From an optimization exercise on the open Yosys and OpenROAD flow, aimed at a short achievable clock period and few clock cycles; shortcuts taken in it are not production practice. RTL that was checked went through simulation tests only; none was proved equivalent to the original. Some runs may be left out. An edit can pass the tests and still lose a function that they never use. For runs 5 to 9, only the layout was checked, not whether the RTL still works.

==> flow/design.v <==
module alu (
    input [15:0] in_a,
    input [15:0] in_b,
    input [2:0] select,
    output reg [15:0] alu_out
);
  always @(*) begin
        case(select)
                3'b000: alu_out = in_a + in_b;
                3'b001: alu_out = in_a - in_b;
                3'b010: alu_out = in_a & in_b;
                3'b011: alu_out = in_a | in_b;
                3'b100: alu_out = in_a ^ in_b;
                3'b101: alu_out = (in_b < 16) ? in_a << in_b : 0;
                3'b110: alu_out = (in_b < 16) ? in_a >> in_b : 0;
                3'b111: alu_out = (in_a == in_b) ? 0 : ((in_a > in_b) ? 1 : 2);
        endcase
  end
endmodule
module mux (
    input wire [15:0] reg0,
    input wire [15:0] reg1,
    input wire [15:0] reg2,
    input wire [15:0] reg3,  
    input wire [15:0] reg4,
    input wire [15:0] reg5,
    input wire [15:0] reg6,
    input wire [15:0] reg7,
    input wire [15:0] imd,
    input wire [3:0] mux_sel,         
    output reg [15:0] out_data       
);
    always @(*) begin
        case (mux_sel)
            4'b0000: out_data = reg0;
            4'b0001: out_data = reg1;
            4'b0010: out_data = reg2;
            4'b0011: out_data = reg3;
            4'b0100: out_data = reg4;
            4'b0101: out_data = reg5;
            4'b0110: out_data = reg6;
            4'b0111: out_data = reg7;
            4'b1000: out_data = imd;
            default: out_data = 16'b0;   
        endcase
    end
endmodule
module register (
	input reset,
	input clk,
	input [15:0] d_in,
	input en,
	output reg [15:0] d_out 
);
	always @(posedge clk or posedge reset) begin
        if (reset) begin
            d_out <= 16'h0001;        
        end 
        else if (en) begin
            d_out <= d_in;         
        end
    end
endmodule
module pc (
    input wire reset,
	input wire clk,
	input wire [11:0] d_in,
	input wire en,
	output reg [11:0] d_out 
);
    always @(posedge clk or posedge reset) begin
        if (reset) begin
            d_out <= 12'd0;        
        end 
        else if (en) begin
            d_out <= d_in;         
        end
    end
endmodule
module branch(
    input [15:0] last_alu,
    input done,
    input [15:0] mem_out,
    input [11:0] pc_out,
    output reg [11:0] new_pc
);
    always @(*) begin
        new_pc = pc_out;
        if (done == 1) begin 
            new_pc = pc_out + 1;
            if (mem_out[1:0] == 2'b10) begin
                case(mem_out[3:2])
                    2'b00: begin 
                        if (last_alu == 16'd0) begin 
                            new_pc = mem_out[15:4];
                        end 
                    end
                    2'b01: begin 
                        if (last_alu == 16'd1) begin 
                            new_pc = mem_out[15:4];
                        end 
                    end
                    2'b10: begin 
                        if (last_alu == 16'd2) begin 
                            new_pc = mem_out[15:4];
                        end 
                    end
                    default: begin
                    end
                endcase
            end
        end 
    end 
endmodule
module control_unit (
    input clk,
    input rst,
    input run,
    input [15:0] reg_inst,
	output reg [2:0] alu_select,
    output reg [3:0] mux_select,
	output reg en_s,
	output reg en_c,
	output reg en_0,
	output reg en_1,
	output reg en_2,
	output reg en_3,
	output reg en_4,
    output reg en_5,
    output reg en_6,
    output reg en_7,
	output reg en_i,
	output reg done,   
    output reg [15:0] immediate
);
parameter s1 = 3'b000, s2 = 3'b001, s3 = 3'b010, s4 = 3'b011, s5 = 3'b100, s6 = 3'b101, s7 = 3'b110; 
reg [2:0] current_state, next_state;
always @(posedge clk or posedge rst) begin
    if (rst) begin
        current_state <= s2;
    end else begin
        current_state <= next_state;
    end
end
    always @(*) begin
        next_state = current_state;
        case (current_state)
            s2: begin
                next_state = s3;
            end
            s3: begin
                next_state = s4;
            end
            s4: begin
                next_state = s5;
            end
            s5: begin 
                next_state = s6;
            end
            s6: begin
                next_state = s7;
            end
            s7: begin
                next_state = s2;
            end
            default: begin
                next_state = s2;
            end
        endcase
    end
    always @(*) begin
        en_c = 0; 
        en_s = 0; 
        en_i = 0; 
        en_0 = 0; en_1 = 0; en_2 = 0; en_3 = 0; en_4 = 0; en_5 = 0; en_6 = 0; en_7 = 0;
        mux_select = 0; alu_select = 0;
        done = 0;
        immediate = 0;
        case (current_state)
            s2: begin
            end
            s3: begin
            end
            s4: begin
                en_i = 1;
            end
            s5: begin
                en_s = 1;
                if (reg_inst[1:0] < 2) begin
                    mux_select = {1'b0, reg_inst[15:13]};
                end 
            end
            s6: begin
                en_c = (reg_inst[1:0] < 2);  
                if (run == 1) begin 
                    case(reg_inst[1:0])
                        2'b00: begin 
                            mux_select = {1'b0, reg_inst[12:10]};  
                            alu_select = reg_inst[4:2];
                        end
                        2'b01: begin 
                            immediate = {8'd0, reg_inst[12:5]}; 
                            mux_select = 4'b1000;   
                            alu_select = reg_inst[4:2];
                        end   
                    endcase
                end
            end
            s7: begin
                if (reg_inst[1:0] < 2) begin
                    case (reg_inst[15:13])
                        3'b000: en_0 = 1;
                        3'b001: en_1 = 1;
                        3'b010: en_2 = 1;
                        3'b011: en_3 = 1;
                        3'b100: en_4 = 1;
                        3'b101: en_5 = 1;
                        3'b110: en_6 = 1;
                        3'b111: en_7 = 1;
                    endcase
                end
                done = 1;
            end
        endcase
    end
endmodule
module bitty_core (
    input clk,
    input rst,
    input [15:0] instr,
    input run,
    output done,
    output [15:0] out_C,
    output [2:0] out_rx
);
    wire en_s, en_c, en_0, en_1, en_2, en_3, en_4, en_5, en_6, en_7, en_i; 
    wire [15:0] to_control, mux_out, to_ina, out_to_regC, immediate;
    wire [2:0] sel_to_alu; 
    wire [3:0] sel_to_mux;
    wire [15:0] reg0, reg1, reg2, reg3, reg4, reg5, reg6, reg7; 
    register reg_i(
        .d_in(instr),
        .reset(rst),
        .clk(clk),
        .en(en_i),
        .d_out(to_control)
    );
    control_unit Control(
        .clk(clk), 
        .rst(rst), 
        .run(run), 
        .reg_inst(to_control),
        .alu_select(sel_to_alu), 
        .mux_select(sel_to_mux), 
        .en_i(en_i), 
        .en_s(en_s), 
        .en_c(en_c), 
        .en_0(en_0), 
        .en_1(en_1), 
        .en_2(en_2), 
        .en_3(en_3), 
        .en_4(en_4), 
        .en_5(en_5), 
        .en_6(en_6), 
        .en_7(en_7), 
        .done(done),
        .immediate(immediate)
    );
    register reg_s(
        .d_in(mux_out), 
        .reset(rst), 
        .clk(clk), 
        .en(en_s),
        .d_out(to_ina)
    );
    alu alu_inst(
        .in_a(to_ina), 
        .in_b(mux_out), 
        .select(sel_to_alu), 
        .alu_out(out_to_regC)
    );
    register reg_c(
        .d_in(out_to_regC), 
        .reset(rst), 
        .clk(clk), 
        .en(en_c), 
        .d_out(out_C)
    );
    register reg_0(
        .d_in(out_C), 
        .reset(rst), 
        .clk(clk), 
        .en(en_0), 
        .d_out(reg0));
    register reg_1(
        .d_in(out_C), 
        .reset(rst), 
        .clk(clk), 
        .en(en_1), 
        .d_out(reg1)
    );
    register reg_2(
        .d_in(out_C), 
        .reset(rst), 
        .clk(clk), 
        .en(en_2), 
        .d_out(reg2));
    register reg_3(
          .d_in(out_C), .reset(rst), .clk(clk), .en(en_3), 
          .d_out(reg3));
    register reg_4(
          .d_in(out_C), .reset(rst), .clk(clk), .en(en_4), 
          .d_out(reg4));
    register reg_5(
          .d_in(out_C), .reset(rst), .clk(clk), .en(en_5), 
          .d_out(reg5));
    register reg_6(
          .d_in(out_C), .reset(rst), .clk(clk), .en(en_6), 
          .d_out(reg6));
    register reg_7(
          .d_in(out_C), .reset(rst), .clk(clk), .en(en_7), 
          .d_out(reg7));
    mux mux_inst(
          .reg0(reg0), .reg1(reg1), .reg2(reg2), .reg3(reg3), .reg4(reg4), .reg5(reg5), .reg6(reg6), .reg7(reg7),
          .mux_sel(sel_to_mux), .imd(immediate),
          .out_data(mux_out));
    assign out_rx = to_control[15:13];
endmodule
module ifu(
    input clk,
    input reset,
    input en_pc,
    input done,
    input [15:0] last_alu,
    input [15:0] imem_data,
    output [11:0] imem_addr,
    output [15:0] instruction
);
    wire [11:0] current_address;  
    wire [11:0] next_address;
    assign instruction = imem_data;
    assign imem_addr = current_address;
    branch BranchLogic(
        .last_alu(last_alu),
        .done(done),
        .mem_out(instruction),
        .pc_out(next_address),
        .new_pc(current_address)
    );
    pc ProgramCounter(
        .clk(clk), 
        .reset(reset), 
        .en(en_pc), 
        .d_in(current_address), 
        .d_out(next_address)
    );
endmodule
module core (
    input clk,
    input reset,
    output [11:0] imem_addr,
    input [15:0] imem_data,
    output wb_valid,
    output [2:0] wb_reg,
    output [15:0] wb_data
);             
    wire bitty_core_done;
    wire [15:0] last_alu_result;
    wire [15:0] instruction;
    wire runny;
    assign runny = instruction[1:0] != 2'b10;
    ifu ifu_inst (
        .clk(clk),
        .reset(reset),
        .en_pc(bitty_core_done),
        .done(bitty_core_done),
        .last_alu(last_alu_result),
        .imem_data(imem_data),
        .imem_addr(imem_addr),
        .instruction(instruction)     
    );
    bitty_core bitty_core_inst (
        .clk(clk),
        .rst(reset),
        .instr(instruction),
        .run(runny),
        .done(bitty_core_done),
        .out_C(last_alu_result),
        .out_rx(wb_reg)
    );
    assign wb_valid = bitty_core_done && (instruction[1] == 1'b0);
    assign wb_data = last_alu_result;
endmodule
==> flow/run.sh <==
#!/bin/bash
# synth_recipe.tcl (not shown) runs the flow's synth.tcl, then flattens the netlist and writes it again
# the make line also repeats each setting of config.mk as NAME=value (left out here)
make -C /OpenROAD-flow-scripts/flow DESIGN_CONFIG=/design/flow/config.mk WORK_HOME=/design/flow/orfs CLKGATE_MAP_FILE= SYNTH_SCRIPT=/design/flow/synth_recipe.tcl finish
==> flow/config.mk <==
export PLATFORM = sky130hd
export DESIGN_NAME = core
export DESIGN_NICKNAME = core
export VERILOG_FILES = /design/flow/design.v
export SDC_FILE = /design/flow/constraint.sdc
export NUM_CORES = 4
export LEC_CHECK = 0
export CAP_MARGIN = 20
export CORE_MARGIN = 2
export CORE_UTILIZATION = 40
export SLEW_MARGIN = 20
==> flow/constraint.sdc <==
create_clock -name core_clock -period 6.0 [get_ports {clk}]
set_input_delay 1.2000 -clock core_clock [delete_from_list [all_inputs] [get_ports {clk}]]
set_output_delay 1.2000 -clock core_clock [all_outputs]
set_load 0.01 [all_outputs]
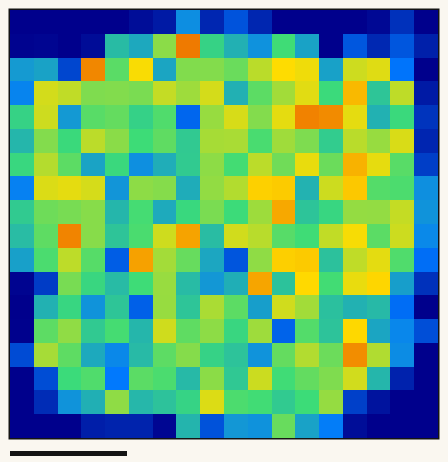
*Cell density map, run 1*
The bar under the picture is 50 um long. The die is cut into 18 by 18 equal tiles; dark blue is low, red is high, 0 to 100% covered.
nearly empty tiles: 10%
mean over tiles: 44%
tiles over 75% full: 6.2%
fullest tile: 86%

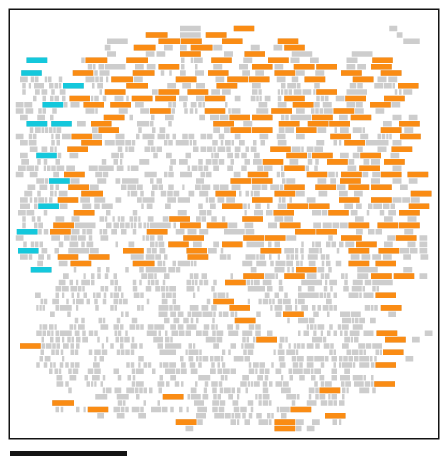
*Hierarchy map of the flops, run 1*
The bar under the picture is 50 um long. Other cells in grey.
legend:
  ifu_inst:
    colour: cyan
    placed_flops: 12
  bitty_core_inst:
    colour: orange
    placed_flops: 179
die footprint: 0.0336 mm^2
post-layout util: 48.3%
Final Non-Filler Cells: 1939

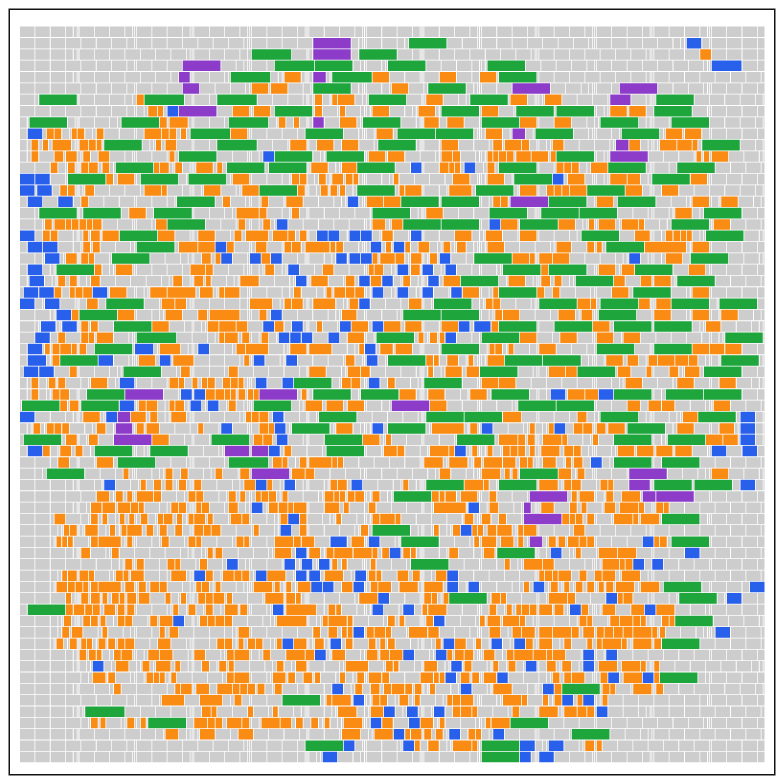
*Cells coloured by class, run 1*
Fill, decap, tap and diode cells in grey.
legend:
  registers:
    colour: green
    cells: 191
    share_of_their_area: 32%
  remaining logic cells:
    colour: orange
    cells: 1112
    share_of_their_area: 52%
  clock drivers and dummy loads:
    colour: purple
    cells: 32
    share_of_their_area: 3.9%
  remaining buffers and delay cells:
    colour: blue
    cells: 202
    share_of_their_area: 11%
Design Area, Final: 0.0153 mm^2
core area: 0.0316 mm^2

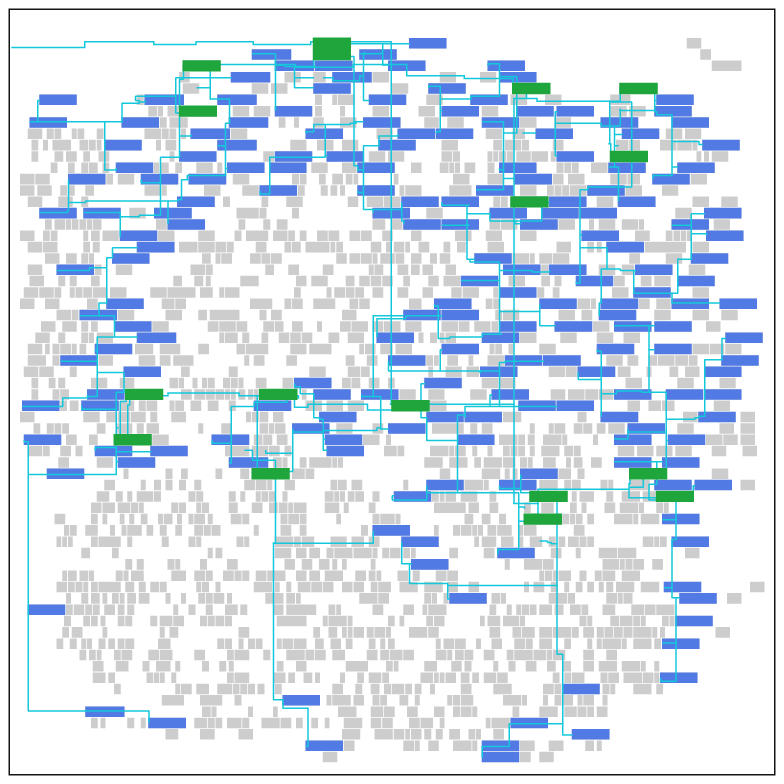
*Clock distribution, run 1*
legend:
  flip-flops:
    colour: blue
    count: 191
  clock wires:
    colour: cyan
    length: 2790 um
  clock-net drivers:
    colour: green
    count: 17
routed clock nets: 18
clock skew: 0.0161 ns
Clk Latency, worst-skew pair: 0.46 ns

==> out/results.tsv, run 1 <==
metric	value	unit
Placed Area	0.0146	mm^2
Hold EP	bitty_core_inst.reg_5.d_out[5]	
setup_tns	0	ns
die span in x	183	um
htree depth	4	
largest buffer count on any clock path	2	
commonest cells in the netlist	179 x dfrtp_1, 146 x mux2_2, 113 x o21ai_0	
Tmin final	5.83	ns
Routability Congestion	1.04	
GRT Util Overall	29.2	%
Synth Area in Simple Gates	16.3	%
maximum operating frequency	0.172	GHz
most common cell after layout, fill and taps aside	dfrtp_1	
GRT met2 Usage	43.0	%
critical hold path startpoint	bitty_core_inst.reg_5.d_out[5]	
CP peak stage delay	0.42	ns
top cells by area in the synthesized netlist	dfrtp_1 35%, mux2_2 13%, ha_1 5.5%, o21ai_0 4.4%, a21oi_1 4.4%	
die height	183	um
synthesis-stage register bit count	191	
fill cell count	3076	
status	finished clean	
initial antenna violation count	1	
Startpoint Class	primary input	
layout cells sized above 1	25.4	%
WP depth	26	
met3 GRT Util	6.77	%
slew margin rel.	26.5	%
Unique masters post-synth	96	
Top delay family on crit path	compound AO/OA/AOI/OAI gates	
most frequent cells in the layout	179 x dfrtp_1, 150 x buf_4, 146 x mux2_2	
R2R Path Start	bitty_core_inst.Control.current_state[2]	
r2r endpoint	bitty_core_inst.reg_c.d_out[15]	
final wirelength	48400	um
Max-Cap Viols	0	
number of vias per cell	6.17	
Antenna Nets Post-Route	0	
# clk buffers	19	
ant diodes	0	
mux contribution to synthesized area	14.4	%
share of the synthesized area in the top cell type	34.8	%
busiest grt layer	met2	
WL met1	21700	um
clk tree area frac	3.76	%
count leader, synth	dfrtp_1	
Worst Hold Depth	2	
number of top-level pins	50	
Post-Syn Area per Cell	9.20	um^2
Routed wire per std cell	24.9	um
row count	65	
Inserted Clock Buffers	17	
R2R setup slack	0.26	ns
Residual DRC	0	
sequential cells	191	
Initial Utilization	40.7	%
Critical Path Fanout Max	5	
Clk pin slew, worst setup/hold paths	0.08	ns
fraction of area in multi-input gates	49.3	%
critical setup path kind	primary input to register	
area taken by multi-input logic gates	0.00754	mm^2
Arr. time, crit path	6.16	ns
final setup fails	0	
Synth Area in Compound Gates	19.9	%
initial detailed-routing violation count	1231	
crit path launch	imem_data[1]	
Post-Synth Adder-Cell Area	5.85	%
Routed met3 length	4480	um
global-route wire length before repair	72900	um
pre-CTS setup slack	-0.506	ns
Post-Syn Area	0.0129	mm^2
NumNets Final	1601	
Seq. cell area	0.00479	mm^2
synth warn	6	
first drt pass iteration count	6	
Worst path most repeated cell	buf_4	
post-CTS setup buffer count	0	
vias in the first global route	11600	
Seq area share	31.4	%
post-DP HPWL	35300	um
GR Util met1	42.0	%
highest metal used	met4	
Final period util	97.1	%
RSZ-0062 raised after global routing	no	
Synthesized Nets	1477	
Testbench counts for the RTL of run 1, summed over its fixed seeds: cycles 544,020.
### CTS result over the die, run 1

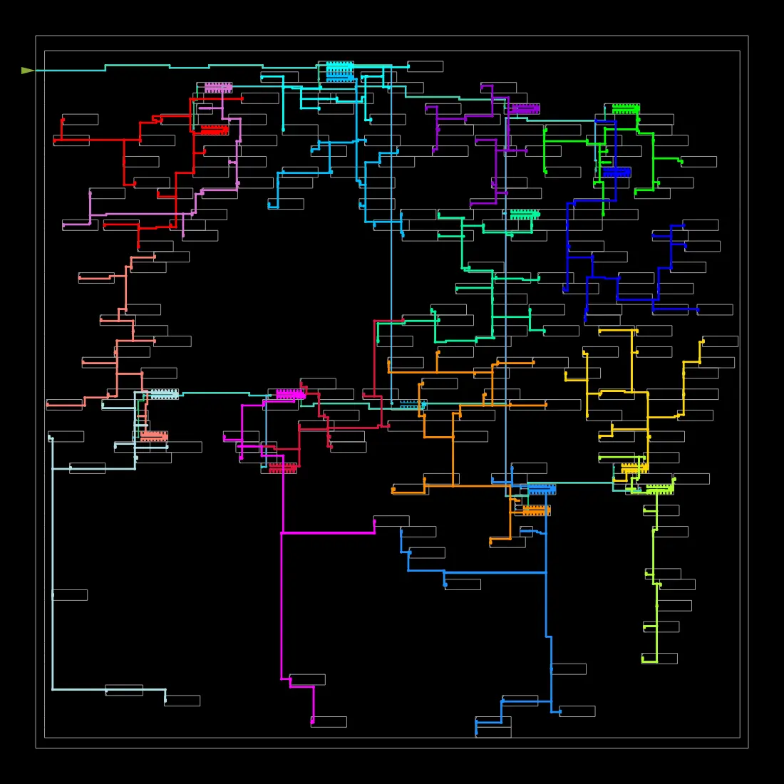

==> run 2: a larger rewrite; changed files in full <==
==> flow/design.v <==
module core (
    input clk,
    input reset,
    output [11:0] imem_addr,
    input [15:0] imem_data,
    output wb_valid,
    output [2:0] wb_reg,
    output [15:0] wb_data
);
    reg [11:0] fa;              
    reg        dv;              
    reg [11:0] dpc;             
    reg        dpred;           
    reg        ev, e_alu, e_br;
    reg [2:0]  e_rx;
    reg [15:0] e_a, e_b;
    reg        e_fa, e_fb;      
    reg [7:0]  e_op;            
    reg [1:0]  e_cond;
    reg [11:0] e_tgt, e_fall, e_pc;
    reg        e_pred;
    reg [15:0] R [0:7];
    reg [15:0] C;
    reg        wbv;
    reg [2:0]  wbr;
    reg        bv   [0:7];
    reg [8:0]  btag [0:7];
    reg [11:0] btgt [0:7];
    reg [1:0]  bctr [0:7];
    assign imem_addr = fa;
    assign wb_valid  = wbv;
    assign wb_reg    = wbr;
    assign wb_data   = C;
    wire [15:0] a = e_fa ? C : e_a;
    wire [15:0] b = e_fb ? C : e_b;
    wire [15:0] r_add = a + b;
    wire [16:0] r_sub = {1'b0, a} - {1'b0, b};
    wire        eq    = (a == b);
    wire        b_big = |b[15:4];
    wire [15:0] r_shl = b_big ? 16'd0 : (a << b[3:0]);
    wire [15:0] r_shr = b_big ? 16'd0 : (a >> b[3:0]);
    wire [15:0] r_cmp = {14'd0, r_sub[16], ~r_sub[16] & ~eq};
    wire [15:0] res = ({16{e_op[0]}} & r_add)
                    | ({16{e_op[1]}} & r_sub[15:0])
                    | ({16{e_op[2]}} & (a & b))
                    | ({16{e_op[3]}} & (a | b))
                    | ({16{e_op[4]}} & (a ^ b))
                    | ({16{e_op[5]}} & r_shl)
                    | ({16{e_op[6]}} & r_shr)
                    | ({16{e_op[7]}} & r_cmp);
    wire do_alu = ev & e_alu;
    wire c_hi0 = ~|C[15:2];
    wire c_eq0 = c_hi0 & ~C[1] & ~C[0];
    wire c_eq1 = c_hi0 & ~C[1] &  C[0];
    wire c_eq2 = c_hi0 &  C[1] & ~C[0];
    wire taken = (e_cond == 2'd0) ? c_eq0 :
                 (e_cond == 2'd1) ? c_eq1 :
                 (e_cond == 2'd2) ? c_eq2 : 1'b0;
    wire do_br = ev & e_br;
    wire mis   = do_br & (taken != e_pred);
    wire [2:0]  fi   = fa[2:0];
    wire        bhit = bv[fi] & (btag[fi] == fa[11:3]) & bctr[fi][1];
    wire [11:0] fa_next = mis  ? (taken ? e_tgt : e_fall) :
                          bhit ? btgt[fi] : fa + 12'd1;
    wire [1:0] fmt = imem_data[1:0];
    wire [2:0] rx  = imem_data[15:13];
    wire [2:0] ry  = imem_data[12:10];
    wire       d_alu = ~fmt[1];
    wire [2:0] d_opc = imem_data[4:2];
    wire       ex_wr = do_alu;    
    integer i;
    always @(posedge clk or posedge reset) begin
        if (reset) begin
            fa <= 12'd0; dv <= 1'b0; dpc <= 12'd0; dpred <= 1'b0;
            ev <= 1'b0; e_alu <= 1'b0; e_br <= 1'b0; e_rx <= 3'd0;
            e_a <= 16'd0; e_b <= 16'd0; e_fa <= 1'b0; e_fb <= 1'b0;
            e_op <= 8'd0; e_cond <= 2'd0; e_tgt <= 12'd0; e_fall <= 12'd0;
            e_pc <= 12'd0; e_pred <= 1'b0;
            for (i = 0; i < 8; i = i + 1) R[i] <= 16'h0001;
            C <= 16'h0001;
            wbv <= 1'b0; wbr <= 3'd0;
            for (i = 0; i < 8; i = i + 1) begin
                bv[i] <= 1'b0; btag[i] <= 9'd0; btgt[i] <= 12'd0; bctr[i] <= 2'd0;
            end
        end else begin
            fa    <= fa_next;
            dv    <= ~mis;
            dpc   <= fa;
            dpred <= bhit;
            ev     <= dv & ~mis;
            e_alu  <= d_alu;
            e_br   <= (fmt == 2'b10) & (imem_data[3:2] != 2'b11);
            e_rx   <= rx;
            e_a    <= R[rx];
            e_b    <= fmt[0] ? {8'd0, imem_data[12:5]} : R[ry];
            e_fa   <= ex_wr & (e_rx == rx);
            e_fb   <= ex_wr & (e_rx == ry) & ~fmt[0];
            e_op   <= 8'd1 << d_opc;
            e_cond <= imem_data[3:2];
            e_tgt  <= imem_data[15:4];
            e_fall <= dpc + 12'd1;
            e_pc   <= dpc;
            e_pred <= dpred;
            wbv <= do_alu;
            wbr <= e_rx;
            if (do_alu) begin
                C       <= res;
                R[e_rx] <= res;
            end
            if (do_br) begin
                if (bv[e_pc[2:0]] && btag[e_pc[2:0]] == e_pc[11:3]) begin
                    if (taken && bctr[e_pc[2:0]] != 2'd3)
                        bctr[e_pc[2:0]] <= bctr[e_pc[2:0]] + 2'd1;
                    else if (!taken && bctr[e_pc[2:0]] != 2'd0)
                        bctr[e_pc[2:0]] <= bctr[e_pc[2:0]] - 2'd1;
                end else if (taken) begin
                    bv[e_pc[2:0]]   <= 1'b1;
                    btag[e_pc[2:0]] <= e_pc[11:3];
                    btgt[e_pc[2:0]] <= e_tgt;
                    bctr[e_pc[2:0]] <= 2'd2;
                end
            end
        end
    end
endmodule
==> flow/config.mk <==
export PLATFORM = sky130hd
export DESIGN_NAME = core
export DESIGN_NICKNAME = core
export VERILOG_FILES = /design/flow/design.v
export SDC_FILE = /design/flow/constraint.sdc
export NUM_CORES = 4
export LEC_CHECK = 0
export ABC_CLOCK_PERIOD_IN_PS = 2000
export CAP_MARGIN = 20
export CORE_MARGIN = 2
export CORE_UTILIZATION = 40
export SETUP_SLACK_MARGIN = 3.5
export SLEW_MARGIN = 20
export TNS_END_PERCENT = 100
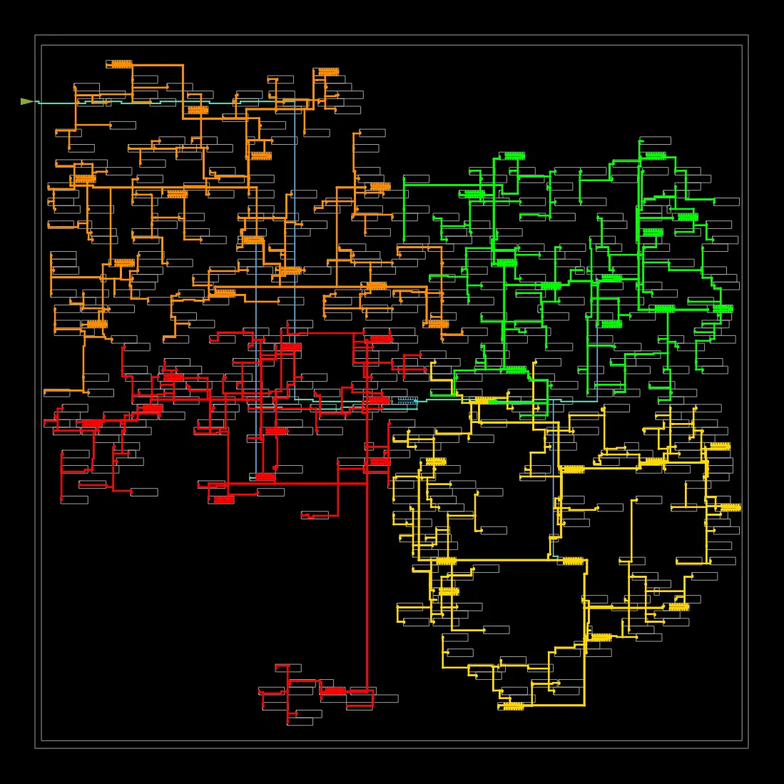
*CTS result over the die, run 2*
clk root buf: clkbuf_16
sequential cells: 450
Inserted Clock Buffers: 50
total clock sinks: 450

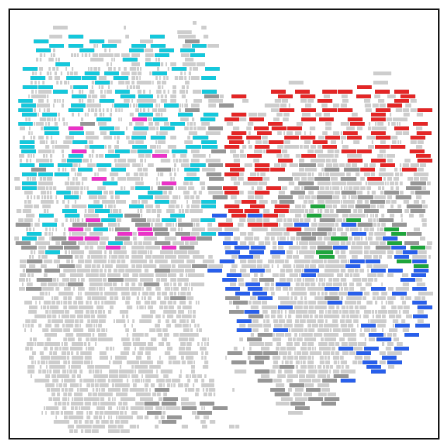
*Register map, names as in the netlist, run 2*
Other sequential cells in the stronger grey, the rest of the logic in the fainter grey.
legend:
  e_b:
    colour: magenta
    placed_flops: 16
    where: west
  btgt:
    colour: red
    placed_flops: 96
  e_pc:
    colour: green
    placed_flops: 12
    where: east
  btag:
    colour: blue
    placed_flops: 72
  R:
    colour: cyan
    placed_flops: 128
not coloured: 126

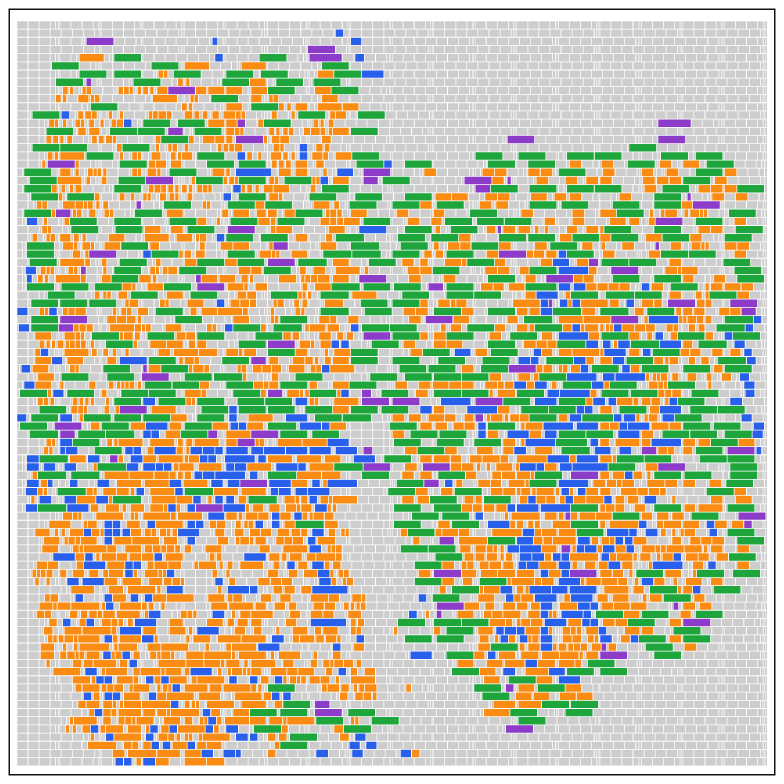
*Cells coloured by class, run 2*
Fill, decap, tap and diode cells in grey.
legend:
  remaining logic cells:
    colour: orange
    cells: 1726
    share_of_their_area: 47%
  remaining buffers and delay cells:
    colour: blue
    cells: 400
    share_of_their_area: 14%
  registers:
    colour: green
    cells: 450
    share_of_their_area: 34%
  clock drivers and dummy loads:
    colour: purple
    cells: 92
    share_of_their_area: 5.0%

==> out/results.tsv, run 2 <==
metric	value	unit	change
post-layout util	55.9	%	+7.6 points
count leader, synth	dfrtp_1		
Design Area, Final	0.0345	mm^2	+130%
Synth Area in Compound Gates	14.0	%	-5.9 points
crit end category	register		
crit path launch	e_pc[0]		
critical setup path kind	register to register		
Max-Cap Viols	0		unchanged
WL met1	37400	um	+72%
Critical Path Fanout Max	10		+5
synthesis-stage register bit count	450		+140%
largest buffer count on any clock path	3		+1
core area	0.0617	mm^2	+95%
share of the synthesized area in the top cell type	44.2	%	+9.4 points
Routed wire per std cell	27.6	um	+11%
post-DP HPWL	55500	um	+57%
Clk pin slew, worst setup/hold paths	0.07	ns	about the same
Routed met3 length	7570	um	+69%
Seq area share	32.8	%	+1.4 points
commonest cells in the netlist	441 x dfrtp_1, 277 x mux2_2, 157 x mux2i_1, 157 x nor2_1, 145 x nand2_1		
Top delay family on crit path	compound AO/OA/AOI/OAI gates		
GRT met2 Usage	46.7	%	+3.7 points
die span in x	254	um	+38%
busiest grt layer	met2		
RSZ-0062 raised after global routing	yes		
r2r endpoint	bctr[6][1]		
Initial Utilization	40.5	%	-0.23 points
clk tree area frac	4.86	%	+1.1 points
R2R setup slack	2.38	ns	+2.12 ns
htree depth	2		-2
setup_tns	0	ns	unchanged
largest net degree at the start of global routing	166		
# clk buffers	71		+52
Hold EP	e_pred		
most common cell after layout, fill and taps aside	dfrtp_1		
Startpoint Class	register		
number of non-clock buffers	400		
Worst Hold Depth	0		-2
Synth Area in Simple Gates	10.1	%	-6.2 points
die height	254	um	+38%
mux contribution to synthesized area	22.1	%	+7.7 points
final wirelength	96800	um	+100%
highest metal used	met4		
Antenna Nets Post-Route	0		unchanged
Post-Synth Adder-Cell Area	2.97	%	-2.9 points
global-route wire length before repair	139000	um	+91%
number of top-level pins	50		unchanged
Routability Congestion	0.940		-9.6%
post-CTS setup buffer count	205		+205
Final Non-Filler Cells	3507		+81%
WP depth	10		-62%
Post-Syn Area	0.0250	mm^2	+94%
Post-Syn Area per Cell	10.7	um^2	+17%
fill cell count	5084		+65%
die footprint	0.0644	mm^2	+92%
Tmin final	3.62	ns	-2.20 ns
Worst Path Buf+Inv	2		
critical hold path startpoint	dpred		
initial antenna violation count	0		-1
first drt pass iteration count	8		+2
Synth Instances	2327		
initial detailed-routing violation count	2337		+90%
most frequent cells in the layout	409 x dfrtp_1, 200 x mux2_2, 191 x buf_4		
top cells by area in the synthesized netlist	dfrtp_1 44%, mux2_2 12%, mux2i_1 6.3%, a21oi_1 2.8%, ha_1 2.8%		
row count	91		+40%
synth warn	6		unchanged
Placed Area	0.0271	mm^2	+85%
DP Cell Count	3104		
maximum operating frequency	0.276	GHz	+61%
R2R Path Start	e_pc[0]		
slew margin rel.	23.5	%	-3.0 points
vias in the first global route	21600		+87%
CP peak stage delay	0.51	ns	+0.09 ns
cts hold-fix bufs	0		
Synthesized Nets	2403		+63%
pre-CTS setup slack	1.26	ns	+1.76 ns
Seq. cell area	0.0113	mm^2	+140%
area taken by multi-input logic gates	0.0154	mm^2	+100%
Clk Latency, worst-skew pair	0.62	ns	+0.16 ns
GRT Util Overall	28.9	%	-0.26 points
NumNets Final	2704		+69%
Unique masters post-synth	88		-8.3%
layout cells sized above 1	42.8	%	+17 points
status	finished clean		
ant diodes	2		+2
GR Util met1	37.3	%	-4.7 points
Arr. time, crit path	4.12	ns	-2.04 ns
Residual DRC	0		unchanged
Final period util	60.4	%	-37 points
clock skew	0.0398	ns	+0.0237 ns
met3 GRT Util	4.44	%	-2.3 points
Synth area leader	dfrtp_1		
final setup fails	0		unchanged
Testbench counts for the RTL of run 2, summed over its fixed seeds: cycles 91,006.
### Clock distribution, run 2

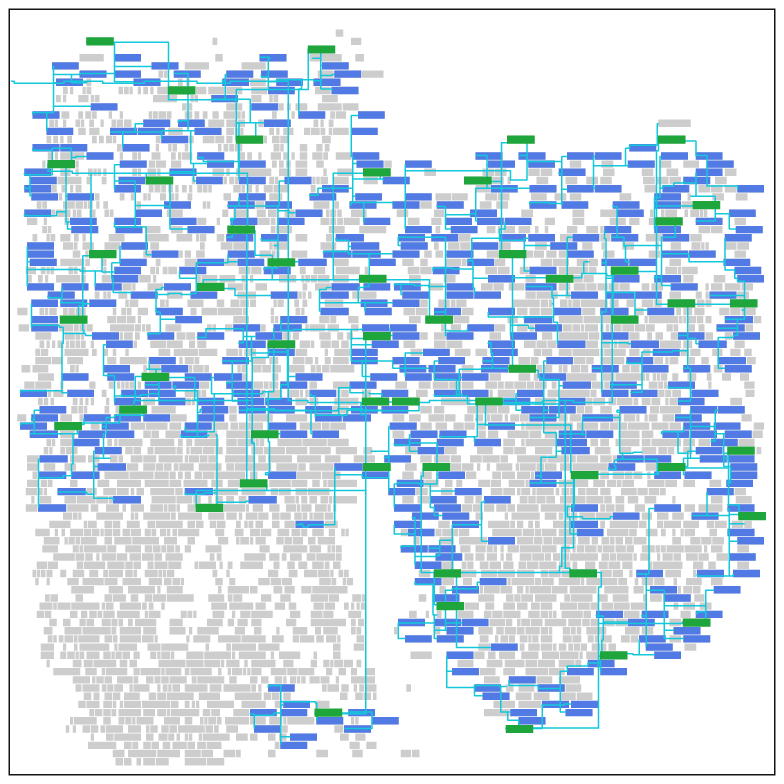

==> inputs of run 3 (changes only) <==
--- a/flow/config.mk
+++ b/flow/config.mk
@@ -7,3 +7,2 @@
 export LEC_CHECK = 0
-export ABC_CLOCK_PERIOD_IN_PS = 2000
 export CAP_MARGIN = 20
@@ -11,4 +10,2 @@
 export CORE_UTILIZATION = 40
-export SETUP_SLACK_MARGIN = 3.5
 export SLEW_MARGIN = 20
-export TNS_END_PERCENT = 100
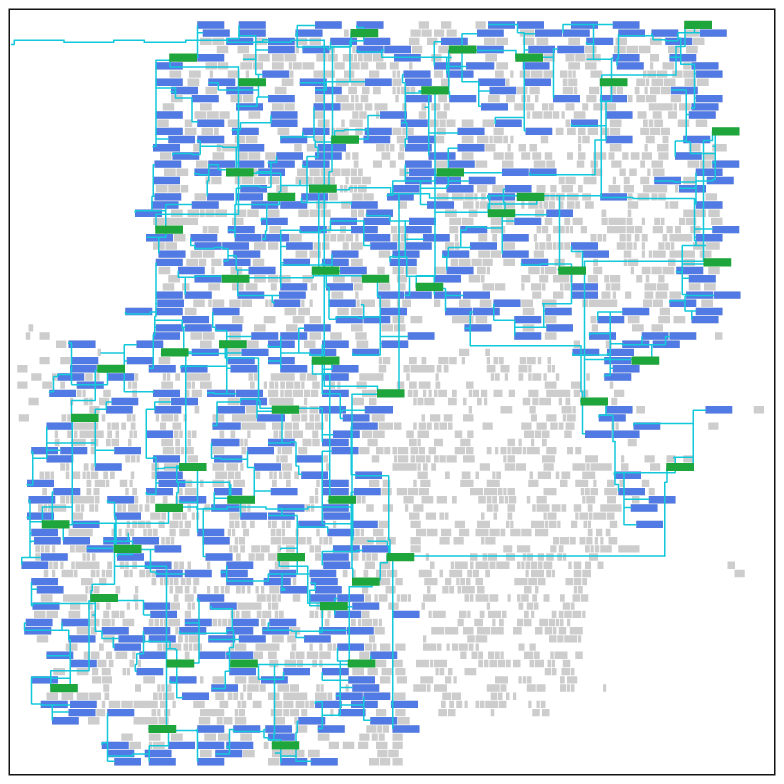
*Clock distribution, run 3*
legend:
  flip-flops:
    colour: blue
    count: 450
  clock-net drivers:
    colour: green
    count: 50
  clock wires:
    colour: cyan
    length: 6090 um
flops lie: spread over the die
routed clock nets: 51
Clk Latency, worst-skew pair: 0.62 ns
clock skew: 0.0415 ns

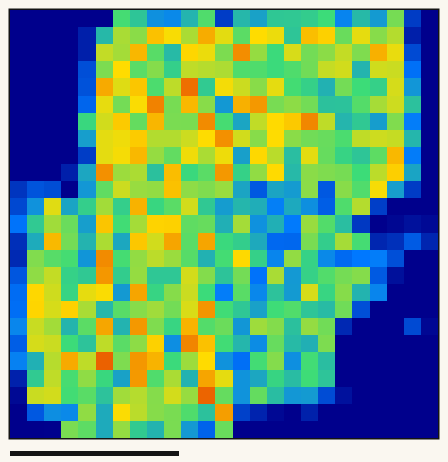
*Cell density map, run 3*
The bar under the picture is 100 um long. The die is cut into 25 by 25 equal tiles; dark blue is low, red is high, 0 to 100% covered.
post-layout util: 45.4%
core area: 0.0617 mm^2
Initial Utilization: 40.5%

==> out/results.tsv, run 3 <==
metric	value	unit	change
clk root buf	clkbuf_16		
share of the synthesized area in the top cell type	44.2	%	unchanged
pre-CTS setup slack	1.23	ns	-0.0239 ns
sequential cells	450		unchanged
final setup fails	0		unchanged
die height	254	um	unchanged
vias in the first global route	19100		-12%
Post-Synth Adder-Cell Area	2.97	%	unchanged
largest buffer count on any clock path	3		unchanged
most common cell after layout, fill and taps aside	dfrtp_1		
slew margin rel.	22.1	%	-1.5 points
final wirelength	77700	um	-20%
Routed met3 length	5670	um	-25%
critical setup path kind	register to register		
synth warn	6		unchanged
Antenna Nets Post-Route	0		unchanged
cts hold-fix bufs	0		unchanged
Synthesized Nets	2403		unchanged
number of top-level pins	50		unchanged
highest metal used	met4		
initial detailed-routing violation count	1762		-25%
layout cells sized above 1	20.8	%	-22 points
Arr. time, crit path	5.41	ns	+1.29 ns
post-CTS setup buffer count	0		-100%
NumNets Final	2400		-11%
Startpoint Class	register		
R2R setup slack	1.12	ns	-1.25 ns
met3 GRT Util	4.09	%	-0.35 points
maximum operating frequency	0.205	GHz	-26%
die footprint	0.0644	mm^2	unchanged
GRT Util Overall	24.2	%	-4.7 points
setup_tns	0	ns	unchanged
Worst Hold Depth	0		unchanged
Synth Instances	2327		unchanged
status	finished clean		
fill cell count	5796		+14%
global-route wire length before repair	120000	um	-14%
commonest cells in the netlist	441 x dfrtp_1, 277 x mux2_2, 157 x mux2i_1, 157 x nor2_1, 145 x nand2_1		
first drt pass iteration count	7		-1
GR Util met1	35.3	%	-2.0 points
top cells by area in the synthesized netlist	dfrtp_1 44%, mux2_2 12%, mux2i_1 6.3%, a21oi_1 2.8%, ha_1 2.8%		
Placed Area	0.0264	mm^2	-2.8%
post-DP HPWL	52100	um	-6.2%
crit end category	register		
total clock sinks	450		unchanged
Inserted Clock Buffers	50		unchanged
Final Non-Filler Cells	3200		-8.8%
crit path launch	e_fb		
critical hold path startpoint	dpred		
DP Cell Count	3109		+0.16%
busiest grt layer	met2		
r2r endpoint	R[3][14]		
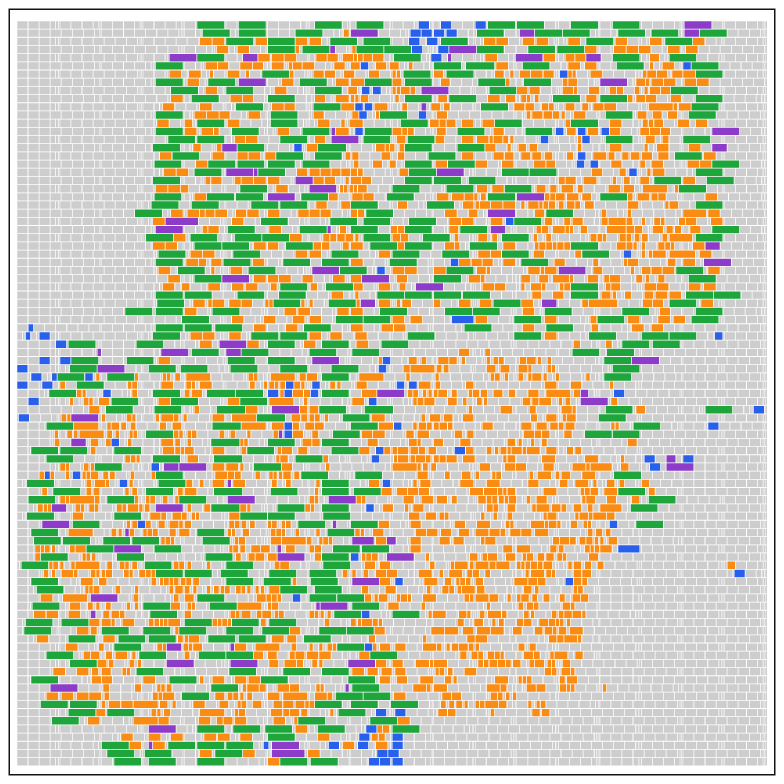
*Cells coloured by class, run 3*
Fill, decap, tap and diode cells in grey.
row count: 91
Design Area, Final: 0.0280 mm^2
Seq area share: 40.2%

### CTS result over the die, run 3

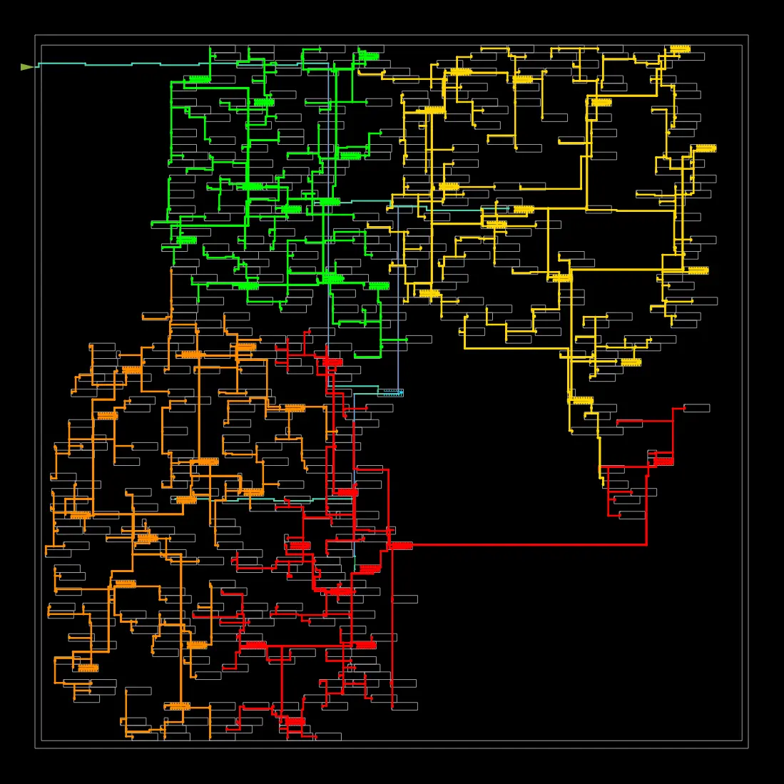

--- run 4 (changed files replaced; the others as in run 3) ---
==> flow/design.v <==
module bitty_add16 (
    input  [15:0] a,
    input  [15:0] b,
    input         cin,
    output [15:0] s,
    output        cout
);
    wire [15:0] p = a ^ b;
    wire [15:0] g0 = a & b;
    wire [15:0] g1, p1, g2, p2, g3, p3, g4, p4;
    wire [15:0] gi = {g0[15:1], g0[0] | (p[0] & cin)};
    genvar i;
    generate
        for (i = 0; i < 16; i = i + 1) begin : l1
            if (i >= 1) begin : a1
                assign g1[i] = gi[i] | (p[i] & gi[i-1]);
                assign p1[i] = p[i] & p[i-1];
            end else begin : b1
                assign g1[i] = gi[i];
                assign p1[i] = p[i];
            end
        end
        for (i = 0; i < 16; i = i + 1) begin : l2
            if (i >= 2) begin : a2
                assign g2[i] = g1[i] | (p1[i] & g1[i-2]);
                assign p2[i] = p1[i] & p1[i-2];
            end else begin : b2
                assign g2[i] = g1[i];
                assign p2[i] = p1[i];
            end
        end
        for (i = 0; i < 16; i = i + 1) begin : l3
            if (i >= 4) begin : a3
                assign g3[i] = g2[i] | (p2[i] & g2[i-4]);
                assign p3[i] = p2[i] & p2[i-4];
            end else begin : b3
                assign g3[i] = g2[i];
                assign p3[i] = p2[i];
            end
        end
        for (i = 0; i < 16; i = i + 1) begin : l4
            if (i >= 8) begin : a4
                assign g4[i] = g3[i] | (p3[i] & g3[i-8]);
                assign p4[i] = p3[i] & p3[i-8];
            end else begin : b4
                assign g4[i] = g3[i];
                assign p4[i] = p3[i];
            end
        end
    endgenerate
    assign s    = p ^ {g4[14:0], cin};
    assign cout = g4[15];
endmodule
module core (
    input clk,
    input reset,
    output [11:0] imem_addr,
    input [15:0] imem_data,
    output wb_valid,
    output [2:0] wb_reg,
    output [15:0] wb_data
);
    reg [11:0] fa;              
    reg        dv;              
    reg [11:0] dpc;             
    reg        dhit;            
    reg [3:0]  dmask;           
    reg        ev, e_alu, e_br;
    reg [2:0]  e_rx;
    reg [15:0] e_a, e_b;
    reg        e_fa, e_fb;      
    reg [7:0]  e_op;            
    reg [1:0]  e_cond;
    reg [11:0] e_tgt, e_fall, e_pc;
    reg        e_hit;
    reg [3:0]  e_mask;
    reg        vv;              
    reg [3:0]  v_mask;
    reg [11:0] v_fall;
    reg        r_act, r_len;    
    reg [11:0] r_key;
    reg [3:0]  r_mask;
    reg [15:0] R [0:7];
    reg [15:0] C;
    reg        wbv;
    reg [2:0]  wbr;
    reg        tv    [0:15];
    reg [7:0]  ttag  [0:15];
    reg [11:0] tnext [0:15];
    reg [3:0]  tmask [0:15];
    assign imem_addr = fa;
    assign wb_valid  = wbv;
    assign wb_reg    = wbr;
    assign wb_data   = C;
    wire c_hi0 = ~|C[15:2];
    wire [3:0] ccls = {~c_hi0, c_hi0 & C[1] & ~C[0], c_hi0 & ~C[1] & C[0], c_hi0 & ~C[1] & ~C[0]};
    wire mis_v = vv & ~|(v_mask & ccls);
    wire [15:0] a = e_fa ? C : e_a;
    wire [15:0] b = e_fb ? C : e_b;
    wire [15:0] r_add, r_sub;
    wire        c_add, c_sub;
    bitty_add16 u_add (.a(a), .b(b),  .cin(1'b0), .s(r_add), .cout(c_add));
    bitty_add16 u_sub (.a(a), .b(~b), .cin(1'b1), .s(r_sub), .cout(c_sub));
    wire        lt    = ~c_sub;
    wire        eq    = (a == b);
    wire        b_big = |b[15:4];
    wire [15:0] r_shl = b_big ? 16'd0 : (a << b[3:0]);
    wire [15:0] r_shr = b_big ? 16'd0 : (a >> b[3:0]);
    wire [15:0] r_cmp = {14'd0, lt, ~lt & ~eq};
    wire [15:0] res = ({16{e_op[0]}} & r_add)
                    | ({16{e_op[1]}} & r_sub)
                    | ({16{e_op[2]}} & (a & b))
                    | ({16{e_op[3]}} & (a | b))
                    | ({16{e_op[4]}} & (a ^ b))
                    | ({16{e_op[5]}} & r_shl)
                    | ({16{e_op[6]}} & r_shr)
                    | ({16{e_op[7]}} & r_cmp);
    wire e_commit = ev & ~mis_v;
    wire do_alu   = e_commit & e_alu;
    wire [3:0] cond_oh = 4'd1 << e_cond;
    wire taken   = e_br & |(cond_oh[2:0] & ccls[2:0]);
    wire e_ok    = |(e_mask & ccls);
    wire mis_e   = e_commit & ~e_alu & (e_hit ? ~e_ok : taken);
    wire mis     = mis_v | mis_e;
    wire [11:0] raddr = mis_v ? v_fall : (taken ? e_tgt : e_fall);
    wire [3:0] k_br  = ~e_br ? 4'b1111 : (taken ? cond_oh : ~cond_oh);
    wire [3:0] k_grp = k_br & ((e_hit & e_ok) ? e_mask : 4'b1111);
    wire [3:0]  fi   = fa[3:0];
    wire        hit  = tv[fi] & (ttag[fi] == fa[11:4]);
    wire [11:0] fa_next = mis ? raddr : hit ? tnext[fi] : fa + 12'd1;
    wire [1:0] fmt = imem_data[1:0];
    wire [2:0] rx  = imem_data[15:13];
    wire [2:0] ry  = imem_data[12:10];
    wire [2:0] d_opc = imem_data[4:2];
    wire       ex_wr = ev & e_alu;    
    integer i;
    always @(posedge clk or posedge reset) begin
        if (reset) begin
            fa <= 12'd0; dv <= 1'b0; dpc <= 12'd0; dhit <= 1'b0; dmask <= 4'd0;
            ev <= 1'b0; e_alu <= 1'b0; e_br <= 1'b0; e_rx <= 3'd0;
            e_a <= 16'd0; e_b <= 16'd0; e_fa <= 1'b0; e_fb <= 1'b0;
            e_op <= 8'd0; e_cond <= 2'd0; e_tgt <= 12'd0; e_fall <= 12'd0;
            e_pc <= 12'd0; e_hit <= 1'b0; e_mask <= 4'd0;
            vv <= 1'b0; v_mask <= 4'd0; v_fall <= 12'd0;
            r_act <= 1'b0; r_len <= 1'b0; r_key <= 12'd0; r_mask <= 4'd0;
            for (i = 0; i < 8; i = i + 1) R[i] <= 16'h0001;
            C <= 16'h0001;
            wbv <= 1'b0; wbr <= 3'd0;
            for (i = 0; i < 16; i = i + 1) begin
                tv[i] <= 1'b0; ttag[i] <= 8'd0; tnext[i] <= 12'd0; tmask[i] <= 4'd0;
            end
        end else begin
            fa    <= fa_next;
            dv    <= ~mis;
            dpc   <= fa;
            dhit  <= hit;
            dmask <= tmask[fi];
            ev     <= dv & ~mis;
            e_alu  <= ~fmt[1];
            e_br   <= (fmt == 2'b10) & (imem_data[3:2] != 2'b11);
            e_rx   <= rx;
            e_a    <= R[rx];
            e_b    <= fmt[0] ? {8'd0, imem_data[12:5]} : R[ry];
            e_fa   <= ex_wr & (e_rx == rx);
            e_fb   <= ex_wr & (e_rx == ry) & ~fmt[0];
            e_op   <= 8'd1 << d_opc;
            e_cond <= imem_data[3:2];
            e_tgt  <= imem_data[15:4];
            e_fall <= dpc + 12'd1;
            e_pc   <= dpc;
            e_hit  <= dhit;
            e_mask <= dmask;
            wbv <= do_alu;
            wbr <= e_rx;
            if (do_alu) begin
                C       <= res;
                R[e_rx] <= res;
            end
            vv     <= do_alu & e_hit;
            v_mask <= e_mask;
            v_fall <= e_fall;
            if (e_commit) begin
                if (e_alu) begin
                    if (r_act && r_len) begin
                        tv[r_key[3:0]]    <= 1'b1;
                        ttag[r_key[3:0]]  <= r_key[11:4];
                        tnext[r_key[3:0]] <= e_pc;
                        tmask[r_key[3:0]] <= r_mask;
                    end
                    r_act  <= 1'b1;
                    r_len  <= 1'b0;
                    r_key  <= e_pc;
                    r_mask <= 4'b1111;
                end else begin
                    r_act  <= 1'b1;
                    r_len  <= 1'b1;
                    if (!r_act) r_key <= e_pc;
                    r_mask <= (r_act ? r_mask : 4'b1111) & k_grp;
                end
            end
        end
    end
endmodule
==> flow/config.mk <==
export PLATFORM = sky130hd
export DESIGN_NAME = core
export DESIGN_NICKNAME = core
export VERILOG_FILES = /design/flow/design.v
export SDC_FILE = /design/flow/constraint.sdc
export NUM_CORES = 4
export LEC_CHECK = 0
export ABC_CLOCK_PERIOD_IN_PS = 2000
export CAP_MARGIN = 20
export CORE_MARGIN = 2
export CORE_UTILIZATION = 40
export SETUP_SLACK_MARGIN = 3.5
export SLEW_MARGIN = 20
export TNS_END_PERCENT = 100
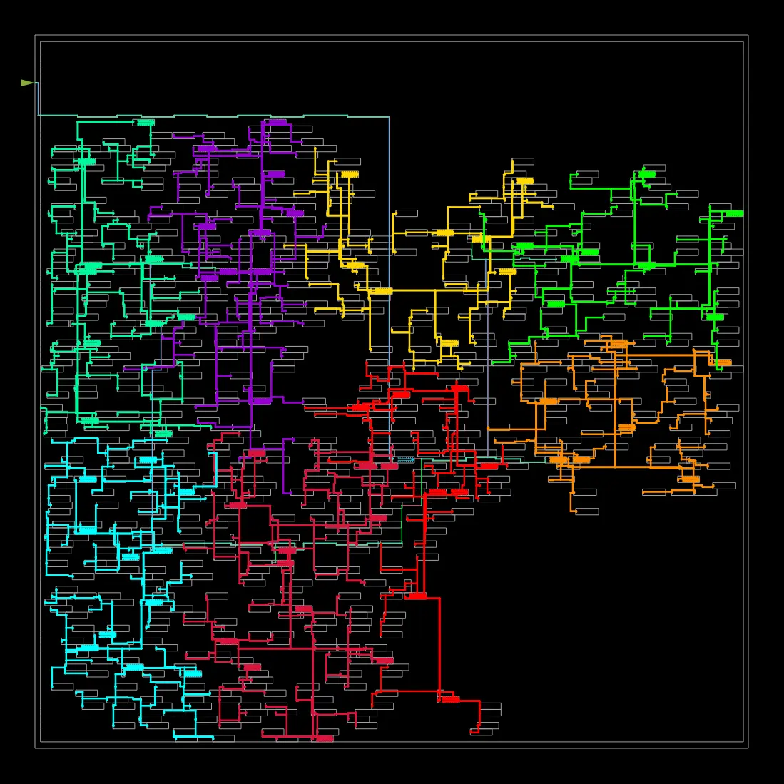
*CTS result over the die, run 4*
sequential cells: 701
htree depth: 3
Inserted Clock Buffers: 75
total clock sinks: 701

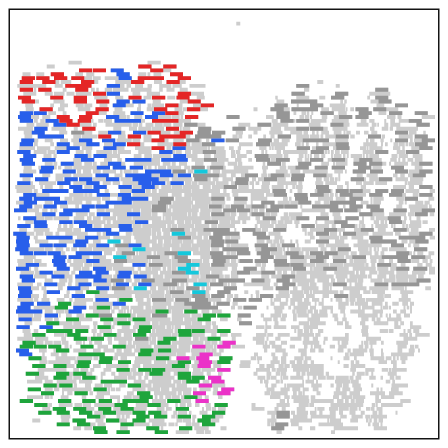
*Register map, names as in the netlist, run 4*
Other sequential cells in the stronger grey, the rest of the logic in the fainter grey.
legend:
  tmask:
    colour: red
    placed_flops: 64
  e_pc:
    colour: cyan
    placed_flops: 12
    where: centre
  tnext:
    colour: blue
    placed_flops: 192
  ttag:
    colour: green
    placed_flops: 128
  tv:
    colour: magenta
    placed_flops: 16
    where: south
post-layout util: 55.3%
Seq. cell area: 0.0176 mm^2
Seq area share: 36.8%

==> out/results.tsv, run 4 <==
metric	value	unit	change
max-slew violation count	0		
Final Non-Filler Cells	4581		+43%
cts hold-fix bufs	0		unchanged
Min-Delay Path Class	register to register		
Clk Latency, worst-skew pair	0.67	ns	+0.05 ns
pre-CTS setup slack	1.22	ns	-0.0131 ns
layout cells sized above 1	43.2	%	+22 points
clock skew	0.0367	ns	-0.00476 ns
Routed met3 length	12100	um	+110%
slew margin rel.	19.6	%	-2.4 points
Post-Syn Area	0.0349	mm^2	
Arr. time, crit path	4.26	ns	-1.15 ns
status	finished clean		
die footprint	0.0895	mm^2	+39%
GRT Util Overall	29.9	%	+5.7 points
dominant kind of cell	multi-input gates		
max FFs per register	192		
Tmin final	3.69	ns	
r2r endpoint	R[2][14]		
largest family of logic cells by synthesized area	multiplexers		
Synth Instances	3019		+30%
Worst Hold Depth	0		unchanged
fraction of area in multi-input gates	41.4	%	
global-route wire length before repair	198000	um	+66%
commonest cells in the netlist	692 x dfrtp_1, 470 x mux2_2, 179 x nor2_1		
crit path launch	e_fb		
Synthesized Nets	3093		+29%
first drt pass iteration count	7		unchanged
clk root buf	clkbuf_16		
Initial Utilization	40.3	%	-0.21 points
number of non-clock buffers	488		
Final period util	61.5	%	
setup_tns	0	ns	unchanged
fill cell count	6830		+18%
Worst Setup EP	R[2][14]		
vias in the first global route	28800		+51%
final wirelength	144000	um	+85%
R2R setup slack	2.31	ns	+1.19 ns
Placed Area	0.0373	mm^2	+42%
top cells by area in the synthesized netlist	dfrtp_1 50%, mux2_2 15%, mux2i_1 4.0%, a22oi_1 2.1%, ha_1 1.9%		
synth warn	6		unchanged
R2R Path Start	e_fb		
Post-Synth Adder-Cell Area	2.05	%	-0.91 points
Slowest cell on crit path	o21a_1		
Worst-Margin Slew	1.21	ns	
NumNets Final	3438		+43%
Primary FF master, synth	dfrtp_1		
FF-to-FF path depth	10		
most common cell after layout, fill and taps aside	dfrtp_1		
largest buffer count on any clock path	3		unchanged
GR Util met1	37.2	%	+1.8 points
GRT met2 Usage	47.8	%	
TAP cells	1155		
DP Cell Count	4083		+31%
final setup fails	0		unchanged
Residual DRC	0		
Final Hold Viols	0		
met3 GRT Util	5.40	%	+1.3 points
die height	299	um	+18%
critical setup path kind	register to register		
post-CTS setup buffer count	240		+240
busiest grt layer	met2		
maximum operating frequency	0.271	GHz	+32%
highest metal used	met4		
number of top-level pins	50		unchanged
crit end category	register		
async set-or-reset flop fraction in the synthesized netlist	100	%	
Hold EP	e_mask[1]		
WP depth	10		
post-DP HPWL	74400	um	+43%
Antenna Nets Post-Route	0		unchanged
Startpoint Class	register		
initial detailed-routing violation count	3423		+94%
critical hold path startpoint	dmask[1]		
share of the synthesized area in the top cell type	49.7	%	+5.5 points
Testbench counts for the RTL of run 4, summed over its fixed seeds: cycles 66,700.
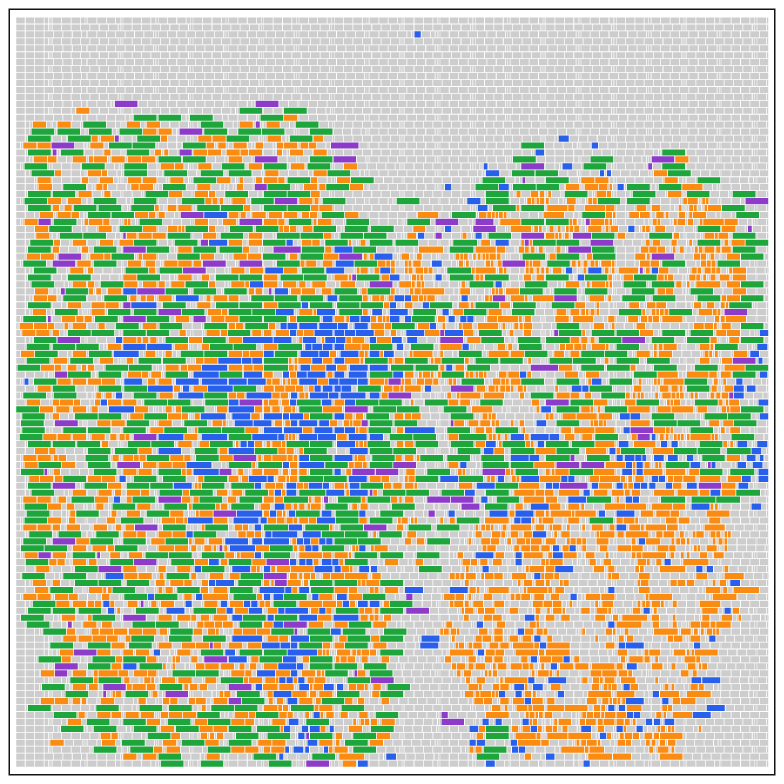
*Cells coloured by class, run 4*
Fill, decap, tap and diode cells in grey.
row count: 108
Design Area, Final: 0.0479 mm^2
core area: 0.0866 mm^2

### Clock distribution, run 4

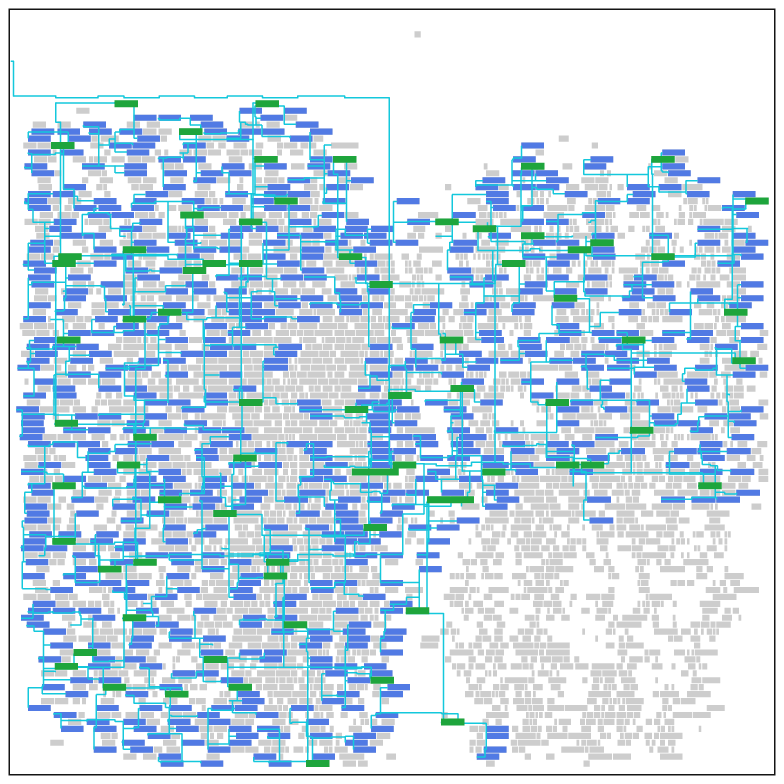

==> inputs of run 5 (changes only) <==
--- a/flow/design.v
+++ b/flow/design.v
@@ -70,3 +70,2 @@
     reg [15:0] e_a, e_b;
-    reg        e_fa, e_fb;      
     reg [7:0]  e_op;            
@@ -97,4 +96,4 @@
     wire mis_v = vv & ~|(v_mask & ccls);
-    wire [15:0] a = e_fa ? C : e_a;
-    wire [15:0] b = e_fb ? C : e_b;
+    wire [15:0] a = e_a;
+    wire [15:0] b = e_b;
     wire [15:0] r_add, r_sub;
@@ -135,2 +134,4 @@
     wire       ex_wr = ev & e_alu;    
+    wire       fwd_a = ex_wr & (e_rx == rx);
+    wire       fwd_b = ex_wr & (e_rx == ry);
     integer i;
@@ -138,15 +139,10 @@
         if (reset) begin
-            fa <= 12'd0; dv <= 1'b0; dpc <= 12'd0; dhit <= 1'b0; dmask <= 4'd0;
-            ev <= 1'b0; e_alu <= 1'b0; e_br <= 1'b0; e_rx <= 3'd0;
-            e_a <= 16'd0; e_b <= 16'd0; e_fa <= 1'b0; e_fb <= 1'b0;
-            e_op <= 8'd0; e_cond <= 2'd0; e_tgt <= 12'd0; e_fall <= 12'd0;
-            e_pc <= 12'd0; e_hit <= 1'b0; e_mask <= 4'd0;
-            vv <= 1'b0; v_mask <= 4'd0; v_fall <= 12'd0;
-            r_act <= 1'b0; r_len <= 1'b0; r_key <= 12'd0; r_mask <= 4'd0;
+            fa <= 12'd0; dv <= 1'b0;
+            ev <= 1'b0;
+            vv <= 1'b0;
+            r_act <= 1'b0;
             for (i = 0; i < 8; i = i + 1) R[i] <= 16'h0001;
             C <= 16'h0001;
-            wbv <= 1'b0; wbr <= 3'd0;
-            for (i = 0; i < 16; i = i + 1) begin
-                tv[i] <= 1'b0; ttag[i] <= 8'd0; tnext[i] <= 12'd0; tmask[i] <= 4'd0;
-            end
+            wbv <= 1'b0;
+            for (i = 0; i < 16; i = i + 1) tv[i] <= 1'b0;
         end else begin
@@ -154,22 +150,4 @@
             dv    <= ~mis;
-            dpc   <= fa;
-            dhit  <= hit;
-            dmask <= tmask[fi];
             ev     <= dv & ~mis;
-            e_alu  <= ~fmt[1];
-            e_br   <= (fmt == 2'b10) & (imem_data[3:2] != 2'b11);
-            e_rx   <= rx;
-            e_a    <= R[rx];
-            e_b    <= fmt[0] ? {8'd0, imem_data[12:5]} : R[ry];
-            e_fa   <= ex_wr & (e_rx == rx);
-            e_fb   <= ex_wr & (e_rx == ry) & ~fmt[0];
-            e_op   <= 8'd1 << d_opc;
-            e_cond <= imem_data[3:2];
-            e_tgt  <= imem_data[15:4];
-            e_fall <= dpc + 12'd1;
-            e_pc   <= dpc;
-            e_hit  <= dhit;
-            e_mask <= dmask;
             wbv <= do_alu;
-            wbr <= e_rx;
             if (do_alu) begin
@@ -179,22 +157,42 @@
             vv     <= do_alu & e_hit;
-            v_mask <= e_mask;
-            v_fall <= e_fall;
             if (e_commit) begin
-                if (e_alu) begin
-                    if (r_act && r_len) begin
-                        tv[r_key[3:0]]    <= 1'b1;
-                        ttag[r_key[3:0]]  <= r_key[11:4];
-                        tnext[r_key[3:0]] <= e_pc;
-                        tmask[r_key[3:0]] <= r_mask;
-                    end
-                    r_act  <= 1'b1;
-                    r_len  <= 1'b0;
-                    r_key  <= e_pc;
-                    r_mask <= 4'b1111;
-                end else begin
-                    r_act  <= 1'b1;
-                    r_len  <= 1'b1;
-                    if (!r_act) r_key <= e_pc;
-                    r_mask <= (r_act ? r_mask : 4'b1111) & k_grp;
+                r_act <= 1'b1;
+                if (e_alu && r_act && r_len)
+                    tv[r_key[3:0]] <= 1'b1;
+            end
+        end
+    end
+    always @(posedge clk) begin
+        dpc    <= fa;
+        dhit   <= hit;
+        dmask  <= tmask[fi];
+        e_alu  <= ~fmt[1];
+        e_br   <= (fmt == 2'b10) & (imem_data[3:2] != 2'b11);
+        e_rx   <= rx;
+        e_a    <= fwd_a ? res : R[rx];
+        e_b    <= fmt[0] ? {8'd0, imem_data[12:5]} : fwd_b ? res : R[ry];
+        e_op   <= 8'd1 << d_opc;
+        e_cond <= imem_data[3:2];
+        e_tgt  <= imem_data[15:4];
+        e_fall <= dpc + 12'd1;
+        e_pc   <= dpc;
+        e_hit  <= dhit;
+        e_mask <= dmask;
+        wbr    <= e_rx;
+        v_mask <= e_mask;
+        v_fall <= e_fall;
+        if (e_commit) begin
+            if (e_alu) begin
+                if (r_act && r_len) begin
+                    ttag[r_key[3:0]]  <= r_key[11:4];
+                    tnext[r_key[3:0]] <= e_pc;
+                    tmask[r_key[3:0]] <= r_mask;
                 end
+                r_len  <= 1'b0;
+                r_key  <= e_pc;
+                r_mask <= 4'b1111;
+            end else begin
+                r_len  <= 1'b1;
+                if (!r_act) r_key <= e_pc;
+                r_mask <= (r_act ? r_mask : 4'b1111) & k_grp;
             end
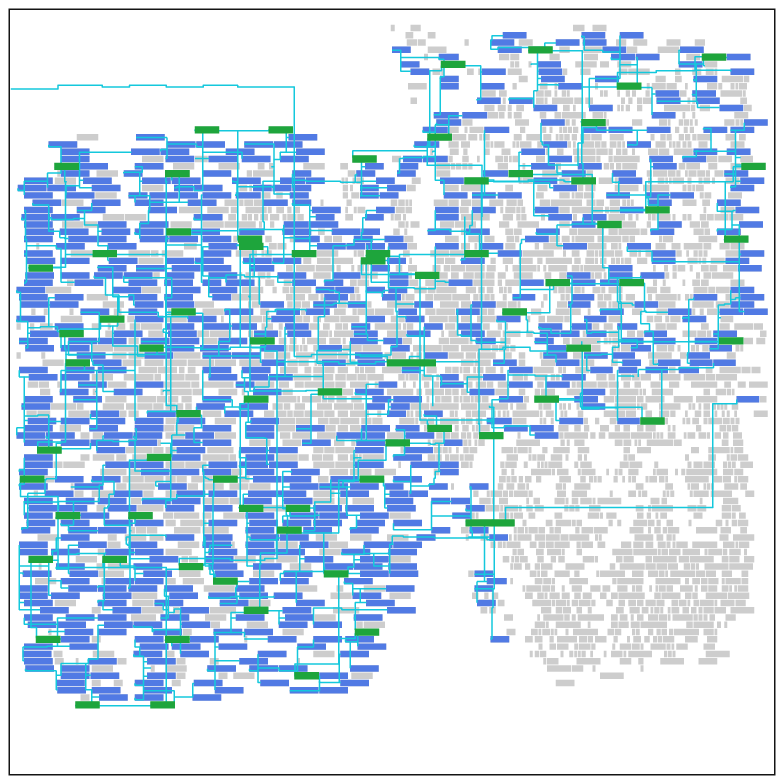
*Clock distribution, run 5*
legend:
  clock-net drivers:
    colour: green
    count: 73
  clock wires:
    colour: cyan
    length: 8740 um
  flip-flops:
    colour: blue
    count: 699
routed clock nets: 74
Clk Latency, worst-skew pair: 0.66 ns
clock skew: 0.0514 ns

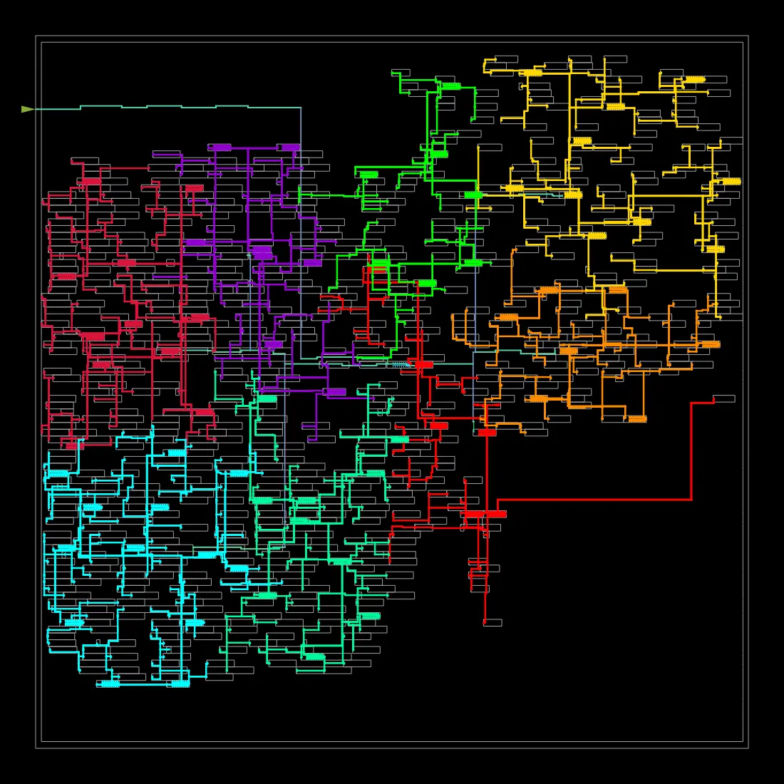
*CTS result over the die, run 5*
sequential cells: 699
Inserted Clock Buffers: 73
total clock sinks: 699

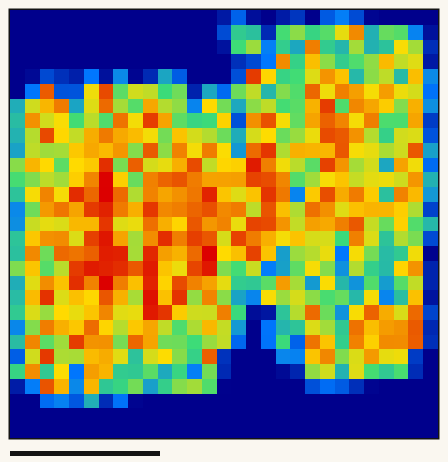
*Cell density map, run 5*
The bar under the picture is 100 um long. The die is cut into 29 by 29 equal tiles; dark blue is low, red is high, 0 to 100% covered.
nearly empty tiles: 21%
emptiest ninth of the die: south
fullest tile: 100%
Initial Utilization: 40.3%
post-layout util: 53.9%

==> out/results.tsv, run 5 <==
metric	value	unit	change
status	finished clean		
share of the synthesized area in the top cell type	38.0	%	-12 points
Seq area share	44.8	%	+8.0 points
cts hold-fix bufs	0		unchanged
clk root buf	clkbuf_16		
r2r endpoint	fa[11]		
WP depth	12		+2
die footprint	0.0815	mm^2	-9.0%
busiest grt layer	met2		
max FFs per register	192		unchanged
final setup fails	0		unchanged
Min-Delay Path Class	register to register		
Final period util	52.3	%	-9.2 points
post-DP HPWL	56800	um	-24%
core area	0.0787	mm^2	-9.1%
Synthesized Nets	2382		-23%
async set-or-reset flop fraction in the synthesized netlist	25.3	%	-75 points
crit end category	register		
Routed met3 length	10600	um	-12%
synth warn	3		-3
Placed Area	0.0337	mm^2	-9.7%
FF-to-FF path depth	12		+2
Worst-Margin Slew	1.27	ns	+0.0595 ns
initial detailed-routing violation count	2826		-17%
Tmin final	3.14	ns	-0.552 ns
Startpoint Class	register		
global-route wire length before repair	161000	um	-19%
critical setup path kind	register to register		
row count	103		-4.6%
critical hold path startpoint	dmask[3]		
max-slew violation count	0		unchanged
number of top-level pins	50		unchanged
Post-Syn Area	0.0317	mm^2	-9.1%
dominant kind of cell	sequential cells		
post-CTS setup buffer count	217		-9.6%
crit path launch	fa[0]		
Worst Setup EP	fa[11]		
most common cell after layout, fill and taps aside	edfxtp_1		
highest metal used	met5		
### Cells coloured by class, run 5

Fill, decap, tap and diode cells in grey.
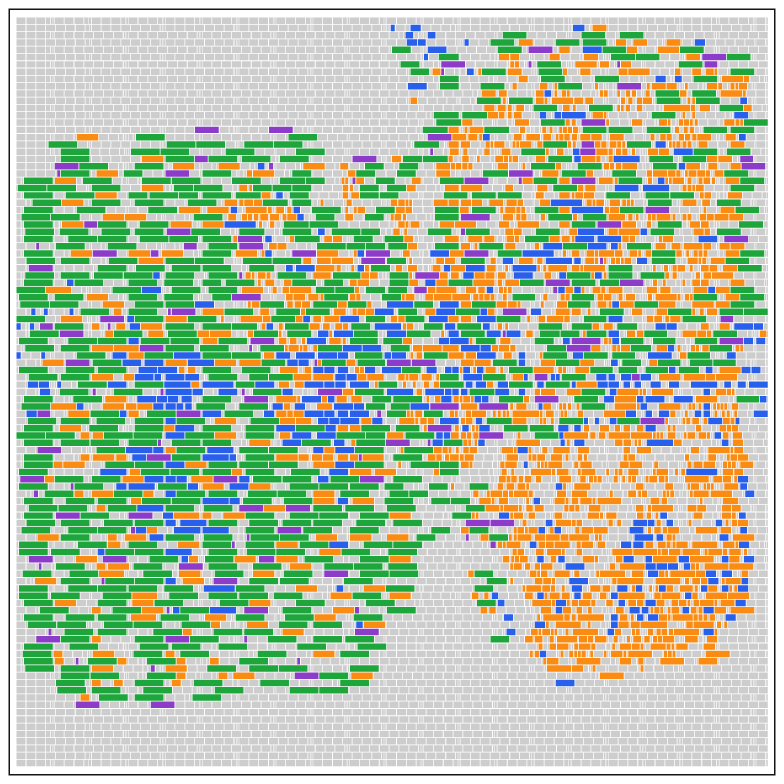

==> inputs of run 6 (changes only) <==
--- a/flow/design.v
+++ b/flow/design.v
@@ -69,3 +69,4 @@
     reg [2:0]  e_rx;
-    reg [15:0] e_a, e_b;
+    reg [15:0] e_a, e_b, e_bx;
+    reg        e_sub;
     reg [7:0]  e_op;            
@@ -98,7 +99,6 @@
     wire [15:0] b = e_b;
-    wire [15:0] r_add, r_sub;
-    wire        c_add, c_sub;
-    bitty_add16 u_add (.a(a), .b(b),  .cin(1'b0), .s(r_add), .cout(c_add));
-    bitty_add16 u_sub (.a(a), .b(~b), .cin(1'b1), .s(r_sub), .cout(c_sub));
-    wire        lt    = ~c_sub;
+    wire [15:0] r_sum;
+    wire        c_out;
+    bitty_add16 u_add (.a(a), .b(e_bx), .cin(e_sub), .s(r_sum), .cout(c_out));
+    wire        lt    = ~c_out;
     wire        eq    = (a == b);
@@ -108,4 +108,3 @@
     wire [15:0] r_cmp = {14'd0, lt, ~lt & ~eq};
-    wire [15:0] res = ({16{e_op[0]}} & r_add)
-                    | ({16{e_op[1]}} & r_sub)
+    wire [15:0] res = ({16{e_op[0] | e_op[1]}} & r_sum)
                     | ({16{e_op[2]}} & (a & b))
@@ -136,2 +135,4 @@
     wire       fwd_b = ex_wr & (e_rx == ry);
+    wire [15:0] d_b  = fmt[0] ? {8'd0, imem_data[12:5]} : fwd_b ? res : R[ry];
+    wire       d_sub = (d_opc == 3'd1) | (d_opc == 3'd7);
     integer i;
@@ -172,3 +173,5 @@
         e_a    <= fwd_a ? res : R[rx];
-        e_b    <= fmt[0] ? {8'd0, imem_data[12:5]} : fwd_b ? res : R[ry];
+        e_b    <= d_b;
+        e_bx   <= d_sub ? ~d_b : d_b;
+        e_sub  <= d_sub;
         e_op   <= 8'd1 << d_opc;
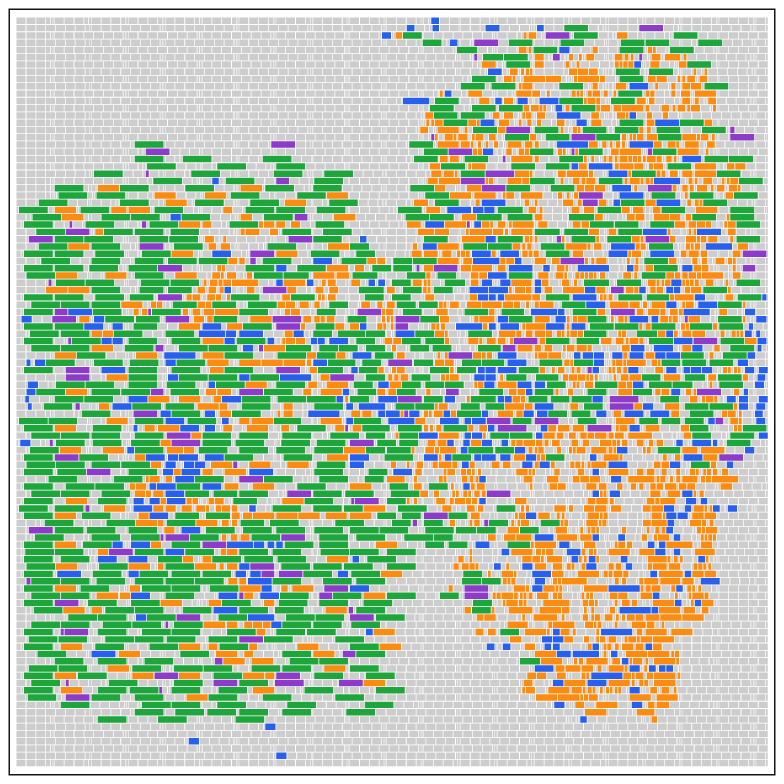
*Cells coloured by class, run 6*
Fill, decap, tap and diode cells in grey.
legend:
  clock drivers and dummy loads:
    colour: purple
    cells: 137
    share_of_their_area: 6.0%
  remaining logic cells:
    colour: orange
    cells: 1490
    share_of_their_area: 34%
  registers:
    colour: green
    cells: 716
    share_of_their_area: 47%
  remaining buffers and delay cells:
    colour: blue
    cells: 398
    share_of_their_area: 13%
core area: 0.0787 mm^2
Design Area, Final: 0.0424 mm^2
Seq area share: 45.6%
row count: 103
post-layout util: 53.9%

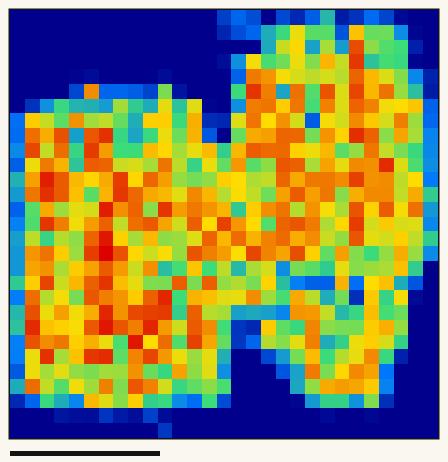
*Cell density map, run 6*
The bar under the picture is 100 um long. The die is cut into 29 by 29 equal tiles; dark blue is low, red is high, 0 to 100% covered.
Initial Utilization: 40.3%

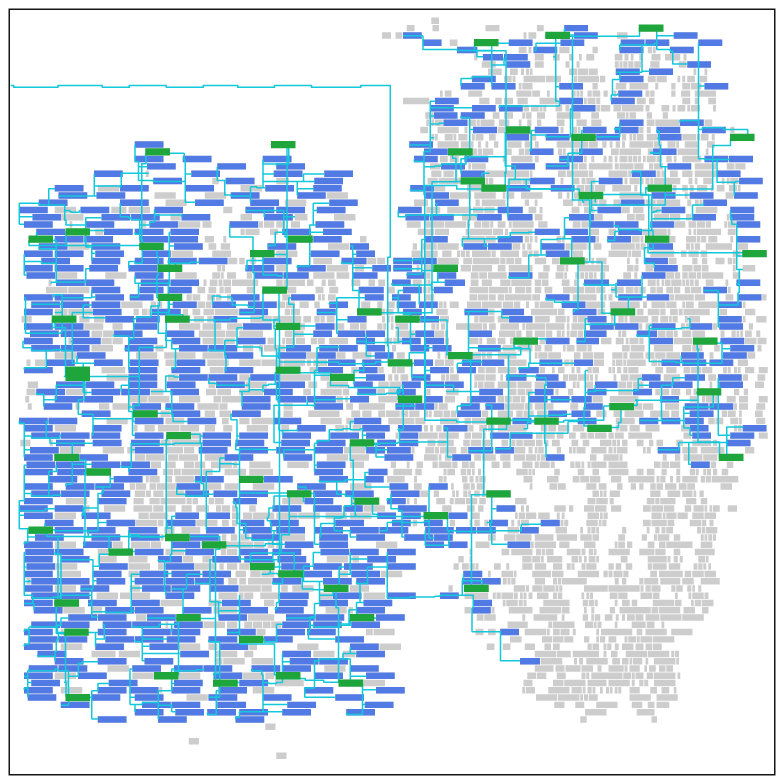
*Clock distribution, run 6*
clock skew: 0.0762 ns

==> out/results.tsv, run 6 <==
metric	value	unit	change
post-DP HPWL	59300	um	+4.4%
slew margin rel.	30.2	%	
initial detailed-routing violation count	2585		-8.5%
Routability Congestion	0.897		
XOR/XNOR Fraction of Synth Area	1.68	%	
#MultiIn Comb	1424		
max-slew violation count	0		unchanged
number of non-clock buffers	398		
largest buffer count on any clock path	3		
Residual DRC	0		
Clk Latency, worst-skew pair	0.66	ns	about the same
count leader, synth	edfxtp_1		
R2R setup slack	2.75	ns	
DP Cell Count	3328		
Final period util	54.2	%	+1.9 points
Min-Delay Path Class	register to register		
Synth Instances	2346		
Synthesized Nets	2419		+1.6%
top cells by area in the synthesized netlist	edfxtp_1 38%, dfrtp_1 13%, mux4_2 12%, dfxtp_1 8.7%, mux2i_1 3.3%		
Worst-Margin Slew	1.05	ns	-0.220 ns
Worst path most repeated cell	mux2i_1		
dominant kind of cell	sequential cells		
Critical Path Fanout Max	6		
synth warn	3		unchanged
CP cell instances	buf_12 -> buf_6 -> mux4_2 -> xor2_1 -> a2111oi_2 -> a21oi_1 -> a211oi_2 -> nand4_1 -> a2111oi_4 -> buf_4 -> buf_8 -> mux2i_1 -> mux2i_1		
WL met1	40800	um	
met2 WL	50500	um	
global-route wire length before repair	148000	um	-8.0%
Tmin final	3.25	ns	+0.112 ns
Routed wire per std cell	27.9	um	
Worst Path Buf+Inv	4		
final wirelength	106000	um	
fill cell count	6208		
Post-Syn Area per Cell	13.5	um^2	
crit end category	register		
vias in the first global route	21800		
GR Util met1	32.1	%	
RSZ-0062 raised after global routing	yes		
Worst Setup EP	fa[3]		
die footprint	0.0816	mm^2	about the same
status	finished clean		
crit path launch	fa[0]		
number of top-level pins	50		unchanged
invs w/o clock	66		
mux contribution to synthesized area	16.2	%	
Inserted Clock Buffers	74		+1.4%
ant diodes	2		
most common cell after layout, fill and taps aside	edfxtp_1		
CTS tree	yes		
post-CTS setup buffer count	182		-16%
Routed met3 length	8230	um	-23%
Hold EP	e_mask[0]		
Placed Area	0.0335	mm^2	-0.54%
highest metal used	met4		
CP peak stage delay	0.51	ns	
share of the synthesized area in the top cell type	38.0	%	about the same
Post-Synth Adder-Cell Area	2.22	%	
buffer share of cell area	12.6	%	
Clk pin slew, worst setup/hold paths	0.07	ns	
cts hold-fix bufs	0		unchanged
async set-or-reset flop fraction in the synthesized netlist	24.7	%	-0.60 points
largest net degree at the start of global routing	147		
max FFs per register	192		unchanged
Synth Area in Simple Gates	7.71	%	
total clock sinks	716		+2.4%
Startpoint Class	register		
busiest grt layer	met2		
Slowest cell on crit path	dfrtp_4		
NumNets Final	2753		
Final Hold Viols	0		
Synth area leader	edfxtp_1		
clk tree area frac	5.85	%	
final setup fails	0		unchanged
Post-Syn Area	0.0317	mm^2	about the same
FF-to-FF path depth	13		+1
GRT met2 Usage	40.0	%	
WP depth	13		+1
Arr. time, crit path	3.74	ns	
R2R Path Start	fa[0]		
sequential cells	716		+2.4%
maximum operating frequency	0.308	GHz	
Max-Cap Viols	0		
hold slack	0.332	ns	
Final WS setup	2.75	ns	
clk root buf	clkbuf_16		
grt total ovfl	0		
vias	22600		
critical hold path startpoint	dmask[0]		
r2r endpoint	fa[3]		
critical setup path kind	register to register		
### Register map, names as in the netlist, run 6

Other sequential cells in the stronger grey, the rest of the logic in the fainter grey.
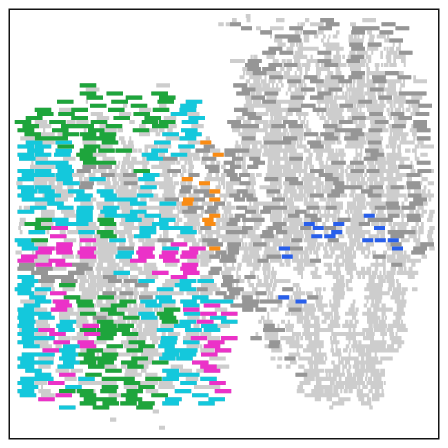

==> inputs of run 7 (changes only) <==
--- a/flow/design.v
+++ b/flow/design.v
@@ -62,3 +62,6 @@
 );
-    reg [11:0] fa;              
+    localparam NT = 8;          
+    reg [11:0] fa_out;          
+    reg [11:0] fa_n;            
+    wire [11:0] fa = ~fa_n;
     reg        dv;              
@@ -69,3 +72,3 @@
     reg [2:0]  e_rx;
-    reg [15:0] e_a, e_b, e_bx;
+    reg [15:0] e_a, e_b, e_bx;  
     reg        e_sub;
@@ -83,13 +86,16 @@
     reg [15:0] R [0:7];
-    reg [15:0] C;
+    reg [15:0] C_n;             
+    reg [15:0] wbd;             
     reg        wbv;
     reg [2:0]  wbr;
-    reg        tv    [0:15];
-    reg [7:0]  ttag  [0:15];
-    reg [11:0] tnext [0:15];
-    reg [3:0]  tmask [0:15];
-    assign imem_addr = fa;
+    reg          tv    [0:NT-1];
+    reg [11:0]   tkey  [0:NT-1];
+    reg [11:0]   tnext [0:NT-1];
+    reg [3:0]    tmask [0:NT-1];
+    reg [$clog2(NT)-1:0] tptr;        
+    assign imem_addr = fa_out;
     assign wb_valid  = wbv;
     assign wb_reg    = wbr;
-    assign wb_data   = C;
+    assign wb_data   = wbd;
+    wire [15:0] C = ~C_n;
     wire c_hi0 = ~|C[15:2];
@@ -125,5 +131,22 @@
     wire [3:0] k_grp = k_br & ((e_hit & e_ok) ? e_mask : 4'b1111);
-    wire [3:0]  fi   = fa[3:0];
-    wire        hit  = tv[fi] & (ttag[fi] == fa[11:4]);
-    wire [11:0] fa_next = mis ? raddr : hit ? tnext[fi] : fa + 12'd1;
+    reg  [NT-1:0] m;            
+    reg  [NT-1:0] u;            
+    reg  [11:0]   t_next;
+    reg  [3:0]    t_mask;
+    integer k;
+    always @(*) begin
+        t_next = 12'd0;
+        t_mask = 4'd0;
+        for (k = 0; k < NT; k = k + 1) begin
+            m[k] = tv[k] & (tkey[k] == fa);
+            u[k] = tv[k] & (tkey[k] == r_key);
+            t_next = t_next | ({12{m[k]}} & tnext[k]);
+            t_mask = t_mask | ({4{m[k]}} & tmask[k]);
+        end
+    end
+    wire        hit  = |m;
+    wire [11:0] fa_next = mis ? raddr : hit ? t_next : fa + 12'd1;
+    wire          install = e_commit & e_alu & r_act & r_len;
+    wire          upd     = |u;
+    wire [NT-1:0] wsel    = upd ? u : ({{(NT-1){1'b0}}, 1'b1} << tptr);
     wire [1:0] fmt = imem_data[1:0];
@@ -140,3 +163,3 @@
         if (reset) begin
-            fa <= 12'd0; dv <= 1'b0;
+            fa_out <= 12'd0; fa_n <= 12'hfff; dv <= 1'b0;
             ev <= 1'b0;
@@ -145,8 +168,11 @@
             for (i = 0; i < 8; i = i + 1) R[i] <= 16'h0001;
-            C <= 16'h0001;
+            C_n <= 16'hfffe;
+            wbd <= 16'h0001;
             wbv <= 1'b0;
-            for (i = 0; i < 16; i = i + 1) tv[i] <= 1'b0;
+            for (i = 0; i < NT; i = i + 1) tv[i] <= 1'b0;
+            tptr <= 0;
         end else begin
-            fa    <= fa_next;
-            dv    <= ~mis;
+            fa_out <= fa_next;
+            fa_n   <= ~fa_next;
+            dv     <= ~mis;
             ev     <= dv & ~mis;
@@ -154,3 +180,4 @@
             if (do_alu) begin
-                C       <= res;
+                C_n     <= ~res;
+                wbd     <= res;
                 R[e_rx] <= res;
@@ -158,6 +185,7 @@
             vv     <= do_alu & e_hit;
-            if (e_commit) begin
-                r_act <= 1'b1;
-                if (e_alu && r_act && r_len)
-                    tv[r_key[3:0]] <= 1'b1;
+            if (e_commit) r_act <= 1'b1;
+            if (install) begin
+                for (i = 0; i < NT; i = i + 1)
+                    if (wsel[i]) tv[i] <= 1'b1;
+                if (!upd) tptr <= tptr + 1'b1;
             end
@@ -168,3 +196,3 @@
         dhit   <= hit;
-        dmask  <= tmask[fi];
+        dmask  <= t_mask;
         e_alu  <= ~fmt[1];
@@ -186,9 +214,12 @@
         v_fall <= e_fall;
+        if (install) begin
+            for (i = 0; i < NT; i = i + 1)
+                if (wsel[i]) begin
+                    tkey[i]  <= r_key;
+                    tnext[i] <= e_pc;
+                    tmask[i] <= r_mask;
+                end
+        end
         if (e_commit) begin
             if (e_alu) begin
-                if (r_act && r_len) begin
-                    ttag[r_key[3:0]]  <= r_key[11:4];
-                    tnext[r_key[3:0]] <= e_pc;
-                    tmask[r_key[3:0]] <= r_mask;
-                end
                 r_len  <= 1'b0;
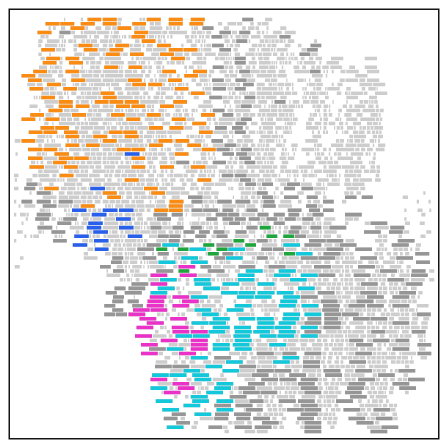
*Register map, names as in the netlist, run 7*
Other sequential cells in the stronger grey, the rest of the logic in the fainter grey.
post-layout util: 57.4%
Seq. cell area: 0.0151 mm^2

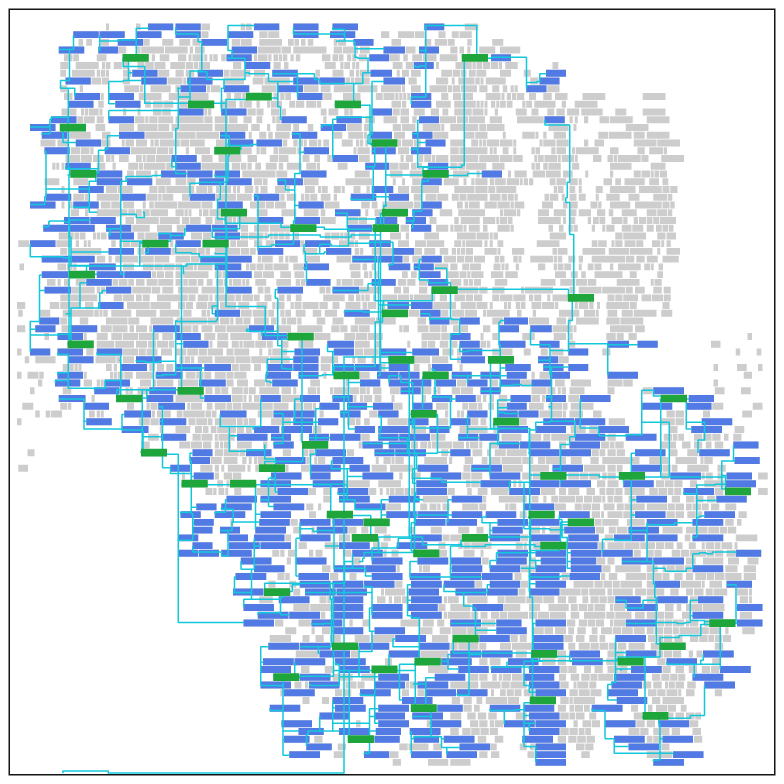
*Clock distribution, run 7*
Clk Latency, worst-skew pair: 0.65 ns
clock skew: 0.0510 ns

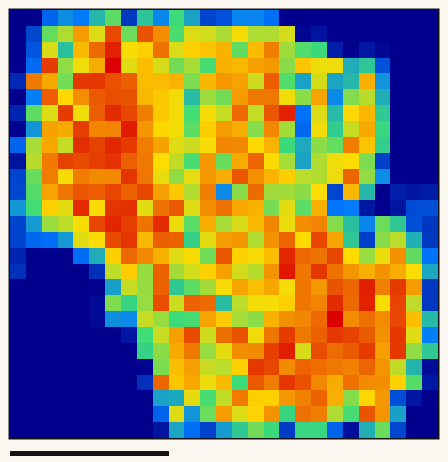
*Cell density map, run 7*
The bar under the picture is 100 um long. The die is cut into 27 by 27 equal tiles; dark blue is low, red is high, 0 to 100% covered.
Initial Utilization: 40.6%
core area: 0.0689 mm^2

==> out/results.tsv, run 7 <==
metric	value	unit	change
GRT met2 Usage	42.4	%	+2.4 points
Residual DRC	0		unchanged
die footprint	0.0720	mm^2	-12%
clk root buf	clkbuf_16		
R2R Path Start	r_key[4]		
ant diodes	1		-1
Min-Delay Path Class	register to register		
Max-Cap Viols	0		unchanged
max-slew violation count	0		unchanged
maximum operating frequency	0.335	GHz	+8.8%
sequential cells	579		-19%
Clk pin slew, worst setup/hold paths	0.06	ns	about the same
layout cells sized above 1	40.0	%	
Routed met3 length	9910	um	+20%
GR Util met1	39.1	%	+7.0 points
number of non-clock buffers	486		+22%
XOR/XNOR Fraction of Synth Area	7.39	%	+5.7 points
Post-Synth Adder-Cell Area	2.65	%	+0.43 points
critical hold path startpoint	dmask[1]		
DP Cell Count	3317		-0.33%
met2 WL	46200	um	-8.7%
r2r endpoint	tmask[6][1]		
TAP cells	931		
crit end category	register		
Synth Area in Simple Gates	11.1	%	+3.4 points
Design Area, Final	0.0396	mm^2	-6.7%
Final WS setup	3.01	ns	+0.264 ns
most common cell after layout, fill and taps aside	edfxtp_1		
Inserted Clock Buffers	61		-18%
Synth area leader	edfxtp_1		
vias	23300		+2.9%
total clock sinks	579		-19%
buffer share of cell area	14.5	%	+2.0 points
max FFs per register	128		-33%
final wirelength	105000	um	-1.3%
Arr. time, crit path	3.30	ns	-0.44 ns
Worst Path Buf+Inv	4		unchanged
slew margin rel.	49.2	%	+19 points
top cells by area in the synthesized netlist	edfxtp_1 26%, dfrtp_1 15%, dfxtp_1 9.9%, xnor2_1 4.0%, mux4_2 3.6%		
Critical Path Fanout Max	14		+8
final setup fails	0		unchanged
mux contribution to synthesized area	9.65	%	-6.5 points
vias in the first global route	22700		+4.5%
Synth Instances	2444		+4.2%
WL met1	43500	um	+6.7%
Tmin final	2.99	ns	-0.264 ns
WP depth	11		-2
highest metal used	met5		
Seq area share	38.3	%	-7.3 points
CP cell instances	buf_4 -> xnor2_1 -> nand3_1 -> or4_4 -> nand4_1 -> nor4_4 -> buf_4 -> nand3_2 -> buf_6 -> a21oi_4 -> buf_12		
row count	96		-6.8%
invs w/o clock	82		+24%
Startpoint Class	register		
post-CTS setup buffer count	316		+74%
hold slack	0.325	ns	-0.00723 ns
Hold EP	e_mask[1]		
Synthesized Nets	2520		+4.2%
grt total ovfl	0		unchanged
Worst Setup EP	tmask[6][1]		
initial detailed-routing violation count	2722		+5.3%
Placed Area	0.0298	mm^2	-11%
RSZ-0062 raised after global routing	yes		
share of the synthesized area in the top cell type	25.9	%	-12 points
fill cell count	5285		-15%
synth warn	6		+3
R2R setup slack	3.01	ns	+0.26 ns
busiest grt layer	met2		
status	finished clean		
CP peak stage delay	0.57	ns	+0.06 ns
count leader, synth	edfxtp_1		
Antenna Nets Post-Route	0		
dominant kind of cell	sequential cells		
largest buffer count on any clock path	3		unchanged
CTS tree	yes		
Slowest cell on crit path	nor4_4		
Post-Syn Area per Cell	11.4	um^2	-15%
Post-Syn Area	0.0280	mm^2	-12%
post-DP HPWL	56300	um	-5.1%
global-route wire length before repair	148000	um	+0.55%
async set-or-reset flop fraction in the synthesized netlist	34.5	%	+9.8 points
Routed wire per std cell	27.1	um	-2.8%
Worst path most repeated cell	buf_4		
Final period util	49.8	%	-4.4 points
number of top-level pins	50		unchanged
clk tree area frac	5.48	%	-0.37 points
Final Hold Viols	0		unchanged
Routability Congestion	0.885		-1.4%
### Cells coloured by class, run 7

Fill, decap, tap and diode cells in grey.
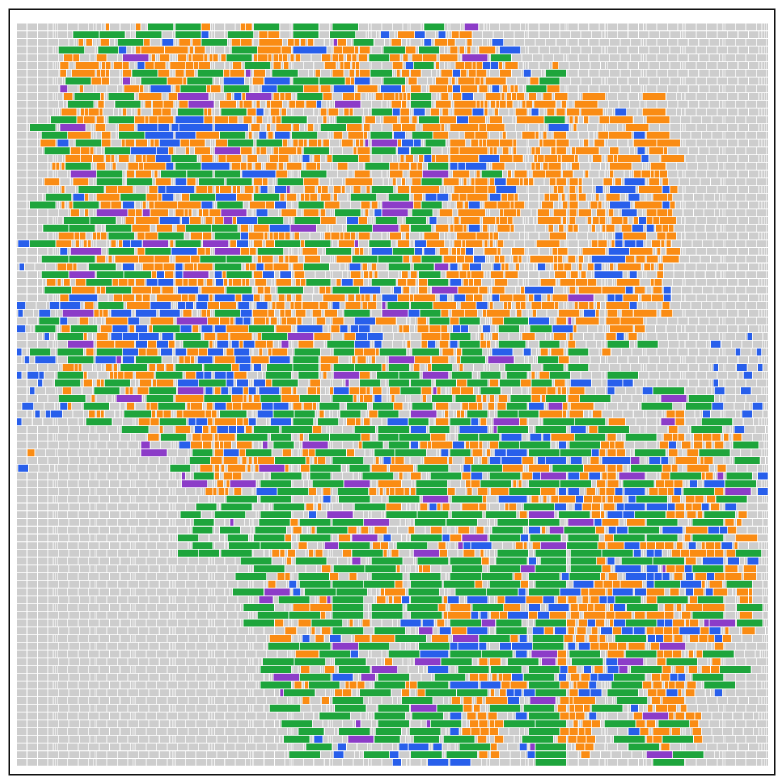

==> inputs of run 8 (changes only) <==
--- a/flow/design.v
+++ b/flow/design.v
@@ -85,2 +85,8 @@
     reg [3:0]  r_mask;
+    reg        i_v;             
+    reg [11:0] i_key, i_next;
+    reg [3:0]  i_mask;
+    reg        k_v;
+    reg [2:0]  k_rx;
+    reg [15:0] k_a, k_cn;
     reg [15:0] R [0:7];
@@ -123,2 +129,3 @@
     wire do_alu   = e_commit & e_alu;
+    wire ex_alu   = ev & e_alu;       
     wire [3:0] cond_oh = 4'd1 << e_cond;
@@ -141,3 +148,3 @@
             m[k] = tv[k] & (tkey[k] == fa);
-            u[k] = tv[k] & (tkey[k] == r_key);
+            u[k] = tv[k] & (tkey[k] == i_key);
             t_next = t_next | ({12{m[k]}} & tnext[k]);
@@ -149,3 +156,3 @@
     wire          install = e_commit & e_alu & r_act & r_len;
-    wire          upd     = |u;
+    wire          upd     = |u;       
     wire [NT-1:0] wsel    = upd ? u : ({{(NT-1){1'b0}}, 1'b1} << tptr);
@@ -167,2 +174,4 @@
             r_act <= 1'b0;
+            i_v <= 1'b0;
+            k_v <= 1'b0;
             for (i = 0; i < 8; i = i + 1) R[i] <= 16'h0001;
@@ -179,3 +188,3 @@
             wbv <= do_alu;
-            if (do_alu) begin
+            if (ex_alu) begin
                 C_n     <= ~res;
@@ -183,6 +192,11 @@
                 R[e_rx] <= res;
-            end
+            end else if (k_v) begin
+                C_n     <= k_cn;
+                R[k_rx] <= k_a;
+            end
+            k_v <= mis_v & ex_alu;
             vv     <= do_alu & e_hit;
             if (e_commit) r_act <= 1'b1;
-            if (install) begin
+            i_v <= install;
+            if (i_v) begin
                 for (i = 0; i < NT; i = i + 1)
@@ -214,8 +228,14 @@
         v_fall <= e_fall;
-        if (install) begin
+        k_rx   <= e_rx;
+        k_a    <= e_a;
+        k_cn   <= C_n;
+        i_key  <= r_key;
+        i_next <= e_pc;
+        i_mask <= r_mask;
+        if (i_v) begin
             for (i = 0; i < NT; i = i + 1)
                 if (wsel[i]) begin
-                    tkey[i]  <= r_key;
-                    tnext[i] <= e_pc;
-                    tmask[i] <= r_mask;
+                    tkey[i]  <= i_key;
+                    tnext[i] <= i_next;
+                    tmask[i] <= i_mask;
                 end
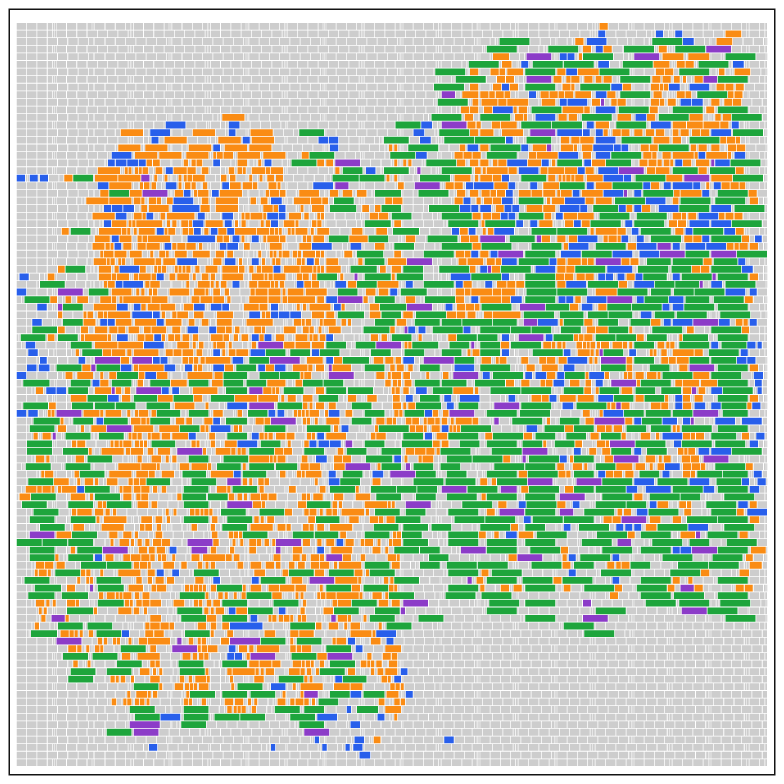
*Cells coloured by class, run 8*
Fill, decap, tap and diode cells in grey.
legend:
  clock drivers and dummy loads:
    colour: purple
    cells: 127
    share_of_their_area: 6.2%
  remaining logic cells:
    colour: orange
    cells: 1745
    share_of_their_area: 38%
  remaining buffers and delay cells:
    colour: blue
    cells: 444
    share_of_their_area: 13%
  registers:
    colour: green
    cells: 641
    share_of_their_area: 43%

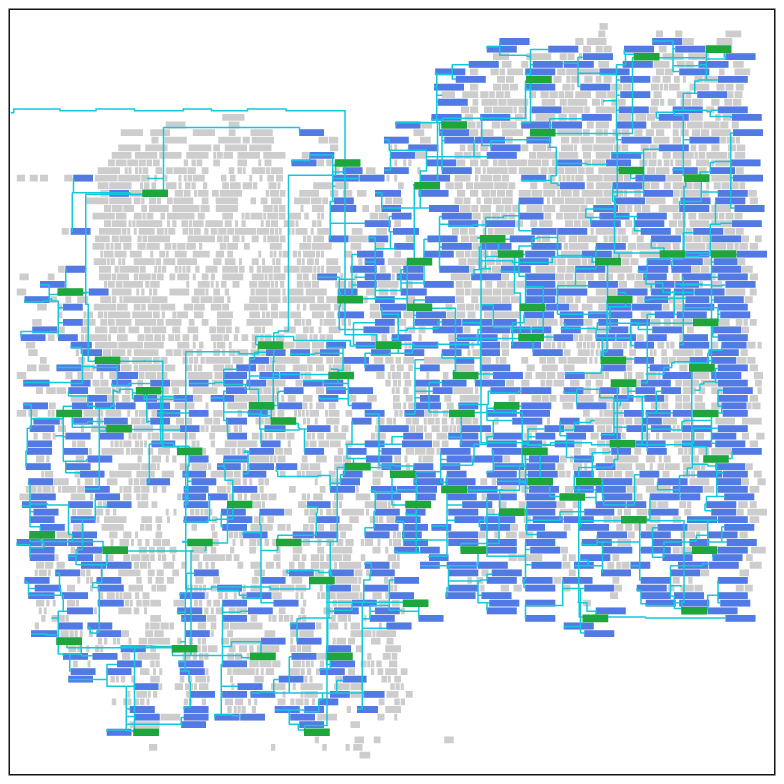
*Clock distribution, run 8*
legend:
  clock wires:
    colour: cyan
    length: 7940 um
  flip-flops:
    colour: blue
    count: 641
  clock-net drivers:
    colour: green
    count: 69
routed clock nets: 70

==> out/results.tsv, run 8 <==
metric	value	unit	change
dominant kind of cell	sequential cells		
max-slew violation count	0		unchanged
Seq. cell area	0.0165	mm^2	+8.8%
status	finished clean		
clock skew	0.0309	ns	-0.0201 ns
Residual DRC	0		unchanged
crit end category	register		
WL met1	40300	um	-7.5%
XOR/XNOR Fraction of Synth Area	7.19	%	-0.20 points
global-route wire length before repair	143000	um	-3.9%
Routability Congestion	0.933		+5.4%
Max-Cap Viols	0		unchanged
Final Hold Viols	0		unchanged
post-layout util	54.7	%	-2.7 points
Design Area, Final	0.0392	mm^2	-0.82%
invs w/o clock	86		+4.9%
Synthesized Nets	2598		+3.1%
R2R setup slack	3.16	ns	+0.15 ns
row count	98		+2.1%
CP cell instances	fa_2 -> inv_2 -> fa_2 -> nor2b_4 -> o21ai_2 -> a211oi_2 -> buf_4 -> o32ai_4 -> buf_4 -> o221a_4 -> nor2_1 -> o31a_1 -> xnor2_1		
Final period util	47.3	%	-2.5 points
number of top-level pins	50		unchanged
Inserted Clock Buffers	69		+13%
r2r endpoint	e_bx[0]		
layout cells sized above 1	34.3	%	-5.7 points
clk tree area frac	5.98	%	+0.49 points
busiest grt layer	met2		
WP depth	13		+2
vias in the first global route	22500		-0.95%
Critical Path Fanout Max	3		-11
async set-or-reset flop fraction in the synthesized netlist	31.5	%	-3.0 points
CP peak stage delay	0.37	ns	-0.20 ns
maximum operating frequency	0.352	GHz	+5.2%
share of the synthesized area in the top cell type	24.9	%	-1.0 points
Final WS setup	3.16	ns	+0.148 ns
sequential cells	641		+11%
buffer share of cell area	12.2	%	-2.3 points
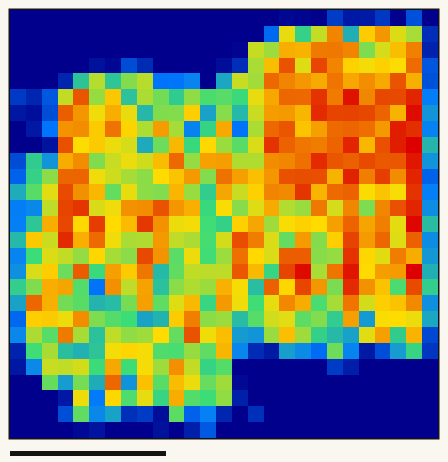
*Cell density map, run 8*
The bar under the picture is 100 um long. The die is cut into 27 by 27 equal tiles; dark blue is low, red is high, 0 to 100% covered.
densest ninth of the die: east
tiles over 75% full: 34%
nearly empty tiles: 20%
mean over tiles: 51%
Initial Utilization: 40.6%
core area: 0.0717 mm^2

### Register map, names as in the netlist, run 8

Other sequential cells in the stronger grey, the rest of the logic in the fainter grey.
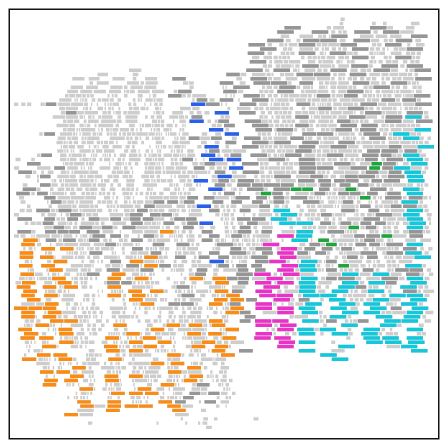

==> inputs of run 9 (changes only) <==
--- a/flow/config.mk
+++ b/flow/config.mk
@@ -10,4 +10,4 @@
 export CORE_MARGIN = 2
-export CORE_UTILIZATION = 40
-export SETUP_SLACK_MARGIN = 3.5
+export CORE_UTILIZATION = 60
+export SETUP_SLACK_MARGIN = 4.0
 export SLEW_MARGIN = 20
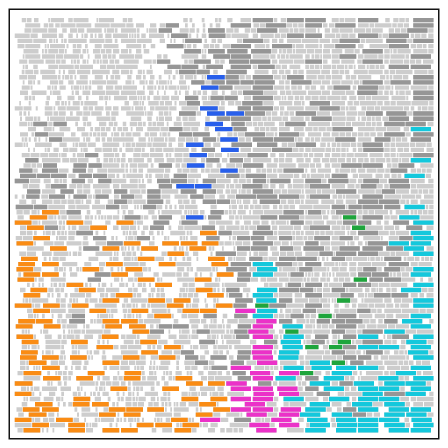
*Register map, names as in the netlist, run 9*
Other sequential cells in the stronger grey, the rest of the logic in the fainter grey.
legend:
  tnext:
    colour: cyan
    placed_flops: 96
    where: south-east
  R:
    colour: orange
    placed_flops: 128
  e_pc:
    colour: green
    placed_flops: 12
  tmask:
    colour: magenta
    placed_flops: 32
    where: south
  C_n:
    colour: blue
    placed_flops: 16
not coloured: 357

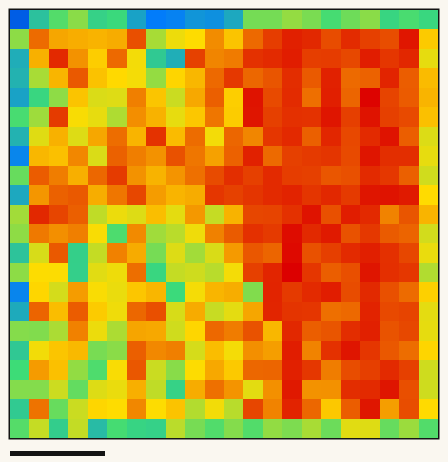
*Cell density map, run 9*
The bar under the picture is 50 um long. The die is cut into 22 by 22 equal tiles; dark blue is low, red is high, 0 to 100% covered.
post-layout util: 84.6%
core area: 0.0478 mm^2

==> out/results.tsv, run 9 <==
metric	value	unit	change
Final WS setup	2.86	ns	-0.305 ns
crit end category	register		
global-route wire length before repair	158000	um	+11%
Hold EP	e_mask[3]		
htree depth	3		
met2 WL	54100	um	
number of synthesized flops with an enable pin	241		
CP peak stage delay	0.39	ns	+0.02 ns
async set-or-reset flop fraction in the synthesized netlist	31.5	%	unchanged
Seq. cell area	0.0165	mm^2	unchanged
CP cell instances	buf_4 -> buf_4 -> xnor2_2 -> nand4_1 -> nor4_4 -> buf_4 -> nor4_4 -> and3_4 -> buf_6 -> a21oi_4 -> buf_6 -> nor2b_4 -> clkbuf_16		
WL met1	40300	um	about the same
Max-Cap Viols	0		unchanged
Routability Congestion	0.957		+2.6%
sequential area share after synthesis	56.0	%	
Synth area leader	edfxtp_1		
Worst Setup EP	tnext[4][7]		
share of the synthesized area in the top cell type	24.9	%	unchanged
Synthesized Nets	2598		unchanged
met3 GRT Util	9.09	%	
P&R area growth vs syn	39.0	%	
vias	25600		
maximum operating frequency	0.318	GHz	-9.7%
synthesis-stage register bit count	641		
Worst Path Buf+Inv	6		
setup_tns	0	ns	
die footprint	0.0503	mm^2	
post-DP HPWL	54300	um	
max FFs per register	128		
sequential cells	641		unchanged
synth warn	6		
Post-Syn Area	0.0291	mm^2	
clock skew	0.0456	ns	+0.0147 ns
post-CTS setup buffer count	332		
vias in the first global route	24300		+7.9%
fill cell count	2268		
r2r endpoint	tnext[4][7]		
busiest grt layer	met2		
GRT met2 Usage	69.9	%	
Min-Delay Path Class	register to register		
invs w/o clock	87		+1.2%
hold slack	0.340	ns	
Placed Area	0.0302	mm^2	
initial detailed-routing violation count	3408		
Residual DRC	0		unchanged
Final period util	52.4	%	+5.1 points
Resized cells post-CTS	804		
Inserted Clock Buffers	67		-2.9%
R2R Path Start	i_key[5]		
XOR/XNOR Fraction of Synth Area	7.19	%	unchanged
worst path required time	6.35	ns	
max-slew violation count	0		unchanged
crit path launch	i_key[5]		
Worst-Margin Slew	1.17	ns	
GRT Util Overall	42.9	%	
dominant kind of cell	sequential cells		
Slowest cell on crit path	dfxtp_4		
status	finished clean		
number of top-level pins	50		unchanged
CTS tree	yes		
Synth Instances	2522		
most common cell after layout, fill and taps aside	edfxtp_1		
Initial Utilization	60.8	%	+20 points
buffer share of cell area	15.0	%	+2.8 points
clk tree area frac	5.57	%	-0.41 points
layout cells sized above 1	38.5	%	+4.3 points
largest buffer count on any clock path	3		
ant diodes	5		
Final Hold Viols	0		unchanged
R2R setup slack	2.86	ns	-0.31 ns
critical hold path startpoint	dmask[3]		
Critical Path Fanout Max	7		+4
WP depth	13		unchanged
TAP cells	615		
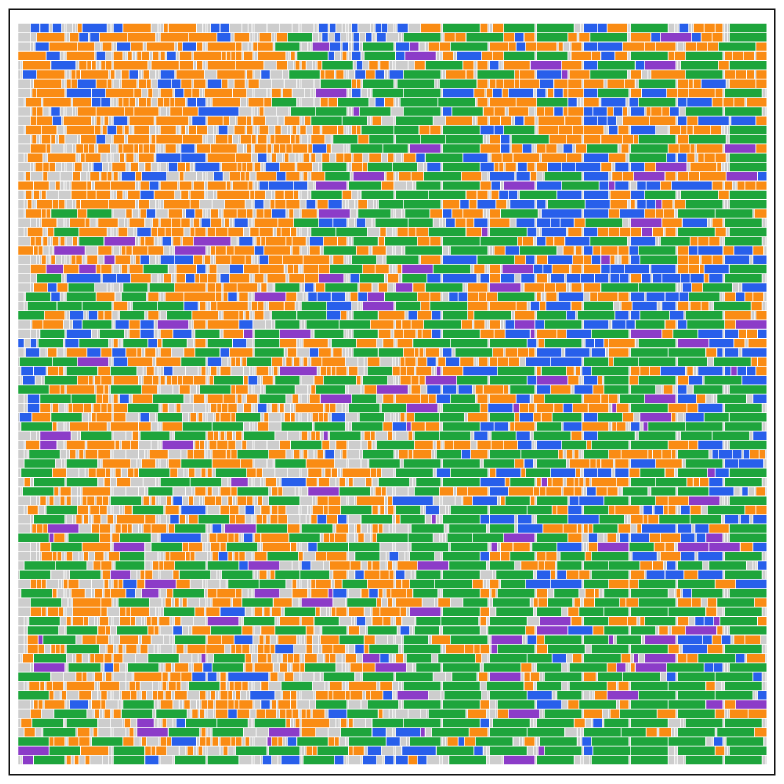
*Cells coloured by class, run 9*
Fill, decap, tap and diode cells in grey.
Seq area share: 40.7%
Design Area, Final: 0.0405 mm^2
row count: 80

### CTS result over the die, run 9

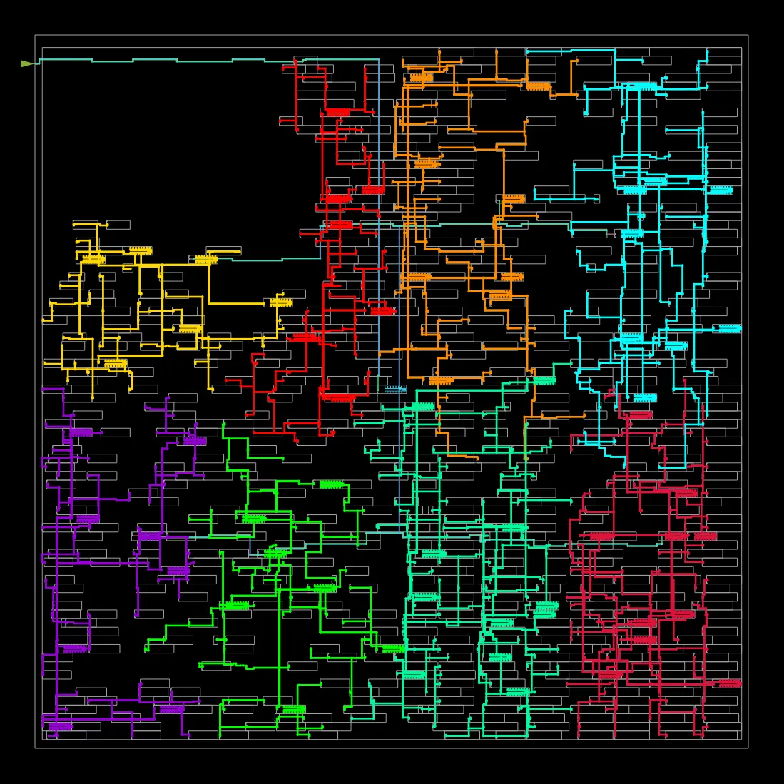

==> inputs of run 10 (changes only) <==
--- a/flow/design.v
+++ b/flow/design.v
@@ -100,3 +100,3 @@
     reg [3:0]    tmask [0:NT-1];
-    reg [$clog2(NT)-1:0] tptr;        
+    reg [2:0]    tptr;        
     assign imem_addr = fa_out;
@@ -157,3 +157,3 @@
     wire          upd     = |u;       
-    wire [NT-1:0] wsel    = upd ? u : ({{(NT-1){1'b0}}, 1'b1} << tptr);
+    wire [NT-1:0] wsel    = upd ? u : (8'd1 << tptr);
     wire [1:0] fmt = imem_data[1:0];
--- a/flow/config.mk
+++ b/flow/config.mk
@@ -10,4 +10,4 @@
 export CORE_MARGIN = 2
-export CORE_UTILIZATION = 60
-export SETUP_SLACK_MARGIN = 4.0
+export CORE_UTILIZATION = 40
+export SETUP_SLACK_MARGIN = 3.5
 export SLEW_MARGIN = 20
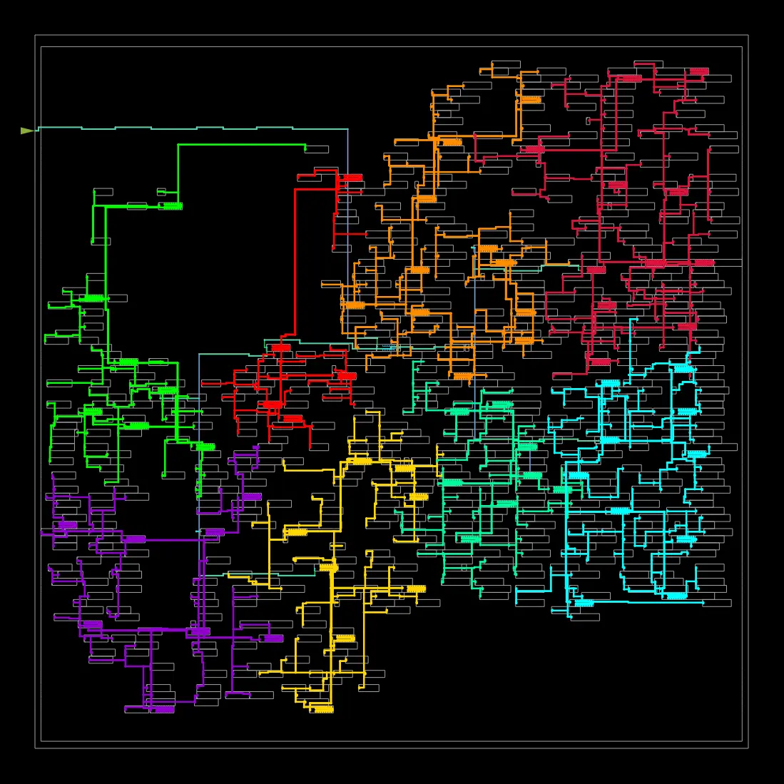
*CTS result over the die, run 10*
Inserted Clock Buffers: 69
total clock sinks: 641
sequential cells: 641

==> out/results.tsv, run 10 <==
metric	value	unit	change
status	finished clean		
met3 GRT Util	3.41	%	-5.7 points
CP peak stage delay	0.37	ns	-0.02 ns
vias	22900		-10%
post-DP HPWL	56500	um	+4.1%
post-layout util	54.7	%	-30 points
Max-Cap Viols	0		unchanged
Final Hold Viols	0		unchanged
die footprint	0.0750	mm^2	+49%
critical hold path startpoint	dmask[0]		
CTS tree	yes		
clock skew	0.0309	ns	-0.0147 ns
GRT Util Overall	25.4	%	-18 points
Critical Path Fanout Max	3		-4
Seq. cell area	0.0165	mm^2	unchanged
Post-Syn Area	0.0291	mm^2	unchanged
clk tree area frac	5.98	%	+0.41 points
Min-Delay Path Class	register to register		
async set-or-reset flop fraction in the synthesized netlist	31.5	%	unchanged
TAP cells	950		+54%
GRT met2 Usage	41.7	%	-28 points
synthesis-stage register bit count	641		unchanged
r2r endpoint	e_bx[0]		
die height	274	um	
invs w/o clock	86		-1.1%
buffer share of cell area	12.2	%	-2.8 points
P&R area growth vs syn	34.8	%	
most common cell after layout, fill and taps aside	edfxtp_1		
met2 WL	47800	um	-12%
number of synthesized flops with an enable pin	241		unchanged
fill cell count	5785		+160%
highest metal used	met5		
share of the synthesized area in the top cell type	24.9	%	unchanged
maximum operating frequency	0.352	GHz	+11%
Final period util	47.3	%	-5.1 points
largest buffer count on any clock path	3		unchanged
Synthesized Nets	2598		unchanged
Worst Path Buf+Inv	3		-3
clk root buf	clkbuf_16		
sequential area share after synthesis	56.0	%	unchanged
row count	98		+23%
dominant kind of cell	sequential cells		
crit end category	register		
number of top-level pins	50		unchanged
XOR/XNOR Fraction of Synth Area	7.19	%	unchanged
Seq area share	42.0	%	+1.3 points
synth warn	6		unchanged
Slowest cell on crit path	fa_2		
crit path launch	e_a[0]		
global-route wire length before repair	143000	um	-9.6%
Synth area leader	edfxtp_1		
ant diodes	0		-5
Resized cells post-CTS	457		-43%
Synth Instances	2522		unchanged
core area	0.0717	mm^2	+50%
worst path required time	6.49	ns	+0.14 ns
R2R Path Start	e_a[0]		
WL met1	40300	um	about the same
Design Area, Final	0.0392	mm^2	-3.0%
Residual DRC	0		unchanged
Initial Utilization	40.6	%	-20 points
Hold EP	e_mask[0]		
Worst-Margin Slew	0.893	ns	-0.276 ns
Worst Setup EP	e_bx[0]		
R2R setup slack	3.16	ns	+0.31 ns
hold slack	0.324	ns	-0.0161 ns
setup_tns	0	ns	unchanged
Routability Congestion	0.933		-2.5%
busiest grt layer	met2		
max FFs per register	128		unchanged
max-slew violation count	0		unchanged
initial detailed-routing violation count	2283		-33%
Testbench counts for the RTL of run 10, summed over its fixed seeds: cycles 66,292.

what the ideal ports hide:
How much do the figures lean on ideal ports? The routed layouts below were timed once more, with nothing changed but the port constraints. Step 1, drivers: a clkbuf_16 drives clk and a buf_2 each remaining input, both assumed. Step 2 moves the port delays by t, midway between the first and last clock arrival at a register: inputs arrive t later, outputs are due t later. That takes back most of the time a late clock gives input paths. a / b / c = no drivers / after step 1 / after step 2; a / b = the first two.
run	t, ns	setup WS [ns]	worst setup path after step 2	worst data-port slew with drivers (ns)
run 1	0.498	0.174 / 0.208 / -0.291	input to register	0.05
run 2	0.661	2.378 / 2.378 / 2.378	register to register	0.05
run 3	0.657	1.124 / 1.124 / 1.124	register to register	0.06
run 4	0.714	2.310 / 2.310 / 2.310	register to register	0.06
run 5	0.692	2.862 / 2.862 / 2.709	input to register	0.05
run 6	0.674	2.749 / 2.749 / 2.607	input to register	0.18
run 7	0.691	3.013 / 3.013 / 2.655	input to register	0.07
run 8	0.663	3.161 / 3.161 / 2.617	input to register	0.04
run 9	0.696	2.855 / 2.855 / 2.694	input to register	0.05
run 10	0.663	3.161 / 3.161 / 2.617	input to register	0.04
Met with ideal ports but missed after step 2: setup timing in run 1.
